This design comes from an exercise in tuning for small area and a short achievable clock period on the open sky130 flow, not from production work. The RTL was checked by simulation tests, not by an equivalence proof against the original design. The series may have gaps, and a smaller design here may also do less where the tests do not look. No activity file was given, so power comes from the tool's default toggle rates.

$ cat run.sh
#!/bin/bash
# synth_recipe.tcl (not shown) runs the flow's synth.tcl, then flattens the netlist and writes it again
# the make line also repeats each setting of config.mk as NAME=value (left out here)
make -C /OpenROAD-flow-scripts/flow DESIGN_CONFIG=/design/flow/config.mk WORK_HOME=/design/flow/orfs CLKGATE_MAP_FILE= SYNTH_SCRIPT=/design/flow/synth_recipe.tcl finish
$ cat config.mk
export PLATFORM = sky130hd
export DESIGN_NAME = CPU
export DESIGN_NICKNAME = CPU
export VERILOG_FILES = /design/flow/design.v
export SDC_FILE = /design/flow/constraint.sdc
export NUM_CORES = 4
export LEC_CHECK = 0
export CAP_MARGIN = 20
export CORE_MARGIN = 2
export CORE_UTILIZATION = 40
export CTS_BUF_LIST = sky130_fd_sc_hd__clkbuf_8
export SLEW_MARGIN = 20
export SYNTH_HIERARCHICAL = 1
$ cat constraint.sdc
create_clock -name core_clock -period 50.0 [get_ports {clk}]
set_input_delay 10.0000 -clock core_clock [delete_from_list [all_inputs] [get_ports {clk}]]
set_output_delay 10.0000 -clock core_clock [all_outputs]
set_load 0.01 [all_outputs]
$ cat design.v
`timescale 1ns / 1ps
module CPU #(parameter WIDTH = 64) (
    clk,rst,write_data,overflow,
    pc,instr,mem_addr,mem_rdata,mem_wdata,mem_write
    );
    input wire clk;
    input wire rst;
    output wire [WIDTH-1:0] pc;
    input wire [31:0] instr;
    output wire [WIDTH-1:0] mem_addr;
    input wire [WIDTH-1:0] mem_rdata;
    output wire [WIDTH-1:0] mem_wdata;
    output wire mem_write;
    output wire [WIDTH-1:0] write_data;
    output wire overflow;
    wire [6:0] op = instr[6:0];
    wire [2:0] f3 = instr[14:12];
    wire       b30 = instr[30];
    wire [4:0] rs1 = instr[19:15];
    wire [4:0] rs2 = instr[24:20];
    wire [4:0] rd  = instr[11:7];
    wire isR  = (op == 7'b0110011);
    wire isIA = (op == 7'b0010011);
    wire isL  = (op == 7'b0000011);
    wire isS  = (op == 7'b0100011);
    wire isB  = (op == 7'b1100011);
    wire isJ  = (op == 7'b1101111);
    wire regWrite = isR | isIA | isL;
    assign mem_write = isS;
    reg [64*32-1:64] rf;
    wire [63:0] rs1_data;
    wire [63:0] rs2_data;
    genvar gi;
    generate
        for (gi = 1; gi < 32; gi = gi + 1) begin : g_rf
            always @(posedge clk) begin
                if (regWrite && rd == gi)
                    rf[64*gi +: 64] <= write_data;
            end
        end
    endgenerate
    rf_read u_rd1 (.rf(rf), .rs(rs1), .o(rs1_data));
    rf_read u_rd2 (.rf(rf), .rs(rs2), .o(rs2_data));
    wire useImm = ~op[5] | (~op[4] & ~op[6]);         
    wire [63:0] imm = {{52{instr[31]}}, instr[31:25], op[5] ? instr[11:7] : instr[24:20]};
    wire [63:0] a = rs1_data;
    wire [63:0] b = useImm ? imm : rs2_data;
    wire sub = op[4] ? (f3[1] | (op[5] & b30)) : op[6];
    wire inv = op[5] & b30;                           
    wire [65:0] sum66 = {1'b0, a, 1'b1} + {1'b0, b ^ {64{sub}}, sub};
    wire [63:0] sum = sum66[64:1];
    wire cout = sum66[65];
    wire lt = ~cout;                                  
    wire [63:0] x = a ^ b;
    wire eq = ~|x;
    wire big = |b[63:6];
    wire left = ~f3[2];
    wire [63:0] a_rev, shr_rev;
    wire [63:0] shin = left ? a_rev : a;
    wire [5:0] shamt;
    opmux6 u_shamt (.sel_imm(useImm), .imm(instr[25:20]), .r(rs2_data[5:0]), .o(shamt));
    wire [63:0] shr = shin >> shamt;
    generate
        for (gi = 0; gi < 64; gi = gi + 1) begin : g_rev
            assign a_rev[gi] = a[63 - gi];
            assign shr_rev[gi] = shr[63 - gi];
        end
    endgenerate
    wire [63:0] sll = big ? 64'd0 : shr_rev;
    wire [63:0] srl = big ? 64'd0 : shr;
    wire [4:0] r5 = b[4:0];
    wire rnz = |r5;
    wire hi_small = ~|b[63:12];                       
    wire [7:0] m = {1'b0, b[11:5]} + {7'd0, rnz};
    wire c0 = hi_small & (m >= 8'd2) & (m <= 8'd65);
    wire c1 = hi_small & (m >= 8'd1) & (m <= 8'd64);
    wire [4:0] i0 = 5'd0 - r5;
    wire [31:0] dec = 32'd1 << i0;
    wire [63:0] mask = {dec & {32{c1}}, dec & {32{c0}}};
    wire [63:0] sr = srl | ({64{inv & a[63]}} & mask);
    reg [63:0] alu;
    always @* begin
        case (f3)
            3'b000: alu = sum;
            3'b001: alu = sll;
            3'b010: alu = {{63{inv}}, lt ^ inv};
            3'b011: alu = 64'd0;
            3'b100: alu = inv ? {63'd0, eq} : x;
            3'b101: alu = sr;
            3'b110: alu = (a | b) ^ {64{inv}};
            default: alu = (a & b) ^ {64{inv}};
        endcase
    end
    assign overflow = cout;
    assign mem_addr = sum;
    wire [2:0] ao;
    add3 u_ao (.a(a[2:0]), .b(imm[2:0]), .s(ao));       
    wire lsign = ~f3[2] | (f3[1] & f3[0]);            
    wire [1:0] lsz = (f3 == 3'b111) ? 2'b00 : f3[1:0];
    wire [63:0] rdr = mem_rdata;
    wire [7:0]  rb = rdr >> {~ao, 3'b000};
    wire [15:0] rh = rdr >> {~ao[2:1], 4'b0000};
    wire [31:0] rw = ao[2] ? rdr[31:0] : rdr[63:32];
    reg [63:0] load;
    always @* begin
        case (lsz)
            2'b00: load = {{56{lsign & rb[7]}}, rb};
            2'b01: load = {{48{lsign & rh[15]}}, rh};
            2'b10: load = {{32{lsign & rw[31]}}, rw};
            default: load = rdr;
        endcase
    end
    assign write_data = op[4] ? alu : load;
    wire [1:0] ssz = f3[2] ? 2'b00 : f3[1:0];
    wire [63:0] wd = rs2_data;
    reg [63:0] st;
    always @* begin
        case (ssz)
            2'b00: st = {wd[7:0], rdr[55:0]};
            2'b01: st = {wd[15:0], rdr[47:0]};
            2'b10: st = {wd[31:0], rdr[31:0]};
            default: st = wd;
        endcase
    end
    assign mem_wdata = st;
    wire cond = f3[2] ? (lt ^ f3[0]) : (eq ^ (f3[0] & ~f3[1]));
    wire taken = isJ | (isB & cond);
    wire [63:0] offJ = {{43{instr[31]}}, instr[31], instr[19:12], instr[20], instr[30:21], 1'b0};
    wire [63:0] offB = {{51{instr[31]}}, instr[31], instr[7], instr[30:25], instr[11:8], 1'b0};
    wire [63:0] off = taken ? (op[3] ? offJ : offB) : 64'd4;
    reg [63:1] pcr;
    wire [63:0] pc_next = {pcr, 1'b0} + off;
    always @(posedge clk or posedge rst) begin
        if (rst)
            pcr <= 63'd0;
        else
            pcr <= pc_next[63:1];
    end
    assign pc = {pcr, 1'b0};
endmodule
module rf_read (
    input  wire [64*32-1:64] rf,
    input  wire [4:0]        rs,
    output wire [63:0]       o
    );
    genvar sl, r;
    generate
        for (sl = 0; sl < 4; sl = sl + 1) begin : g_sl
            wire [16*32-1:16] d;
            for (r = 1; r < 32; r = r + 1) begin : g_r
                assign d[16*r +: 16] = rf[64*r + 16*sl +: 16];
            end
            wire [31:1] sel;
            rf_dec u_dec (.rs(rs), .sel(sel));
            rf_slice u_slice (.d(d), .sel(sel), .o(o[16*sl +: 16]));
        end
    endgenerate
endmodule
module rf_dec (
    input  wire [4:0]  rs,
    output wire [31:1] sel
    );
    wire [3:0] lo;
    wire [7:0] hi;
    genvar k;
    generate
        for (k = 0; k < 4; k = k + 1) begin : g_lo
            assign lo[k] = (rs[1:0] == k);
        end
        for (k = 0; k < 8; k = k + 1) begin : g_hi
            assign hi[k] = (rs[4:2] == k);
        end
        for (k = 1; k < 32; k = k + 1) begin : g_sel
            assign sel[k] = hi[k >> 2] & lo[k & 3];
        end
    endgenerate
endmodule
module rf_slice (
    input  wire [16*32-1:16] d,
    input  wire [31:1]       sel,
    output wire [15:0]       o
    );
    wire [16*10-1:0] y;
    genvar g;
    generate
        for (g = 0; g < 10; g = g + 1) begin : g_grp
            rf_aoi3 u_aoi (
                .d0(d[16*(3*g+1) +: 16]), .d1(d[16*(3*g+2) +: 16]), .d2(d[16*(3*g+3) +: 16]),
                .s0(sel[3*g+1]), .s1(sel[3*g+2]), .s2(sel[3*g+3]),
                .y(y[16*g +: 16]));
        end
    endgenerate
    rf_comb u_comb (.y(y), .d(d[16*31 +: 16]), .s(sel[31]), .o(o));
endmodule
module rf_aoi3 (
    input  wire [15:0] d0, d1, d2,
    input  wire        s0, s1, s2,
    output wire [15:0] y
    );
    assign y = ~(({16{s0}} & d0) | ({16{s1}} & d1) | ({16{s2}} & d2));
endmodule
module rf_comb (
    input  wire [16*10-1:0] y,
    input  wire [15:0]      d,
    input  wire             s,
    output reg  [15:0]      o
    );
    integer i, k;
    always @* begin
        for (i = 0; i < 16; i = i + 1) begin
            o[i] = s & d[i];
            for (k = 0; k < 10; k = k + 1)
                o[i] = o[i] | ~y[16*k + i];
        end
    end
endmodule
module opmux6 (
    input  wire       sel_imm,
    input  wire [5:0] imm,
    input  wire [5:0] r,
    output wire [5:0] o
    );
    assign o = sel_imm ? imm : r;
endmodule
module add3 (
    input  wire [2:0] a,
    input  wire [2:0] b,
    output wire [2:0] s
    );
    assign s = a + b;
endmodule
==> metrics.yaml, run 1 <==
global_routing:
  grt_busiest_layer: "met2"
  grt_max_degree: 69
  use_met2: 0.543
  grt_overflow: 0
placed_design:
  dpl_cell_area_um2: 116000
  dp_slack_ns: 20.71
cells_and_area:
  fill_cells: 24100
  multi_input_area_um2: 42600
  layoutNonFillerInstCount: 12700
  multi_input_area_share: 0.346
  clk_share: 0.0516
  largest_reg_flops: 1984
  seq_cell_count: 2047
  n_antenna_cell: 51
  final_common_cell: "edfxtp_1"
  design_area_um2: 123000
  areaGrowthSynthToFinish_pct: 14.7
  sh_seq_area: 0.497
routing:
  drt_iter0_markers: 24200
  route.met2.wl_um: 225000
  drt.antenna.violating_nets: 0
  viasPerCell: 7.46
  finalWirelength_um: 551000
logic_synthesis:
  synth_xor_area_frac: 0.0211
  synth_top_area_frac: 0.556
  synthSimpleGateAreaFrac: 0.0820
  netlist_area_um2: 107000
  synth_edf_count: 1984
  synth-adder-area-share: 0.0305
  syn_nets: 8572
  yosysSeqAreaShare: 0.571
  ys_types: 107
worst_setup_path:
  timing.rr.start: "rf[1236]"
  critPathTopFamily: "compound AO/OA/AOI/OAI gates"
  worst-path-buf-inv: 4
  critPathKind: "in2out"
  crit_start: "instr[24]"
  r2r-end: "pcr[61]"
  crit_fanout: 19
  r2r_cells: 29
die:
  die_area_um2: 272000
  rows: 190
  die_y_um: 522
clock_tree:
  cts_root_buffer: "clkbuf_8"
  hold_buffers: 0
  htree_levels: 5
pwr:
  power_leakage_uw: 0.0427
  switching_share: 0.363
  finalPower_uw: 4960
  p_int_uw: 3160
  power.switching_uw: 1800
sta:
  rsz0062_at_grt: "false"
  finalSetupViolCount: 0
  hold_viol: 0
  min_period_ns: 29.86
  fmax_mhz: 33.5
hold_path:
  worstHoldStart: "pcr[1]"
outcome:
  outcome: "complete, no violations"
Figure 1. Wiring heat map (run 1).
26 x 26 tiles, from black (low) to pale yellow (high), scaled to the fullest tile. Values are wire area over tile area, all layers added.
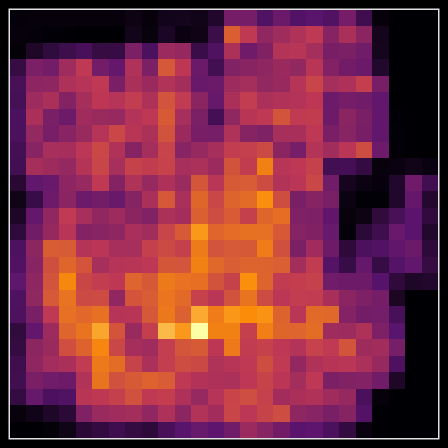
28% of the tiles are over half the peak. The fullest tile reaches 1.0. The mean over all tiles is 0.38. 11% of the tiles are nearly empty.
vias: 95.0k
overall global routing resource usage: 0.387
Avg WL per Cell: 43.3 µm

Figure 2. Clock wires, drivers and flops (run 1).
Scale bar: 200 µm.
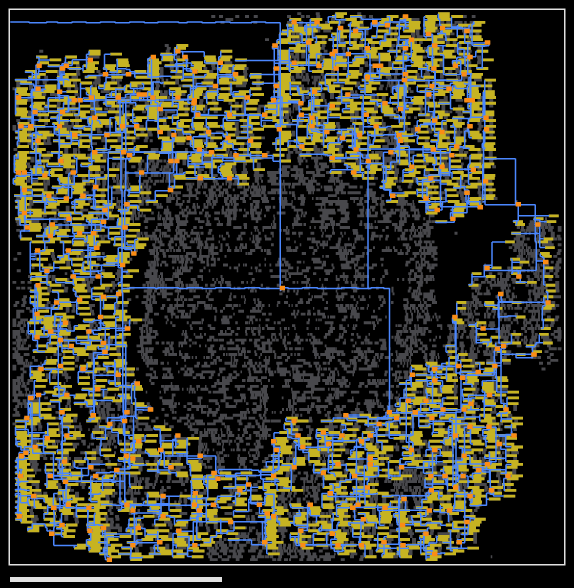
Key: orange = clock drivers [count 347]; yellow = flip-flops [count 2,047]; blue = clock wires [length 27.2 mm]
There are 348 routed clock nets. Position of the flops: widely spread.
clk_skew: 0.0749 ns
Clock Power Share: 0.289
later-pin clock latency in the skew report: 1.13 ns
Clk. pwr: 1430 µW

Figure 3. Met1 routing (run 1).
Scale bar: 200 µm. Supply wires on this layer in grey.
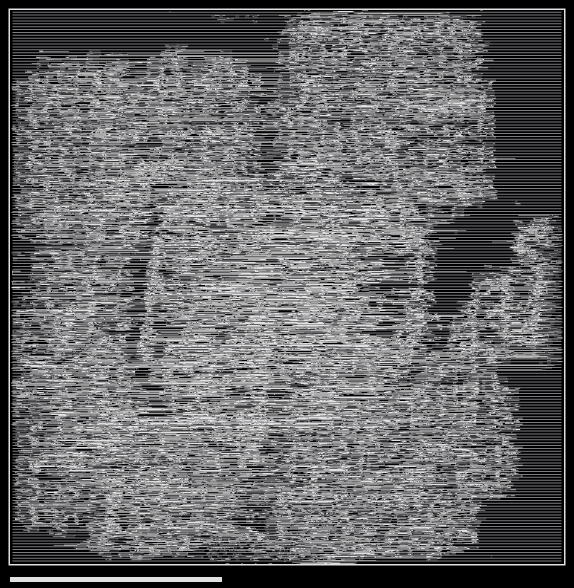
The layer holds 35% of the routed length. 8,771 nets have wire on it.

Figure 4. Wiring by layer (run 1).
Only two layers are drawn.
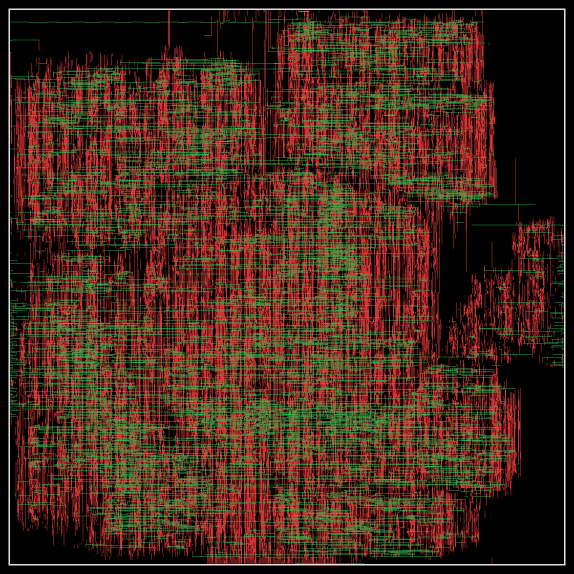

==> run 2: a larger rewrite; changed files in full <==
removed: run.sh
==> design.v <==
module add64 (
    input  wire [63:0] a,
    input  wire [63:0] b,
    input  wire        cin,
    output wire [63:0] sum,
    output wire        cout
    );
    wire [63:0] g0, p0;
    add_pg u_pg (.a(a), .b(b), .g(g0), .p(p0));
    wire c0g;
    add_gn u_c0 (.gi(g0[0]), .pi(p0[0]), .gj(cin), .g(c0g));
    wire g1_1;
    add_gn u_n1_1 (.gi(g0[1]), .pi(p0[1]), .gj(c0g), .g(g1_1));
    wire g1_3, p1_3;
    add_gpn u_n1_3 (.gi(g0[3]), .pi(p0[3]), .gj(g0[2]), .pj(p0[2]), .g(g1_3), .p(p1_3));
    wire g1_5, p1_5;
    add_gpn u_n1_5 (.gi(g0[5]), .pi(p0[5]), .gj(g0[4]), .pj(p0[4]), .g(g1_5), .p(p1_5));
    wire g1_7, p1_7;
    add_gpn u_n1_7 (.gi(g0[7]), .pi(p0[7]), .gj(g0[6]), .pj(p0[6]), .g(g1_7), .p(p1_7));
    wire g1_9, p1_9;
    add_gpn u_n1_9 (.gi(g0[9]), .pi(p0[9]), .gj(g0[8]), .pj(p0[8]), .g(g1_9), .p(p1_9));
    wire g1_11, p1_11;
    add_gpn u_n1_11 (.gi(g0[11]), .pi(p0[11]), .gj(g0[10]), .pj(p0[10]), .g(g1_11), .p(p1_11));
    wire g1_13, p1_13;
    add_gpn u_n1_13 (.gi(g0[13]), .pi(p0[13]), .gj(g0[12]), .pj(p0[12]), .g(g1_13), .p(p1_13));
    wire g1_15, p1_15;
    add_gpn u_n1_15 (.gi(g0[15]), .pi(p0[15]), .gj(g0[14]), .pj(p0[14]), .g(g1_15), .p(p1_15));
    wire g1_17, p1_17;
    add_gpn u_n1_17 (.gi(g0[17]), .pi(p0[17]), .gj(g0[16]), .pj(p0[16]), .g(g1_17), .p(p1_17));
    wire g1_19, p1_19;
    add_gpn u_n1_19 (.gi(g0[19]), .pi(p0[19]), .gj(g0[18]), .pj(p0[18]), .g(g1_19), .p(p1_19));
    wire g1_21, p1_21;
    add_gpn u_n1_21 (.gi(g0[21]), .pi(p0[21]), .gj(g0[20]), .pj(p0[20]), .g(g1_21), .p(p1_21));
    wire g1_23, p1_23;
    add_gpn u_n1_23 (.gi(g0[23]), .pi(p0[23]), .gj(g0[22]), .pj(p0[22]), .g(g1_23), .p(p1_23));
    wire g1_25, p1_25;
    add_gpn u_n1_25 (.gi(g0[25]), .pi(p0[25]), .gj(g0[24]), .pj(p0[24]), .g(g1_25), .p(p1_25));
    wire g1_27, p1_27;
    add_gpn u_n1_27 (.gi(g0[27]), .pi(p0[27]), .gj(g0[26]), .pj(p0[26]), .g(g1_27), .p(p1_27));
    wire g1_29, p1_29;
    add_gpn u_n1_29 (.gi(g0[29]), .pi(p0[29]), .gj(g0[28]), .pj(p0[28]), .g(g1_29), .p(p1_29));
    wire g1_31, p1_31;
    add_gpn u_n1_31 (.gi(g0[31]), .pi(p0[31]), .gj(g0[30]), .pj(p0[30]), .g(g1_31), .p(p1_31));
    wire g1_33, p1_33;
    add_gpn u_n1_33 (.gi(g0[33]), .pi(p0[33]), .gj(g0[32]), .pj(p0[32]), .g(g1_33), .p(p1_33));
    wire g1_35, p1_35;
    add_gpn u_n1_35 (.gi(g0[35]), .pi(p0[35]), .gj(g0[34]), .pj(p0[34]), .g(g1_35), .p(p1_35));
    wire g1_37, p1_37;
    add_gpn u_n1_37 (.gi(g0[37]), .pi(p0[37]), .gj(g0[36]), .pj(p0[36]), .g(g1_37), .p(p1_37));
    wire g1_39, p1_39;
    add_gpn u_n1_39 (.gi(g0[39]), .pi(p0[39]), .gj(g0[38]), .pj(p0[38]), .g(g1_39), .p(p1_39));
    wire g1_41, p1_41;
    add_gpn u_n1_41 (.gi(g0[41]), .pi(p0[41]), .gj(g0[40]), .pj(p0[40]), .g(g1_41), .p(p1_41));
    wire g1_43, p1_43;
    add_gpn u_n1_43 (.gi(g0[43]), .pi(p0[43]), .gj(g0[42]), .pj(p0[42]), .g(g1_43), .p(p1_43));
    wire g1_45, p1_45;
    add_gpn u_n1_45 (.gi(g0[45]), .pi(p0[45]), .gj(g0[44]), .pj(p0[44]), .g(g1_45), .p(p1_45));
    wire g1_47, p1_47;
    add_gpn u_n1_47 (.gi(g0[47]), .pi(p0[47]), .gj(g0[46]), .pj(p0[46]), .g(g1_47), .p(p1_47));
    wire g1_49, p1_49;
    add_gpn u_n1_49 (.gi(g0[49]), .pi(p0[49]), .gj(g0[48]), .pj(p0[48]), .g(g1_49), .p(p1_49));
    wire g1_51, p1_51;
    add_gpn u_n1_51 (.gi(g0[51]), .pi(p0[51]), .gj(g0[50]), .pj(p0[50]), .g(g1_51), .p(p1_51));
    wire g1_53, p1_53;
    add_gpn u_n1_53 (.gi(g0[53]), .pi(p0[53]), .gj(g0[52]), .pj(p0[52]), .g(g1_53), .p(p1_53));
    wire g1_55, p1_55;
    add_gpn u_n1_55 (.gi(g0[55]), .pi(p0[55]), .gj(g0[54]), .pj(p0[54]), .g(g1_55), .p(p1_55));
    wire g1_57, p1_57;
    add_gpn u_n1_57 (.gi(g0[57]), .pi(p0[57]), .gj(g0[56]), .pj(p0[56]), .g(g1_57), .p(p1_57));
    wire g1_59, p1_59;
    add_gpn u_n1_59 (.gi(g0[59]), .pi(p0[59]), .gj(g0[58]), .pj(p0[58]), .g(g1_59), .p(p1_59));
    wire g1_61, p1_61;
    add_gpn u_n1_61 (.gi(g0[61]), .pi(p0[61]), .gj(g0[60]), .pj(p0[60]), .g(g1_61), .p(p1_61));
    wire g1_63, p1_63;
    add_gpn u_n1_63 (.gi(g0[63]), .pi(p0[63]), .gj(g0[62]), .pj(p0[62]), .g(g1_63), .p(p1_63));
    wire g2_2;
    add_gn u_n2_2 (.gi(g0[2]), .pi(p0[2]), .gj(g1_1), .g(g2_2));
    wire g2_3;
    add_gn u_n2_3 (.gi(g1_3), .pi(p1_3), .gj(g1_1), .g(g2_3));
    wire g2_6, p2_6;
    add_gpn u_n2_6 (.gi(g0[6]), .pi(p0[6]), .gj(g1_5), .pj(p1_5), .g(g2_6), .p(p2_6));
    wire g2_7, p2_7;
    add_gpn u_n2_7 (.gi(g1_7), .pi(p1_7), .gj(g1_5), .pj(p1_5), .g(g2_7), .p(p2_7));
    wire g2_10, p2_10;
    add_gpn u_n2_10 (.gi(g0[10]), .pi(p0[10]), .gj(g1_9), .pj(p1_9), .g(g2_10), .p(p2_10));
    wire g2_11, p2_11;
    add_gpn u_n2_11 (.gi(g1_11), .pi(p1_11), .gj(g1_9), .pj(p1_9), .g(g2_11), .p(p2_11));
    wire g2_14, p2_14;
    add_gpn u_n2_14 (.gi(g0[14]), .pi(p0[14]), .gj(g1_13), .pj(p1_13), .g(g2_14), .p(p2_14));
    wire g2_15, p2_15;
    add_gpn u_n2_15 (.gi(g1_15), .pi(p1_15), .gj(g1_13), .pj(p1_13), .g(g2_15), .p(p2_15));
    wire g2_18, p2_18;
    add_gpn u_n2_18 (.gi(g0[18]), .pi(p0[18]), .gj(g1_17), .pj(p1_17), .g(g2_18), .p(p2_18));
    wire g2_19, p2_19;
    add_gpn u_n2_19 (.gi(g1_19), .pi(p1_19), .gj(g1_17), .pj(p1_17), .g(g2_19), .p(p2_19));
    wire g2_22, p2_22;
    add_gpn u_n2_22 (.gi(g0[22]), .pi(p0[22]), .gj(g1_21), .pj(p1_21), .g(g2_22), .p(p2_22));
    wire g2_23, p2_23;
    add_gpn u_n2_23 (.gi(g1_23), .pi(p1_23), .gj(g1_21), .pj(p1_21), .g(g2_23), .p(p2_23));
    wire g2_26, p2_26;
    add_gpn u_n2_26 (.gi(g0[26]), .pi(p0[26]), .gj(g1_25), .pj(p1_25), .g(g2_26), .p(p2_26));
    wire g2_27, p2_27;
    add_gpn u_n2_27 (.gi(g1_27), .pi(p1_27), .gj(g1_25), .pj(p1_25), .g(g2_27), .p(p2_27));
    wire g2_30, p2_30;
    add_gpn u_n2_30 (.gi(g0[30]), .pi(p0[30]), .gj(g1_29), .pj(p1_29), .g(g2_30), .p(p2_30));
    wire g2_31, p2_31;
    add_gpn u_n2_31 (.gi(g1_31), .pi(p1_31), .gj(g1_29), .pj(p1_29), .g(g2_31), .p(p2_31));
    wire g2_34, p2_34;
    add_gpn u_n2_34 (.gi(g0[34]), .pi(p0[34]), .gj(g1_33), .pj(p1_33), .g(g2_34), .p(p2_34));
    wire g2_35, p2_35;
    add_gpn u_n2_35 (.gi(g1_35), .pi(p1_35), .gj(g1_33), .pj(p1_33), .g(g2_35), .p(p2_35));
    wire g2_38, p2_38;
    add_gpn u_n2_38 (.gi(g0[38]), .pi(p0[38]), .gj(g1_37), .pj(p1_37), .g(g2_38), .p(p2_38));
    wire g2_39, p2_39;
    add_gpn u_n2_39 (.gi(g1_39), .pi(p1_39), .gj(g1_37), .pj(p1_37), .g(g2_39), .p(p2_39));
    wire g2_42, p2_42;
    add_gpn u_n2_42 (.gi(g0[42]), .pi(p0[42]), .gj(g1_41), .pj(p1_41), .g(g2_42), .p(p2_42));
    wire g2_43, p2_43;
    add_gpn u_n2_43 (.gi(g1_43), .pi(p1_43), .gj(g1_41), .pj(p1_41), .g(g2_43), .p(p2_43));
    wire g2_46, p2_46;
    add_gpn u_n2_46 (.gi(g0[46]), .pi(p0[46]), .gj(g1_45), .pj(p1_45), .g(g2_46), .p(p2_46));
    wire g2_47, p2_47;
    add_gpn u_n2_47 (.gi(g1_47), .pi(p1_47), .gj(g1_45), .pj(p1_45), .g(g2_47), .p(p2_47));
    wire g2_50, p2_50;
    add_gpn u_n2_50 (.gi(g0[50]), .pi(p0[50]), .gj(g1_49), .pj(p1_49), .g(g2_50), .p(p2_50));
    wire g2_51, p2_51;
    add_gpn u_n2_51 (.gi(g1_51), .pi(p1_51), .gj(g1_49), .pj(p1_49), .g(g2_51), .p(p2_51));
    wire g2_54, p2_54;
    add_gpn u_n2_54 (.gi(g0[54]), .pi(p0[54]), .gj(g1_53), .pj(p1_53), .g(g2_54), .p(p2_54));
    wire g2_55, p2_55;
    add_gpn u_n2_55 (.gi(g1_55), .pi(p1_55), .gj(g1_53), .pj(p1_53), .g(g2_55), .p(p2_55));
    wire g2_58, p2_58;
    add_gpn u_n2_58 (.gi(g0[58]), .pi(p0[58]), .gj(g1_57), .pj(p1_57), .g(g2_58), .p(p2_58));
    wire g2_59, p2_59;
    add_gpn u_n2_59 (.gi(g1_59), .pi(p1_59), .gj(g1_57), .pj(p1_57), .g(g2_59), .p(p2_59));
    wire g2_62, p2_62;
    add_gpn u_n2_62 (.gi(g0[62]), .pi(p0[62]), .gj(g1_61), .pj(p1_61), .g(g2_62), .p(p2_62));
    wire g2_63, p2_63;
    add_gpn u_n2_63 (.gi(g1_63), .pi(p1_63), .gj(g1_61), .pj(p1_61), .g(g2_63), .p(p2_63));
    wire g3_4;
    add_gn u_n3_4 (.gi(g0[4]), .pi(p0[4]), .gj(g2_3), .g(g3_4));
    wire g3_5;
    add_gn u_n3_5 (.gi(g1_5), .pi(p1_5), .gj(g2_3), .g(g3_5));
    wire g3_6;
    add_gn u_n3_6 (.gi(g2_6), .pi(p2_6), .gj(g2_3), .g(g3_6));
    wire g3_7;
    add_gn u_n3_7 (.gi(g2_7), .pi(p2_7), .gj(g2_3), .g(g3_7));
    wire g3_12, p3_12;
    add_gpn u_n3_12 (.gi(g0[12]), .pi(p0[12]), .gj(g2_11), .pj(p2_11), .g(g3_12), .p(p3_12));
    wire g3_13, p3_13;
    add_gpn u_n3_13 (.gi(g1_13), .pi(p1_13), .gj(g2_11), .pj(p2_11), .g(g3_13), .p(p3_13));
    wire g3_14, p3_14;
    add_gpn u_n3_14 (.gi(g2_14), .pi(p2_14), .gj(g2_11), .pj(p2_11), .g(g3_14), .p(p3_14));
    wire g3_15, p3_15;
    add_gpn u_n3_15 (.gi(g2_15), .pi(p2_15), .gj(g2_11), .pj(p2_11), .g(g3_15), .p(p3_15));
    wire g3_20, p3_20;
    add_gpn u_n3_20 (.gi(g0[20]), .pi(p0[20]), .gj(g2_19), .pj(p2_19), .g(g3_20), .p(p3_20));
    wire g3_21, p3_21;
    add_gpn u_n3_21 (.gi(g1_21), .pi(p1_21), .gj(g2_19), .pj(p2_19), .g(g3_21), .p(p3_21));
    wire g3_22, p3_22;
    add_gpn u_n3_22 (.gi(g2_22), .pi(p2_22), .gj(g2_19), .pj(p2_19), .g(g3_22), .p(p3_22));
    wire g3_23, p3_23;
    add_gpn u_n3_23 (.gi(g2_23), .pi(p2_23), .gj(g2_19), .pj(p2_19), .g(g3_23), .p(p3_23));
    wire g3_28, p3_28;
    add_gpn u_n3_28 (.gi(g0[28]), .pi(p0[28]), .gj(g2_27), .pj(p2_27), .g(g3_28), .p(p3_28));
    wire g3_29, p3_29;
    add_gpn u_n3_29 (.gi(g1_29), .pi(p1_29), .gj(g2_27), .pj(p2_27), .g(g3_29), .p(p3_29));
    wire g3_30, p3_30;
    add_gpn u_n3_30 (.gi(g2_30), .pi(p2_30), .gj(g2_27), .pj(p2_27), .g(g3_30), .p(p3_30));
    wire g3_31, p3_31;
    add_gpn u_n3_31 (.gi(g2_31), .pi(p2_31), .gj(g2_27), .pj(p2_27), .g(g3_31), .p(p3_31));
    wire g3_36, p3_36;
    add_gpn u_n3_36 (.gi(g0[36]), .pi(p0[36]), .gj(g2_35), .pj(p2_35), .g(g3_36), .p(p3_36));
    wire g3_37, p3_37;
    add_gpn u_n3_37 (.gi(g1_37), .pi(p1_37), .gj(g2_35), .pj(p2_35), .g(g3_37), .p(p3_37));
    wire g3_38, p3_38;
    add_gpn u_n3_38 (.gi(g2_38), .pi(p2_38), .gj(g2_35), .pj(p2_35), .g(g3_38), .p(p3_38));
    wire g3_39, p3_39;
    add_gpn u_n3_39 (.gi(g2_39), .pi(p2_39), .gj(g2_35), .pj(p2_35), .g(g3_39), .p(p3_39));
    wire g3_44, p3_44;
    add_gpn u_n3_44 (.gi(g0[44]), .pi(p0[44]), .gj(g2_43), .pj(p2_43), .g(g3_44), .p(p3_44));
    wire g3_45, p3_45;
    add_gpn u_n3_45 (.gi(g1_45), .pi(p1_45), .gj(g2_43), .pj(p2_43), .g(g3_45), .p(p3_45));
    wire g3_46, p3_46;
    add_gpn u_n3_46 (.gi(g2_46), .pi(p2_46), .gj(g2_43), .pj(p2_43), .g(g3_46), .p(p3_46));
    wire g3_47, p3_47;
    add_gpn u_n3_47 (.gi(g2_47), .pi(p2_47), .gj(g2_43), .pj(p2_43), .g(g3_47), .p(p3_47));
    wire g3_52, p3_52;
    add_gpn u_n3_52 (.gi(g0[52]), .pi(p0[52]), .gj(g2_51), .pj(p2_51), .g(g3_52), .p(p3_52));
    wire g3_53, p3_53;
    add_gpn u_n3_53 (.gi(g1_53), .pi(p1_53), .gj(g2_51), .pj(p2_51), .g(g3_53), .p(p3_53));
    wire g3_54, p3_54;
    add_gpn u_n3_54 (.gi(g2_54), .pi(p2_54), .gj(g2_51), .pj(p2_51), .g(g3_54), .p(p3_54));
    wire g3_55, p3_55;
    add_gpn u_n3_55 (.gi(g2_55), .pi(p2_55), .gj(g2_51), .pj(p2_51), .g(g3_55), .p(p3_55));
    wire g3_60, p3_60;
    add_gpn u_n3_60 (.gi(g0[60]), .pi(p0[60]), .gj(g2_59), .pj(p2_59), .g(g3_60), .p(p3_60));
    wire g3_61, p3_61;
    add_gpn u_n3_61 (.gi(g1_61), .pi(p1_61), .gj(g2_59), .pj(p2_59), .g(g3_61), .p(p3_61));
    wire g3_62, p3_62;
    add_gpn u_n3_62 (.gi(g2_62), .pi(p2_62), .gj(g2_59), .pj(p2_59), .g(g3_62), .p(p3_62));
    wire g3_63, p3_63;
    add_gpn u_n3_63 (.gi(g2_63), .pi(p2_63), .gj(g2_59), .pj(p2_59), .g(g3_63), .p(p3_63));
    wire g4_8;
    add_gn u_n4_8 (.gi(g0[8]), .pi(p0[8]), .gj(g3_7), .g(g4_8));
    wire g4_9;
    add_gn u_n4_9 (.gi(g1_9), .pi(p1_9), .gj(g3_7), .g(g4_9));
    wire g4_10;
    add_gn u_n4_10 (.gi(g2_10), .pi(p2_10), .gj(g3_7), .g(g4_10));
    wire g4_11;
    add_gn u_n4_11 (.gi(g2_11), .pi(p2_11), .gj(g3_7), .g(g4_11));
    wire g4_12;
    add_gn u_n4_12 (.gi(g3_12), .pi(p3_12), .gj(g3_7), .g(g4_12));
    wire g4_13;
    add_gn u_n4_13 (.gi(g3_13), .pi(p3_13), .gj(g3_7), .g(g4_13));
    wire g4_14;
    add_gn u_n4_14 (.gi(g3_14), .pi(p3_14), .gj(g3_7), .g(g4_14));
    wire g4_15;
    add_gn u_n4_15 (.gi(g3_15), .pi(p3_15), .gj(g3_7), .g(g4_15));
    wire g4_24, p4_24;
    add_gpn u_n4_24 (.gi(g0[24]), .pi(p0[24]), .gj(g3_23), .pj(p3_23), .g(g4_24), .p(p4_24));
    wire g4_25, p4_25;
    add_gpn u_n4_25 (.gi(g1_25), .pi(p1_25), .gj(g3_23), .pj(p3_23), .g(g4_25), .p(p4_25));
    wire g4_26, p4_26;
    add_gpn u_n4_26 (.gi(g2_26), .pi(p2_26), .gj(g3_23), .pj(p3_23), .g(g4_26), .p(p4_26));
    wire g4_27, p4_27;
    add_gpn u_n4_27 (.gi(g2_27), .pi(p2_27), .gj(g3_23), .pj(p3_23), .g(g4_27), .p(p4_27));
    wire g4_28, p4_28;
    add_gpn u_n4_28 (.gi(g3_28), .pi(p3_28), .gj(g3_23), .pj(p3_23), .g(g4_28), .p(p4_28));
    wire g4_29, p4_29;
    add_gpn u_n4_29 (.gi(g3_29), .pi(p3_29), .gj(g3_23), .pj(p3_23), .g(g4_29), .p(p4_29));
    wire g4_30, p4_30;
    add_gpn u_n4_30 (.gi(g3_30), .pi(p3_30), .gj(g3_23), .pj(p3_23), .g(g4_30), .p(p4_30));
    wire g4_31, p4_31;
    add_gpn u_n4_31 (.gi(g3_31), .pi(p3_31), .gj(g3_23), .pj(p3_23), .g(g4_31), .p(p4_31));
    wire g4_40, p4_40;
    add_gpn u_n4_40 (.gi(g0[40]), .pi(p0[40]), .gj(g3_39), .pj(p3_39), .g(g4_40), .p(p4_40));
    wire g4_41, p4_41;
    add_gpn u_n4_41 (.gi(g1_41), .pi(p1_41), .gj(g3_39), .pj(p3_39), .g(g4_41), .p(p4_41));
    wire g4_42, p4_42;
    add_gpn u_n4_42 (.gi(g2_42), .pi(p2_42), .gj(g3_39), .pj(p3_39), .g(g4_42), .p(p4_42));
    wire g4_43, p4_43;
    add_gpn u_n4_43 (.gi(g2_43), .pi(p2_43), .gj(g3_39), .pj(p3_39), .g(g4_43), .p(p4_43));
    wire g4_44, p4_44;
    add_gpn u_n4_44 (.gi(g3_44), .pi(p3_44), .gj(g3_39), .pj(p3_39), .g(g4_44), .p(p4_44));
    wire g4_45, p4_45;
    add_gpn u_n4_45 (.gi(g3_45), .pi(p3_45), .gj(g3_39), .pj(p3_39), .g(g4_45), .p(p4_45));
    wire g4_46, p4_46;
    add_gpn u_n4_46 (.gi(g3_46), .pi(p3_46), .gj(g3_39), .pj(p3_39), .g(g4_46), .p(p4_46));
    wire g4_47, p4_47;
    add_gpn u_n4_47 (.gi(g3_47), .pi(p3_47), .gj(g3_39), .pj(p3_39), .g(g4_47), .p(p4_47));
    wire g4_56, p4_56;
    add_gpn u_n4_56 (.gi(g0[56]), .pi(p0[56]), .gj(g3_55), .pj(p3_55), .g(g4_56), .p(p4_56));
    wire g4_57, p4_57;
    add_gpn u_n4_57 (.gi(g1_57), .pi(p1_57), .gj(g3_55), .pj(p3_55), .g(g4_57), .p(p4_57));
    wire g4_58, p4_58;
    add_gpn u_n4_58 (.gi(g2_58), .pi(p2_58), .gj(g3_55), .pj(p3_55), .g(g4_58), .p(p4_58));
    wire g4_59, p4_59;
    add_gpn u_n4_59 (.gi(g2_59), .pi(p2_59), .gj(g3_55), .pj(p3_55), .g(g4_59), .p(p4_59));
    wire g4_60, p4_60;
    add_gpn u_n4_60 (.gi(g3_60), .pi(p3_60), .gj(g3_55), .pj(p3_55), .g(g4_60), .p(p4_60));
    wire g4_61, p4_61;
    add_gpn u_n4_61 (.gi(g3_61), .pi(p3_61), .gj(g3_55), .pj(p3_55), .g(g4_61), .p(p4_61));
    wire g4_62, p4_62;
    add_gpn u_n4_62 (.gi(g3_62), .pi(p3_62), .gj(g3_55), .pj(p3_55), .g(g4_62), .p(p4_62));
    wire g4_63, p4_63;
    add_gpn u_n4_63 (.gi(g3_63), .pi(p3_63), .gj(g3_55), .pj(p3_55), .g(g4_63), .p(p4_63));
    wire g5_16;
    add_gn u_n5_16 (.gi(g0[16]), .pi(p0[16]), .gj(g4_15), .g(g5_16));
    wire g5_17;
    add_gn u_n5_17 (.gi(g1_17), .pi(p1_17), .gj(g4_15), .g(g5_17));
    wire g5_18;
    add_gn u_n5_18 (.gi(g2_18), .pi(p2_18), .gj(g4_15), .g(g5_18));
    wire g5_19;
    add_gn u_n5_19 (.gi(g2_19), .pi(p2_19), .gj(g4_15), .g(g5_19));
    wire g5_20;
    add_gn u_n5_20 (.gi(g3_20), .pi(p3_20), .gj(g4_15), .g(g5_20));
    wire g5_21;
    add_gn u_n5_21 (.gi(g3_21), .pi(p3_21), .gj(g4_15), .g(g5_21));
    wire g5_22;
    add_gn u_n5_22 (.gi(g3_22), .pi(p3_22), .gj(g4_15), .g(g5_22));
    wire g5_23;
    add_gn u_n5_23 (.gi(g3_23), .pi(p3_23), .gj(g4_15), .g(g5_23));
    wire g5_24;
    add_gn u_n5_24 (.gi(g4_24), .pi(p4_24), .gj(g4_15), .g(g5_24));
    wire g5_25;
    add_gn u_n5_25 (.gi(g4_25), .pi(p4_25), .gj(g4_15), .g(g5_25));
    wire g5_26;
    add_gn u_n5_26 (.gi(g4_26), .pi(p4_26), .gj(g4_15), .g(g5_26));
    wire g5_27;
    add_gn u_n5_27 (.gi(g4_27), .pi(p4_27), .gj(g4_15), .g(g5_27));
    wire g5_28;
    add_gn u_n5_28 (.gi(g4_28), .pi(p4_28), .gj(g4_15), .g(g5_28));
    wire g5_29;
    add_gn u_n5_29 (.gi(g4_29), .pi(p4_29), .gj(g4_15), .g(g5_29));
    wire g5_30;
    add_gn u_n5_30 (.gi(g4_30), .pi(p4_30), .gj(g4_15), .g(g5_30));
    wire g5_31;
    add_gn u_n5_31 (.gi(g4_31), .pi(p4_31), .gj(g4_15), .g(g5_31));
    wire g5_48, p5_48;
    add_gpn u_n5_48 (.gi(g0[48]), .pi(p0[48]), .gj(g4_47), .pj(p4_47), .g(g5_48), .p(p5_48));
    wire g5_49, p5_49;
    add_gpn u_n5_49 (.gi(g1_49), .pi(p1_49), .gj(g4_47), .pj(p4_47), .g(g5_49), .p(p5_49));
    wire g5_50, p5_50;
    add_gpn u_n5_50 (.gi(g2_50), .pi(p2_50), .gj(g4_47), .pj(p4_47), .g(g5_50), .p(p5_50));
    wire g5_51, p5_51;
    add_gpn u_n5_51 (.gi(g2_51), .pi(p2_51), .gj(g4_47), .pj(p4_47), .g(g5_51), .p(p5_51));
    wire g5_52, p5_52;
    add_gpn u_n5_52 (.gi(g3_52), .pi(p3_52), .gj(g4_47), .pj(p4_47), .g(g5_52), .p(p5_52));
    wire g5_53, p5_53;
    add_gpn u_n5_53 (.gi(g3_53), .pi(p3_53), .gj(g4_47), .pj(p4_47), .g(g5_53), .p(p5_53));
    wire g5_54, p5_54;
    add_gpn u_n5_54 (.gi(g3_54), .pi(p3_54), .gj(g4_47), .pj(p4_47), .g(g5_54), .p(p5_54));
    wire g5_55, p5_55;
    add_gpn u_n5_55 (.gi(g3_55), .pi(p3_55), .gj(g4_47), .pj(p4_47), .g(g5_55), .p(p5_55));
    wire g5_56, p5_56;
    add_gpn u_n5_56 (.gi(g4_56), .pi(p4_56), .gj(g4_47), .pj(p4_47), .g(g5_56), .p(p5_56));
    wire g5_57, p5_57;
    add_gpn u_n5_57 (.gi(g4_57), .pi(p4_57), .gj(g4_47), .pj(p4_47), .g(g5_57), .p(p5_57));
    wire g5_58, p5_58;
    add_gpn u_n5_58 (.gi(g4_58), .pi(p4_58), .gj(g4_47), .pj(p4_47), .g(g5_58), .p(p5_58));
    wire g5_59, p5_59;
    add_gpn u_n5_59 (.gi(g4_59), .pi(p4_59), .gj(g4_47), .pj(p4_47), .g(g5_59), .p(p5_59));
    wire g5_60, p5_60;
    add_gpn u_n5_60 (.gi(g4_60), .pi(p4_60), .gj(g4_47), .pj(p4_47), .g(g5_60), .p(p5_60));
    wire g5_61, p5_61;
    add_gpn u_n5_61 (.gi(g4_61), .pi(p4_61), .gj(g4_47), .pj(p4_47), .g(g5_61), .p(p5_61));
    wire g5_62, p5_62;
    add_gpn u_n5_62 (.gi(g4_62), .pi(p4_62), .gj(g4_47), .pj(p4_47), .g(g5_62), .p(p5_62));
    wire g5_63, p5_63;
    add_gpn u_n5_63 (.gi(g4_63), .pi(p4_63), .gj(g4_47), .pj(p4_47), .g(g5_63), .p(p5_63));
    wire g6_32;
    add_gn u_n6_32 (.gi(g0[32]), .pi(p0[32]), .gj(g5_31), .g(g6_32));
    wire g6_33;
    add_gn u_n6_33 (.gi(g1_33), .pi(p1_33), .gj(g5_31), .g(g6_33));
    wire g6_34;
    add_gn u_n6_34 (.gi(g2_34), .pi(p2_34), .gj(g5_31), .g(g6_34));
    wire g6_35;
    add_gn u_n6_35 (.gi(g2_35), .pi(p2_35), .gj(g5_31), .g(g6_35));
    wire g6_36;
    add_gn u_n6_36 (.gi(g3_36), .pi(p3_36), .gj(g5_31), .g(g6_36));
    wire g6_37;
    add_gn u_n6_37 (.gi(g3_37), .pi(p3_37), .gj(g5_31), .g(g6_37));
    wire g6_38;
    add_gn u_n6_38 (.gi(g3_38), .pi(p3_38), .gj(g5_31), .g(g6_38));
    wire g6_39;
    add_gn u_n6_39 (.gi(g3_39), .pi(p3_39), .gj(g5_31), .g(g6_39));
    wire g6_40;
    add_gn u_n6_40 (.gi(g4_40), .pi(p4_40), .gj(g5_31), .g(g6_40));
    wire g6_41;
    add_gn u_n6_41 (.gi(g4_41), .pi(p4_41), .gj(g5_31), .g(g6_41));
    wire g6_42;
    add_gn u_n6_42 (.gi(g4_42), .pi(p4_42), .gj(g5_31), .g(g6_42));
    wire g6_43;
    add_gn u_n6_43 (.gi(g4_43), .pi(p4_43), .gj(g5_31), .g(g6_43));
    wire g6_44;
    add_gn u_n6_44 (.gi(g4_44), .pi(p4_44), .gj(g5_31), .g(g6_44));
    wire g6_45;
    add_gn u_n6_45 (.gi(g4_45), .pi(p4_45), .gj(g5_31), .g(g6_45));
    wire g6_46;
    add_gn u_n6_46 (.gi(g4_46), .pi(p4_46), .gj(g5_31), .g(g6_46));
    wire g6_47;
    add_gn u_n6_47 (.gi(g4_47), .pi(p4_47), .gj(g5_31), .g(g6_47));
    wire g6_48;
    add_gn u_n6_48 (.gi(g5_48), .pi(p5_48), .gj(g5_31), .g(g6_48));
    wire g6_49;
    add_gn u_n6_49 (.gi(g5_49), .pi(p5_49), .gj(g5_31), .g(g6_49));
    wire g6_50;
    add_gn u_n6_50 (.gi(g5_50), .pi(p5_50), .gj(g5_31), .g(g6_50));
    wire g6_51;
    add_gn u_n6_51 (.gi(g5_51), .pi(p5_51), .gj(g5_31), .g(g6_51));
    wire g6_52;
    add_gn u_n6_52 (.gi(g5_52), .pi(p5_52), .gj(g5_31), .g(g6_52));
    wire g6_53;
    add_gn u_n6_53 (.gi(g5_53), .pi(p5_53), .gj(g5_31), .g(g6_53));
    wire g6_54;
    add_gn u_n6_54 (.gi(g5_54), .pi(p5_54), .gj(g5_31), .g(g6_54));
    wire g6_55;
    add_gn u_n6_55 (.gi(g5_55), .pi(p5_55), .gj(g5_31), .g(g6_55));
    wire g6_56;
    add_gn u_n6_56 (.gi(g5_56), .pi(p5_56), .gj(g5_31), .g(g6_56));
    wire g6_57;
    add_gn u_n6_57 (.gi(g5_57), .pi(p5_57), .gj(g5_31), .g(g6_57));
    wire g6_58;
    add_gn u_n6_58 (.gi(g5_58), .pi(p5_58), .gj(g5_31), .g(g6_58));
    wire g6_59;
    add_gn u_n6_59 (.gi(g5_59), .pi(p5_59), .gj(g5_31), .g(g6_59));
    wire g6_60;
    add_gn u_n6_60 (.gi(g5_60), .pi(p5_60), .gj(g5_31), .g(g6_60));
    wire g6_61;
    add_gn u_n6_61 (.gi(g5_61), .pi(p5_61), .gj(g5_31), .g(g6_61));
    wire g6_62;
    add_gn u_n6_62 (.gi(g5_62), .pi(p5_62), .gj(g5_31), .g(g6_62));
    wire g6_63;
    add_gn u_n6_63 (.gi(g5_63), .pi(p5_63), .gj(g5_31), .g(g6_63));
    wire [63:0] c;    
    assign c[0] = c0g;
    assign c[1] = g1_1;
    assign c[2] = g2_2;
    assign c[3] = g2_3;
    assign c[4] = g3_4;
    assign c[5] = g3_5;
    assign c[6] = g3_6;
    assign c[7] = g3_7;
    assign c[8] = g4_8;
    assign c[9] = g4_9;
    assign c[10] = g4_10;
    assign c[11] = g4_11;
    assign c[12] = g4_12;
    assign c[13] = g4_13;
    assign c[14] = g4_14;
    assign c[15] = g4_15;
    assign c[16] = g5_16;
    assign c[17] = g5_17;
    assign c[18] = g5_18;
    assign c[19] = g5_19;
    assign c[20] = g5_20;
    assign c[21] = g5_21;
    assign c[22] = g5_22;
    assign c[23] = g5_23;
    assign c[24] = g5_24;
    assign c[25] = g5_25;
    assign c[26] = g5_26;
    assign c[27] = g5_27;
    assign c[28] = g5_28;
    assign c[29] = g5_29;
    assign c[30] = g5_30;
    assign c[31] = g5_31;
    assign c[32] = g6_32;
    assign c[33] = g6_33;
    assign c[34] = g6_34;
    assign c[35] = g6_35;
    assign c[36] = g6_36;
    assign c[37] = g6_37;
    assign c[38] = g6_38;
    assign c[39] = g6_39;
    assign c[40] = g6_40;
    assign c[41] = g6_41;
    assign c[42] = g6_42;
    assign c[43] = g6_43;
    assign c[44] = g6_44;
    assign c[45] = g6_45;
    assign c[46] = g6_46;
    assign c[47] = g6_47;
    assign c[48] = g6_48;
    assign c[49] = g6_49;
    assign c[50] = g6_50;
    assign c[51] = g6_51;
    assign c[52] = g6_52;
    assign c[53] = g6_53;
    assign c[54] = g6_54;
    assign c[55] = g6_55;
    assign c[56] = g6_56;
    assign c[57] = g6_57;
    assign c[58] = g6_58;
    assign c[59] = g6_59;
    assign c[60] = g6_60;
    assign c[61] = g6_61;
    assign c[62] = g6_62;
    assign c[63] = g6_63;
    add_sum u_sum (.p(p0), .c({c[62:0], cin}), .s(sum));
    assign cout = c[63];
endmodule
module add_pg (input wire [63:0] a, input wire [63:0] b, output wire [63:0] g, output wire [63:0] p);
    assign g = a & b;
    assign p = a ^ b;
endmodule
module add_gpn (input wire gi, input wire pi, input wire gj, input wire pj, output wire g, output wire p);
    assign g = gi | (pi & gj);
    assign p = pi & pj;
endmodule
module add_gn (input wire gi, input wire pi, input wire gj, output wire g);
    assign g = gi | (pi & gj);
endmodule
module add_sum (input wire [63:0] p, input wire [63:0] c, output wire [63:0] s);
    assign s = p ^ c;
endmodule
`timescale 1ns / 1ps
module CPU #(parameter WIDTH = 64) (
    clk,rst,write_data,overflow,
    pc,instr,mem_addr,mem_rdata,mem_wdata,mem_write
    );
    input wire clk;
    input wire rst;
    output wire [WIDTH-1:0] pc;
    input wire [31:0] instr;
    output wire [WIDTH-1:0] mem_addr;
    input wire [WIDTH-1:0] mem_rdata;
    output wire [WIDTH-1:0] mem_wdata;
    output wire mem_write;
    output wire [WIDTH-1:0] write_data;
    output wire overflow;
    wire [6:0] op = instr[6:0];
    wire [2:0] f3 = instr[14:12];
    wire       b30 = instr[30];
    wire [4:0] rs1 = instr[19:15];
    wire [4:0] rs2 = instr[24:20];
    wire [4:0] rd  = instr[11:7];
    wire isR  = (op == 7'b0110011);
    wire isIA = (op == 7'b0010011);
    wire isL  = (op == 7'b0000011);
    wire isS  = (op == 7'b0100011);
    wire isB  = (op == 7'b1100011);
    wire isJ  = (op == 7'b1101111);
    wire regWrite = isR | isIA | isL;
    assign mem_write = isS;
    reg [64*32-1:64] rf;
    wire [63:0] wd_rf;                                
    wire [63:0] rs1_data;
    wire [63:0] rs2_data;
    genvar gi;
    generate
        for (gi = 1; gi < 32; gi = gi + 1) begin : g_rf
            always @(posedge clk) begin
                if (regWrite && rd == gi)
                    rf[64*gi +: 64] <= wd_rf;
            end
        end
    endgenerate
    rf_read u_rd1 (.rf(rf), .rs(rs1), .o(rs1_data));
    rf_read u_rd2 (.rf(rf), .rs(rs2), .o(rs2_data));
    wire useImm = ~op[5] | (~op[4] & ~op[6]);         
    wire [63:0] imm = {{52{instr[31]}}, instr[31:25], op[5] ? instr[11:7] : instr[24:20]};
    wire [63:0] a = rs1_data;
    wire [63:0] b = useImm ? imm : rs2_data;
    wire sub = op[4] ? (f3[1] | (op[5] & b30)) : op[6];
    wire inv = op[5] & b30;                           
    wire [63:0] sum;
    wire cout;
    add64 u_add (.a(a), .b(b ^ {64{sub}}), .cin(sub), .sum(sum), .cout(cout));
    wire lt = ~cout;                                  
    wire [63:0] x = a ^ b;
    wire eq = ~|x;
    wire big = |b[63:6];
    wire left = ~f3[2];
    wire [63:0] a_rev, shr_rev;
    wire [63:0] shin = left ? a_rev : a;
    wire [5:0] shamt;
    opmux6 u_shamt (.sel_imm(useImm), .imm(instr[25:20]), .r(rs2_data[5:0]), .o(shamt));
    wire [63:0] shr = shin >> shamt;
    generate
        for (gi = 0; gi < 64; gi = gi + 1) begin : g_rev
            assign a_rev[gi] = a[63 - gi];
            assign shr_rev[gi] = shr[63 - gi];
        end
    endgenerate
    wire [4:0] r5 = b[4:0];
    wire rnz = |r5;
    wire hi_small = ~|b[63:12];                       
    wire [7:0] m = {1'b0, b[11:5]} + {7'd0, rnz};
    wire c0 = hi_small & (m >= 8'd2) & (m <= 8'd65);
    wire c1 = hi_small & (m >= 8'd1) & (m <= 8'd64);
    wire [4:0] i0 = 5'd0 - r5;
    wire [31:0] dec = 32'd1 << i0;
    wire [63:0] mask = {dec & {32{c1}}, dec & {32{c0}}};
    wire [7:0] f3d = 8'd1 << f3;
    wire [63:0] alu;
    alusel u_alusel (
        .sum(sum), .shl(shr_rev), .shr(shr), .mask(mask), .x(x), .lor(a | b), .land(a & b),
        .lt(lt), .eq(eq),
        .s_sum(f3d[0]),
        .s_shl(f3d[1] & ~big),
        .s_shr(f3d[5] & ~big),
        .s_msk(f3d[5] & inv & a[63]),
        .s_slt(f3d[2]),
        .s_x(f3d[4] & ~inv),
        .s_eq(f3d[4] & inv),
        .s_or(f3d[6] & ~inv),
        .s_nor(f3d[6] & inv),
        .s_and(f3d[7] & ~inv),
        .s_nand(f3d[7] & inv),
        .inv(inv),
        .o(alu));
    assign overflow = cout;
    assign mem_addr = sum;
    wire [2:0] ao;
    add3 u_ao (.a(a[2:0]), .b(imm[2:0]), .s(ao));       
    wire [63:0] rdr = mem_rdata;
    wire [63:0] load;
    ld_ext u_ld (.rdr(rdr), .ao(ao), .f3(f3), .o(load));
    wbsel u_wb_out (.sel_alu(op[4]), .alu(alu), .load(load), .o(write_data));
    wbsel u_wb_rf  (.sel_alu(op[4]), .alu(alu), .load(load), .o(wd_rf));
    wire [1:0] ssz = f3[2] ? 2'b00 : f3[1:0];
    wire [63:0] wd = rs2_data;
    reg [63:0] st;
    always @* begin
        case (ssz)
            2'b00: st = {wd[7:0], rdr[55:0]};
            2'b01: st = {wd[15:0], rdr[47:0]};
            2'b10: st = {wd[31:0], rdr[31:0]};
            default: st = wd;
        endcase
    end
    assign mem_wdata = st;
    wire cond = f3[2] ? (lt ^ f3[0]) : (eq ^ (f3[0] & ~f3[1]));
    wire taken = isJ | (isB & cond);
    wire [63:0] offJ = {{43{instr[31]}}, instr[31], instr[19:12], instr[20], instr[30:21], 1'b0};
    wire [63:0] offB = {{51{instr[31]}}, instr[31], instr[7], instr[30:25], instr[11:8], 1'b0};
    wire [63:0] off = taken ? (op[3] ? offJ : offB) : 64'd4;
    reg [63:1] pcr;
    wire [63:0] pc_next = {pcr, 1'b0} + off;
    always @(posedge clk or posedge rst) begin
        if (rst)
            pcr <= 63'd0;
        else
            pcr <= pc_next[63:1];
    end
    assign pc = {pcr, 1'b0};
endmodule
module rf_read (
    input  wire [64*32-1:64] rf,
    input  wire [4:0]        rs,
    output wire [63:0]       o
    );
    genvar sl, r;
    generate
        for (sl = 0; sl < 4; sl = sl + 1) begin : g_sl
            wire [16*32-1:16] d;
            for (r = 1; r < 32; r = r + 1) begin : g_r
                assign d[16*r +: 16] = rf[64*r + 16*sl +: 16];
            end
            wire [31:1] sel;
            rf_dec u_dec (.rs(rs), .sel(sel));
            rf_slice u_slice (.d(d), .sel(sel), .o(o[16*sl +: 16]));
        end
    endgenerate
endmodule
module rf_dec (
    input  wire [4:0]  rs,
    output wire [31:1] sel
    );
    wire [3:0] lo;
    wire [7:0] hi;
    genvar k;
    generate
        for (k = 0; k < 4; k = k + 1) begin : g_lo
            assign lo[k] = (rs[1:0] == k);
        end
        for (k = 0; k < 8; k = k + 1) begin : g_hi
            assign hi[k] = (rs[4:2] == k);
        end
        for (k = 1; k < 32; k = k + 1) begin : g_sel
            assign sel[k] = hi[k >> 2] & lo[k & 3];
        end
    endgenerate
endmodule
module rf_slice (
    input  wire [16*32-1:16] d,
    input  wire [31:1]       sel,
    output wire [15:0]       o
    );
    wire [16*10-1:0] y;
    genvar g;
    generate
        for (g = 0; g < 10; g = g + 1) begin : g_grp
            rf_aoi3 u_aoi (
                .d0(d[16*(3*g+1) +: 16]), .d1(d[16*(3*g+2) +: 16]), .d2(d[16*(3*g+3) +: 16]),
                .s0(sel[3*g+1]), .s1(sel[3*g+2]), .s2(sel[3*g+3]),
                .y(y[16*g +: 16]));
        end
    endgenerate
    rf_comb u_comb (.y(y), .d(d[16*31 +: 16]), .s(sel[31]), .o(o));
endmodule
module rf_aoi3 (
    input  wire [15:0] d0, d1, d2,
    input  wire        s0, s1, s2,
    output wire [15:0] y
    );
    assign y = ~(({16{s0}} & d0) | ({16{s1}} & d1) | ({16{s2}} & d2));
endmodule
module rf_comb (
    input  wire [16*10-1:0] y,
    input  wire [15:0]      d,
    input  wire             s,
    output reg  [15:0]      o
    );
    integer i, k;
    always @* begin
        for (i = 0; i < 16; i = i + 1) begin
            o[i] = s & d[i];
            for (k = 0; k < 10; k = k + 1)
                o[i] = o[i] | ~y[16*k + i];
        end
    end
endmodule
module opmux6 (
    input  wire       sel_imm,
    input  wire [5:0] imm,
    input  wire [5:0] r,
    output wire [5:0] o
    );
    assign o = sel_imm ? imm : r;
endmodule
module add3 (
    input  wire [2:0] a,
    input  wire [2:0] b,
    output wire [2:0] s
    );
    assign s = a + b;
endmodule
module wbsel (
    input  wire        sel_alu,
    input  wire [63:0] alu,
    input  wire [63:0] load,
    output wire [63:0] o
    );
    assign o = sel_alu ? alu : load;
endmodule
module ld_ext (
    input  wire [63:0] rdr,
    input  wire [2:0]  ao,
    input  wire [2:0]  f3,
    output wire [63:0] o
    );
    wire lsign = ~f3[2] | (f3[1] & f3[0]);            
    wire [1:0] lsz = (f3 == 3'b111) ? 2'b00 : f3[1:0];
    wire sz_b = (lsz == 2'b00);
    wire sz_d = (lsz == 2'b11);
    wire [2:0] j0 = {ao[2] | sz_d, ao[1] | lsz[1], ao[0] | ~sz_b};
    wire [1:0] j1 = {ao[2] | sz_d, ao[1] | lsz[1]};
    wire [2:0] js = {ao[2], ao[1] & ~lsz[1], ao[0] & sz_b};
    wire [7:0] b0 = rdr >> {~j0, 3'b000};
    wire [7:0] b1 = rdr >> {~j1, 4'b1000};
    wire [7:0] bs = rdr >> {~js, 3'b000};
    wire sgn = lsign & bs[7];
    wire [15:0] w1 = (ao[2] | sz_d) ? rdr[31:16] : rdr[63:48];
    assign o[7:0]   = b0;
    assign o[15:8]  = sz_b ? {8{sgn}} : b1;
    assign o[31:16] = lsz[1] ? w1 : {16{sgn}};
    assign o[63:32] = sz_d ? rdr[63:32] : {32{sgn}};
endmodule
module alusel (
    input  wire [63:0] sum, shl, shr, mask, x, lor, land,
    input  wire        lt, eq,
    input  wire        s_sum, s_shl, s_shr, s_msk, s_slt, s_x, s_eq, s_or, s_nor, s_and, s_nand,
    input  wire        inv,
    output wire [63:0] o
    );
    wire [63:0] common = ({64{s_sum}} & sum) | ({64{s_shl}} & shl) | ({64{s_shr}} & shr)
                       | ({64{s_msk}} & mask) | ({64{s_x}} & x)
                       | ({64{s_or}} & lor) | ({64{s_nor}} & ~lor)
                       | ({64{s_and}} & land) | ({64{s_nand}} & ~land);
    assign o[0] = common[0] | (s_slt & (lt ^ inv)) | (s_eq & eq);
    assign o[63:1] = common[63:1] | {63{s_slt & inv}};
endmodule
==> flow/run.sh <==
#!/bin/bash
# Layout flow: the standard layout (standard.sh) unchanged, except that
# buffer_ports gives every input and output port a plain buf_2 instead of the
# delay buffer (clkdlybuf4s50_1) it picks by default.
# ORFS writes each step's full log under orfs/logs/; make's own output goes
# to standard.log here.
set -euo pipefail
export BUFFER_PORTS_ARGS="-buffer_cell sky130_fd_sc_hd__buf_2"
bash standard.sh > standard.log 2>&1
==> standard.sh <==
#!/bin/bash
# synth_recipe.tcl (not shown) runs the flow's synth.tcl, then flattens the netlist and writes it again
# the make line also repeats each setting of config.mk as NAME=value (left out here)
make -C /OpenROAD-flow-scripts/flow DESIGN_CONFIG=/design/flow/config.mk WORK_HOME=/design/flow/orfs CLKGATE_MAP_FILE= SYNTH_SCRIPT=/design/flow/synth_recipe.tcl "${@:-finish}"
==> config.mk <==
export PLATFORM = sky130hd
export DESIGN_NAME = CPU
export DESIGN_NICKNAME = CPU
export VERILOG_FILES = /design/flow/design.v
export SDC_FILE = /design/flow/constraint.sdc
export NUM_CORES = 4
export LEC_CHECK = 0
export CAP_MARGIN = 20
export CORE_MARGIN = 2
export CORE_UTILIZATION = 55
export CTS_BUF_LIST = sky130_fd_sc_hd__clkbuf_8
export PLACE_DENSITY = 0.65
export SLEW_MARGIN = 20
export SYNTH_HIERARCHICAL = 1
Figure 5. Wiring by layer (run 2).
Only two layers are drawn.
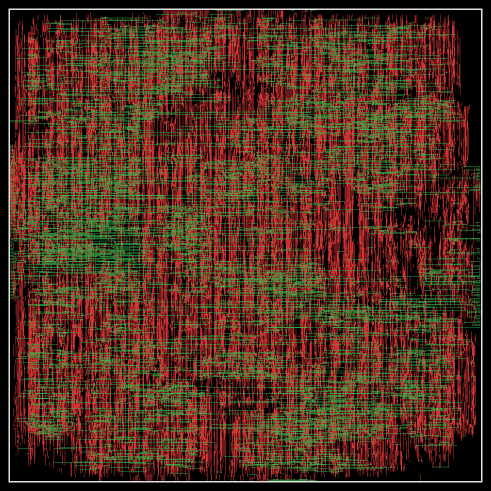
Key: red = metal 2 [wire length 200 mm]; green = metal 3 [wire length 76.3 mm]

Figure 6. Clock wires, drivers and flops (run 2).
Scale bar: 100 µm.
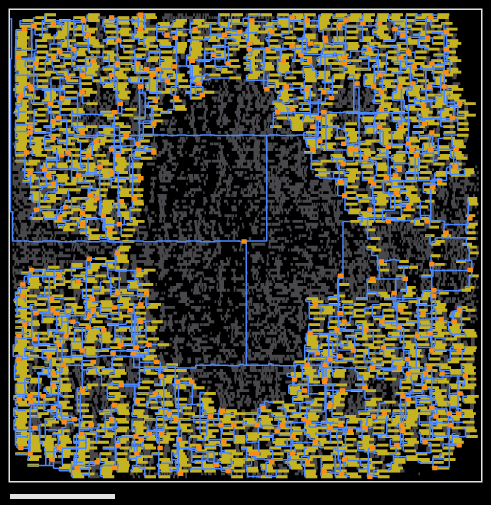
Key: blue = clock wires [length 25.2 mm]; yellow = flip-flops [count 2,047]; orange = clock drivers [count 347]
There are 348 routed clock nets.

Figure 7. Routing congestion (run 2).
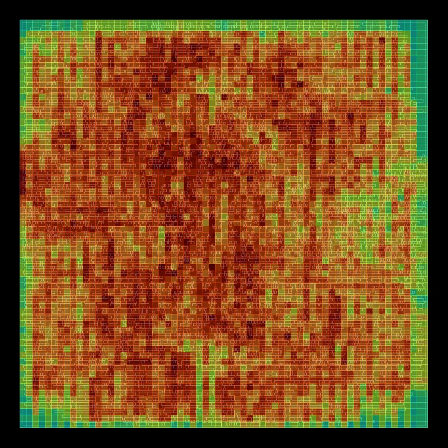
met2 Track Usage GR: 0.670
met1 Resource Use GR: 0.575
Avg WL per Cell: 42.1 µm

Figure 8. Wiring heat map (run 2).
22 x 22 tiles, from black (low) to pale yellow (high), scaled to the fullest tile. Values are wire area over tile area, all layers added.
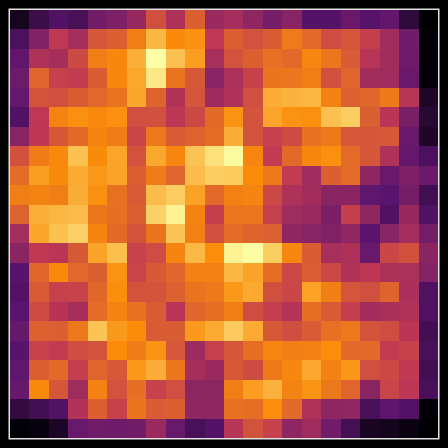
The fullest tile reaches 0.80. 67% of the tiles are over half the peak. The mean over all tiles is 0.45. 1.7% of the tiles are nearly empty.

==> run 2 against run 1 <==
Compared with the run above:
- combinational power decreased by 12%
- critical path type unchanged
- sequential share of layout area increased by 2.2 points
- still clean
- critical path depth increased by 2
- first-iteration DRC count decreased by 3.0%
- die area decreased by 27%
- flip-flop and latch count unchanged
- maximum frequency increased by 7.0%
==> metrics.yaml, run 2 <==
routing:
  route.met2.wl_um: 200000
  num_vias: 89400
  viasPerCell: 7.92
  drt_iter0_markers: 23500
  finalWirelength_um: 476000
  drt.antenna.violating_nets: 0
placed_design:
  dp_slack_ns: 22.52
  dpl_cell_area_um2: 111000
worst_setup_path:
  r2r_cells: 29
  critPathKind: "in2out"
  worst-path-buf-inv: 7
  crit_start: "instr[23]"
  r2r-end: "pcr[54]"
  crit_fanout: 35
  timing.rr.start: "rf[650]"
global_routing:
  grt_busiest_layer: "met2"
  grt_use_total: 0.463
  grt_max_degree: 83
sta:
  rsz0062_at_grt: "false"
  finalClockSkew_ns: 0.0896
  hold_viol: 0
  finalSetupViolCount: 0
cells_and_area:
  final_common_cell: "edfxtp_1"
  multi_input_area_um2: 42100
  areaGrowthSynthToFinish_pct: 9.33
  multi_input_area_share: 0.358
  clk_share: 0.0530
  layoutNonFillerInstCount: 11300
logic_synthesis:
  synthSimpleGateAreaFrac: 0.0795
  netlist_area_um2: 108000
  ys_types: 90
  yosysSeqAreaShare: 0.568
  synth-adder-area-share: 0.0303
  syn_nets: 8340
  synth_xor_area_frac: 0.0158
pwr:
  pwr-share-clk: 0.293
  pg_clk_uw: 1410
  power.switching_uw: 1660
  finalPower_uw: 4800
clock_tree:
  cts_root_buffer: "clkbuf_8"
  htree_levels: 5
  insertion_delay_ns: 1.12
  hold_buffers: 0
die:
  die_y_um: 446
  die_area_um2: 199000
  rows: 162
outcome:
  outcome: "complete, no violations"
Figure 9. Supply voltage drop heat map (run 2).
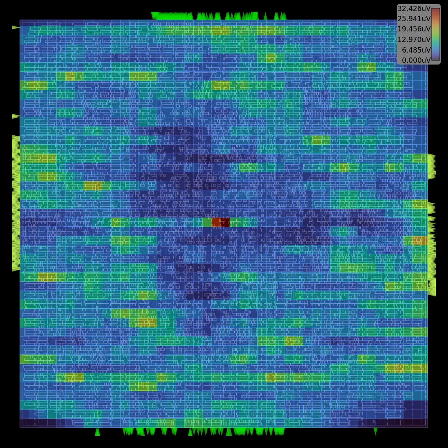

==> inputs of run 3 (changes only) <==
==> flow/run.sh (replaced) <==
#!/bin/bash
# Layout flow: the standard layout (standard.sh) with two changes:
#  - buffer_ports gives every input and output port a plain buf_2 instead of
#    the delay buffer (clkdlybuf4s50_1) it picks by default;
#  - clock tree synthesis runs with its usual arguments but without dummy
#    loads (-dont_use_dummy_load).
# ORFS writes each step's full log under orfs/logs/; make's own output goes
# to standard.log here.
set -euo pipefail
export BUFFER_PORTS_ARGS="-buffer_cell sky130_fd_sc_hd__buf_2"
export CTS_ARGS="-sink_clustering_enable -repair_clock_nets -buf_list sky130_fd_sc_hd__clkbuf_8 -dont_use_dummy_load"
bash standard.sh > standard.log 2>&1
--- a/config.mk
+++ b/config.mk
@@ -5,7 +5,7 @@
 export SDC_FILE = /design/flow/constraint.sdc
 export NUM_CORES = 4
 export LEC_CHECK = 0
-export CAP_MARGIN = 20
+export CAP_MARGIN = 30
 export CORE_MARGIN = 2
 export CORE_UTILIZATION = 55
 export CTS_BUF_LIST = sky130_fd_sc_hd__clkbuf_8
Figure 10. Supply voltage drop heat map (run 3).
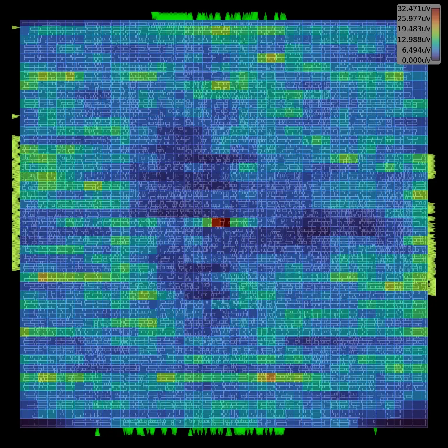
switching power: 1600 µW
pwr dens: 39.6 nW/µm²

Figure 11. Clock wires, drivers and flops (run 3).
Scale bar: 100 µm.
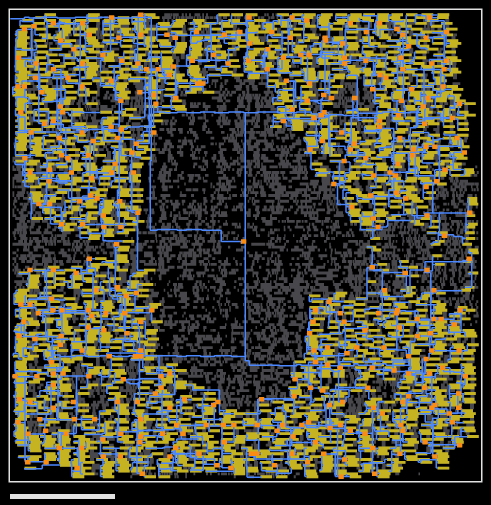
Key: blue = clock wires [length 24.7 mm]; yellow = flip-flops [count 2,047]; orange = clock drivers [count 348]
There are 349 routed clock nets. Position of the flops: widely spread.

==> run 3 against run 2 <==
Compared with the run above:
- still clean on timing, DRC and antenna
- count of clock-buffer cells in the layout shrank 10
- critical path depth shrank 3
- maximum frequency grew 0.54%
- utilization shrank 0.26 points
- clock power shrank 13%
- largest power group unchanged
==> metrics.yaml, run 3 <==
sta:
  fmax_mhz: 36.0
  finalSetupViolCount: 0
  rsz0062_at_grt: "false"
  hold_viol: 0
  min_period_ns: 27.76
  finalClockSkew_ns: 0.144
logic_synthesis:
  synthSimpleGateAreaFrac: 0.0795
  synth_edf_count: 1984
  yosysSeqAreaShare: 0.568
  ys_types: 90
  synth_top_area_frac: 0.553
  synth_xor_area_frac: 0.0158
  netlist_area_um2: 108000
pwr:
  switching_share: 0.346
  finalPower_uw: 4640
  pg_clk_uw: 1230
  pwr-share-clk: 0.265
worst_setup_path:
  timing.rr.start: "rf[650]"
  r2r-end: "pcr[63]"
  critPathKind: "in2out"
  critPathTopFamily: "compound AO/OA/AOI/OAI gates"
  crit_start: "instr[23]"
  crit_fanout: 66
routing:
  wl_met3_um: 78000
  route.met2.wl_um: 199000
  viasPerCell: 8.05
  drt.antenna.violating_nets: 0
  drt_iter0_markers: 23200
clock_tree:
  htree_levels: 5
  cts_root_buffer: "clkbuf_8"
  insertion_delay_ns: 1.14
  hold_buffers: 0
global_routing:
  grt_overflow: 0
  grt_busiest_layer: "met2"
  use_met2: 0.667
  use_met1: 0.574
  grt_max_degree: 83
cells_and_area:
  sh_seq_area: 0.522
  layoutNonFillerInstCount: 11100
  n_antenna_cell: 31
  clk_share: 0.0409
  design_area_um2: 117000
  fill_cells: 15500
  seq_cell_count: 2047
  final_common_cell: "edfxtp_1"
hold_path:
  worstHoldStart: "pcr[63]"
die:
  rows: 162
  fp.dieW_um: 446
  die_area_um2: 199000
placed_design:
  dpl_cell_area_um2: 112000
  dp_slack_ns: 22.60
outcome:
  outcome: "complete, no violations"
Figure 12. Wiring heat map (run 3).
22 x 22 tiles, from black (low) to pale yellow (high), scaled to the fullest tile. Values are wire area over tile area, all layers added.
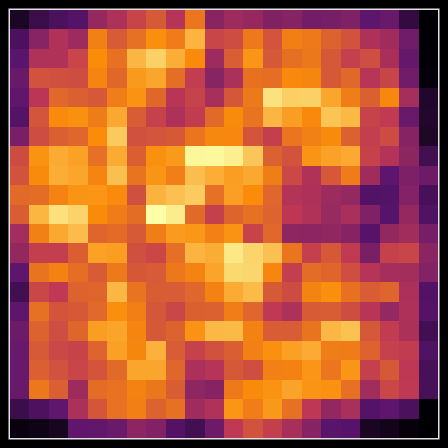
69% of the tiles are over half the peak. 1.4% of the tiles are nearly empty. The mean over all tiles is 0.45. The densest ninth of the die: centre. The fullest tile reaches 0.79.
overall global routing resource usage: 0.465
vias: 89.6k
final wirelength: 477,000 µm

Figure 13. Wiring by layer (run 3).
Only two layers are drawn.
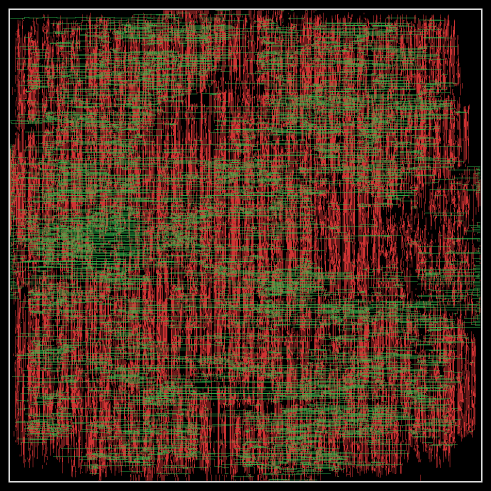
Key: red = metal 2 [wire length 199 mm]; green = metal 3 [wire length 78.0 mm]
Avg WL per Cell: 42.9 µm

Figure 14. Met1 routing (run 3).
Scale bar: 100 µm. Supply wires on this layer in grey.
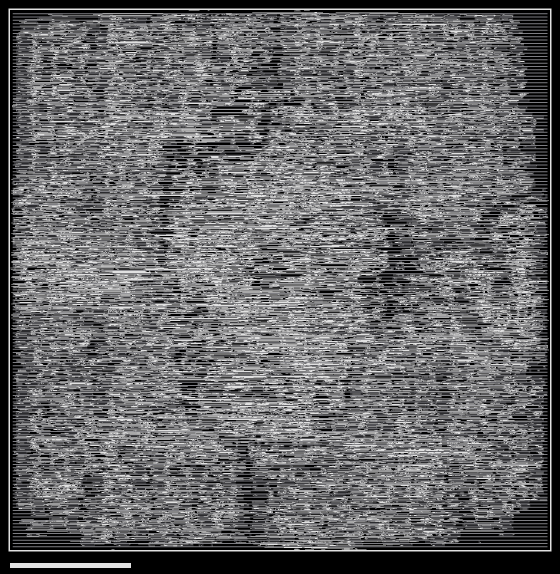

==> inputs of run 4 (changes only) <==
==> flow/run.sh (replaced) <==
#!/bin/bash
# Layout flow: the standard layout (standard.sh) with two changes:
#  - buffer_ports gives every input and output port a plain buf_2 instead of
#    the delay buffer (clkdlybuf4s50_1) it picks by default;
#  - clock tree synthesis builds the tree from clkbuf_4 cells and inserts no
#    dummy loads (-dont_use_dummy_load).
# ORFS writes each step's full log under orfs/logs/; make's own output goes
# to standard.log here.
set -euo pipefail
export BUFFER_PORTS_ARGS="-buffer_cell sky130_fd_sc_hd__buf_2"
export CTS_ARGS="-sink_clustering_enable -repair_clock_nets -buf_list sky130_fd_sc_hd__clkbuf_4 -dont_use_dummy_load"
bash standard.sh > standard.log 2>&1
--- a/config.mk
+++ b/config.mk
@@ -8,7 +8,7 @@
 export CAP_MARGIN = 30
 export CORE_MARGIN = 2
 export CORE_UTILIZATION = 55
-export CTS_BUF_LIST = sky130_fd_sc_hd__clkbuf_8
+export CTS_BUF_LIST = sky130_fd_sc_hd__clkbuf_4
 export PLACE_DENSITY = 0.65
 export SLEW_MARGIN = 20
 export SYNTH_HIERARCHICAL = 1
Figure 15. Met1 routing (run 4).
Scale bar: 100 µm. Supply wires on this layer in grey.
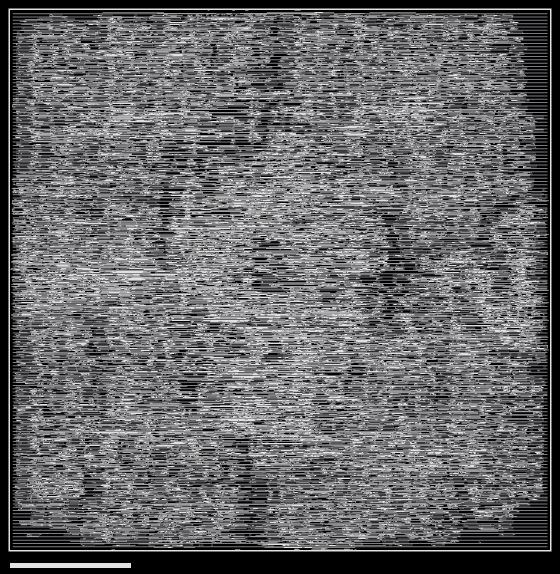
8,561 nets have wire on it. The layer carries 157 mm of wire. The longest straight run is 105 µm.
met1 Resource Use GR: 0.572
vias: 90.8k
final wirelength: 478,000 µm

Figure 16. Supply voltage drop heat map (run 4).
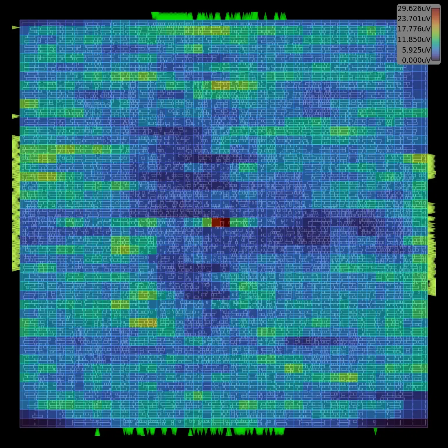
switching power: 1610 µW
pwr dens: 38.8 nW/µm²
post-layout power: 4520 µW
P_int: 2920 µW

Figure 17. Routing congestion (run 4).
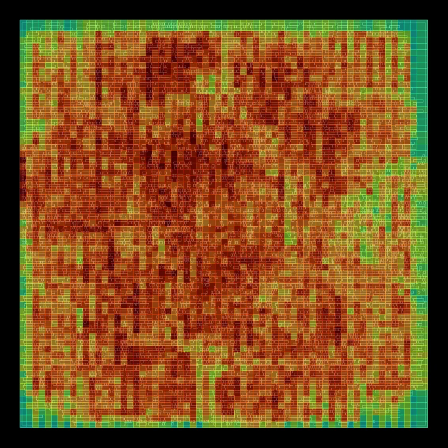
Avg WL per Cell: 42.2 µm
GR Util met3: 0.177

Figure 18. Clock wires, drivers and flops (run 4).
Scale bar: 100 µm.
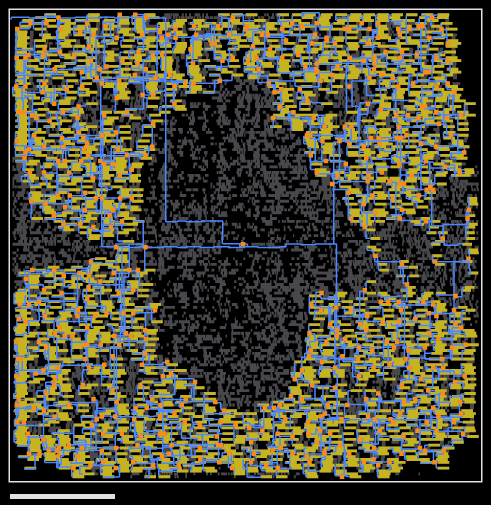
Key: orange = clock drivers [count 547]; blue = clock wires [length 25.5 mm]; yellow = flip-flops [count 2,047]
Position of the flops: widely spread.

==> run 4 against run 3 <==
Compared with the run above:
- critical path type unchanged
- highest routed layer unchanged
- non-clock buffer count is 5 lower
- largest power group unchanged
- maximum frequency hardly changed
- largest cell class unchanged
- setup slack better by 0.019 ns
==> metrics.yaml, run 4 <==
cells_and_area:
  design_area_um2: 116000
  multi_input_area_um2: 42100
  n_antenna_cell: 31
  nonClockBufferCount: 692
  multi_input_gates: 5089
  layoutNonFillerInstCount: 11300
  sh_seq_area: 0.525
  areaGrowthSynthToFinish_pct: 8.17
  nets: 9034
  largest_reg_flops: 1984
  clk_share: 0.0353
  seq_cell_count: 2047
  final_common_cell: "edfxtp_1"
  regMostFlops: "rf"
  fill_cells: 15700
  largestRegisters: "rf x1984, pcr x63"
  multi_input_area_share: 0.361
die:
  tap_cells: 2624
  die_y_um: 446
  die_area_um2: 199000
  rows: 162
  fp.dieW_um: 446
clock_tree:
  cts_root_buffer: "clkbuf_4"
  htree_levels: 6
  hold_buffers: 0
  post_cts.repair.setup_buffers: 0
  insertion_delay_ns: 1.50
pwr:
  pwr-share-clk: 0.247
  pg_clk_uw: 1120
  power_leakage_uw: 0.0427
  combinationalPowerShare: 0.299
  switching_share: 0.355
logic_synthesis:
  ys_types: 90
  yosysSeqAreaShare: 0.568
  synth-adder-area-share: 0.0303
  synth_edf_count: 1984
  synthSimpleGateAreaFrac: 0.0795
  synth_xor_area_frac: 0.0158
  netlist_area_um2: 108000
  synth_top_area_frac: 0.553
  syn_nets: 8340
sta:
  finalClockSkew_ns: 0.159
  finalSetupViolCount: 0
  finalSetupTns_ns: 0
  rsz0062_at_grt: "false"
  fmax_mhz: 36.1
  min_period_ns: 27.74
  hold_viol: 0
global_routing:
  grt_max_degree: 83
  grt_busiest_layer: "met2"
  grt_overflow: 0
  grt_use_total: 0.466
  grt_pass1_wl_um: 649000
  use_met2: 0.671
worst_setup_path:
  timing.rr.start: "rf[650]"
  crit_start: "instr[23]"
  worst-path-buf-inv: 7
  crit_fanout: 35
  r2r_cells: 30
  cp.required_ns: 40.00
  r2r-end: "pcr[63]"
  critPathTopFamily: "compound AO/OA/AOI/OAI gates"
  critPathKind: "in2out"
  max_stage_delay_ns: 0.70
routing:
  drt_iter0_markers: 23500
  viasPerCell: 8.01
  drcViolationCount: 0
  wl_met3_um: 79500
  route.met2.wl_um: 200000
  drt.antenna.violating_nets: 0
placed_design:
  dpl_cell_area_um2: 112000
  dp_slack_ns: 22.60
hold_path:
  worstHoldStart: "pcr[63]"
outcome:
  outcome: "complete, no violations"

[re-timing with driven ports]
Ports are ideal in the flow. The routed layouts listed here were re-timed in OpenROAD. Step 1: set_driving_cell puts a clkbuf_16 on clk and a buf_2 on each other input, an assumption about the parent block. Step 2 moves the port delays by t, midway between the first and last clock arrival at a register: inputs arrive t later, outputs are due t later. That takes back most of the time a late clock gives input paths. Slacks: ideal / step 1 / step 2; pairs: ideal / step 1.
| run | t (ns) | setup slack, ns | clock arrival spread, ns | worst slew at a driven data input, ns |
|---|---|---|---|---|
| run 1 | 1.195 | 20.135 / 20.108 / 20.108 | 0.075 / 0.075 | 0.12 |
| run 2 | 1.172 | 22.095 / 22.061 / 22.061 | 0.089 / 0.090 | 0.14 |
| run 3 | 1.167 | 22.245 / 22.188 / 22.188 | 0.144 / 0.144 | 0.14 |
| run 4 | 1.514 | 22.264 / 22.230 / 22.230 | 0.159 / 0.159 | 0.14 |
After both steps every run listed still meets setup and hold. The setup slack of run 3, which loses most, moves by -0.057 ns with the drivers and by -0.057 ns with both steps.
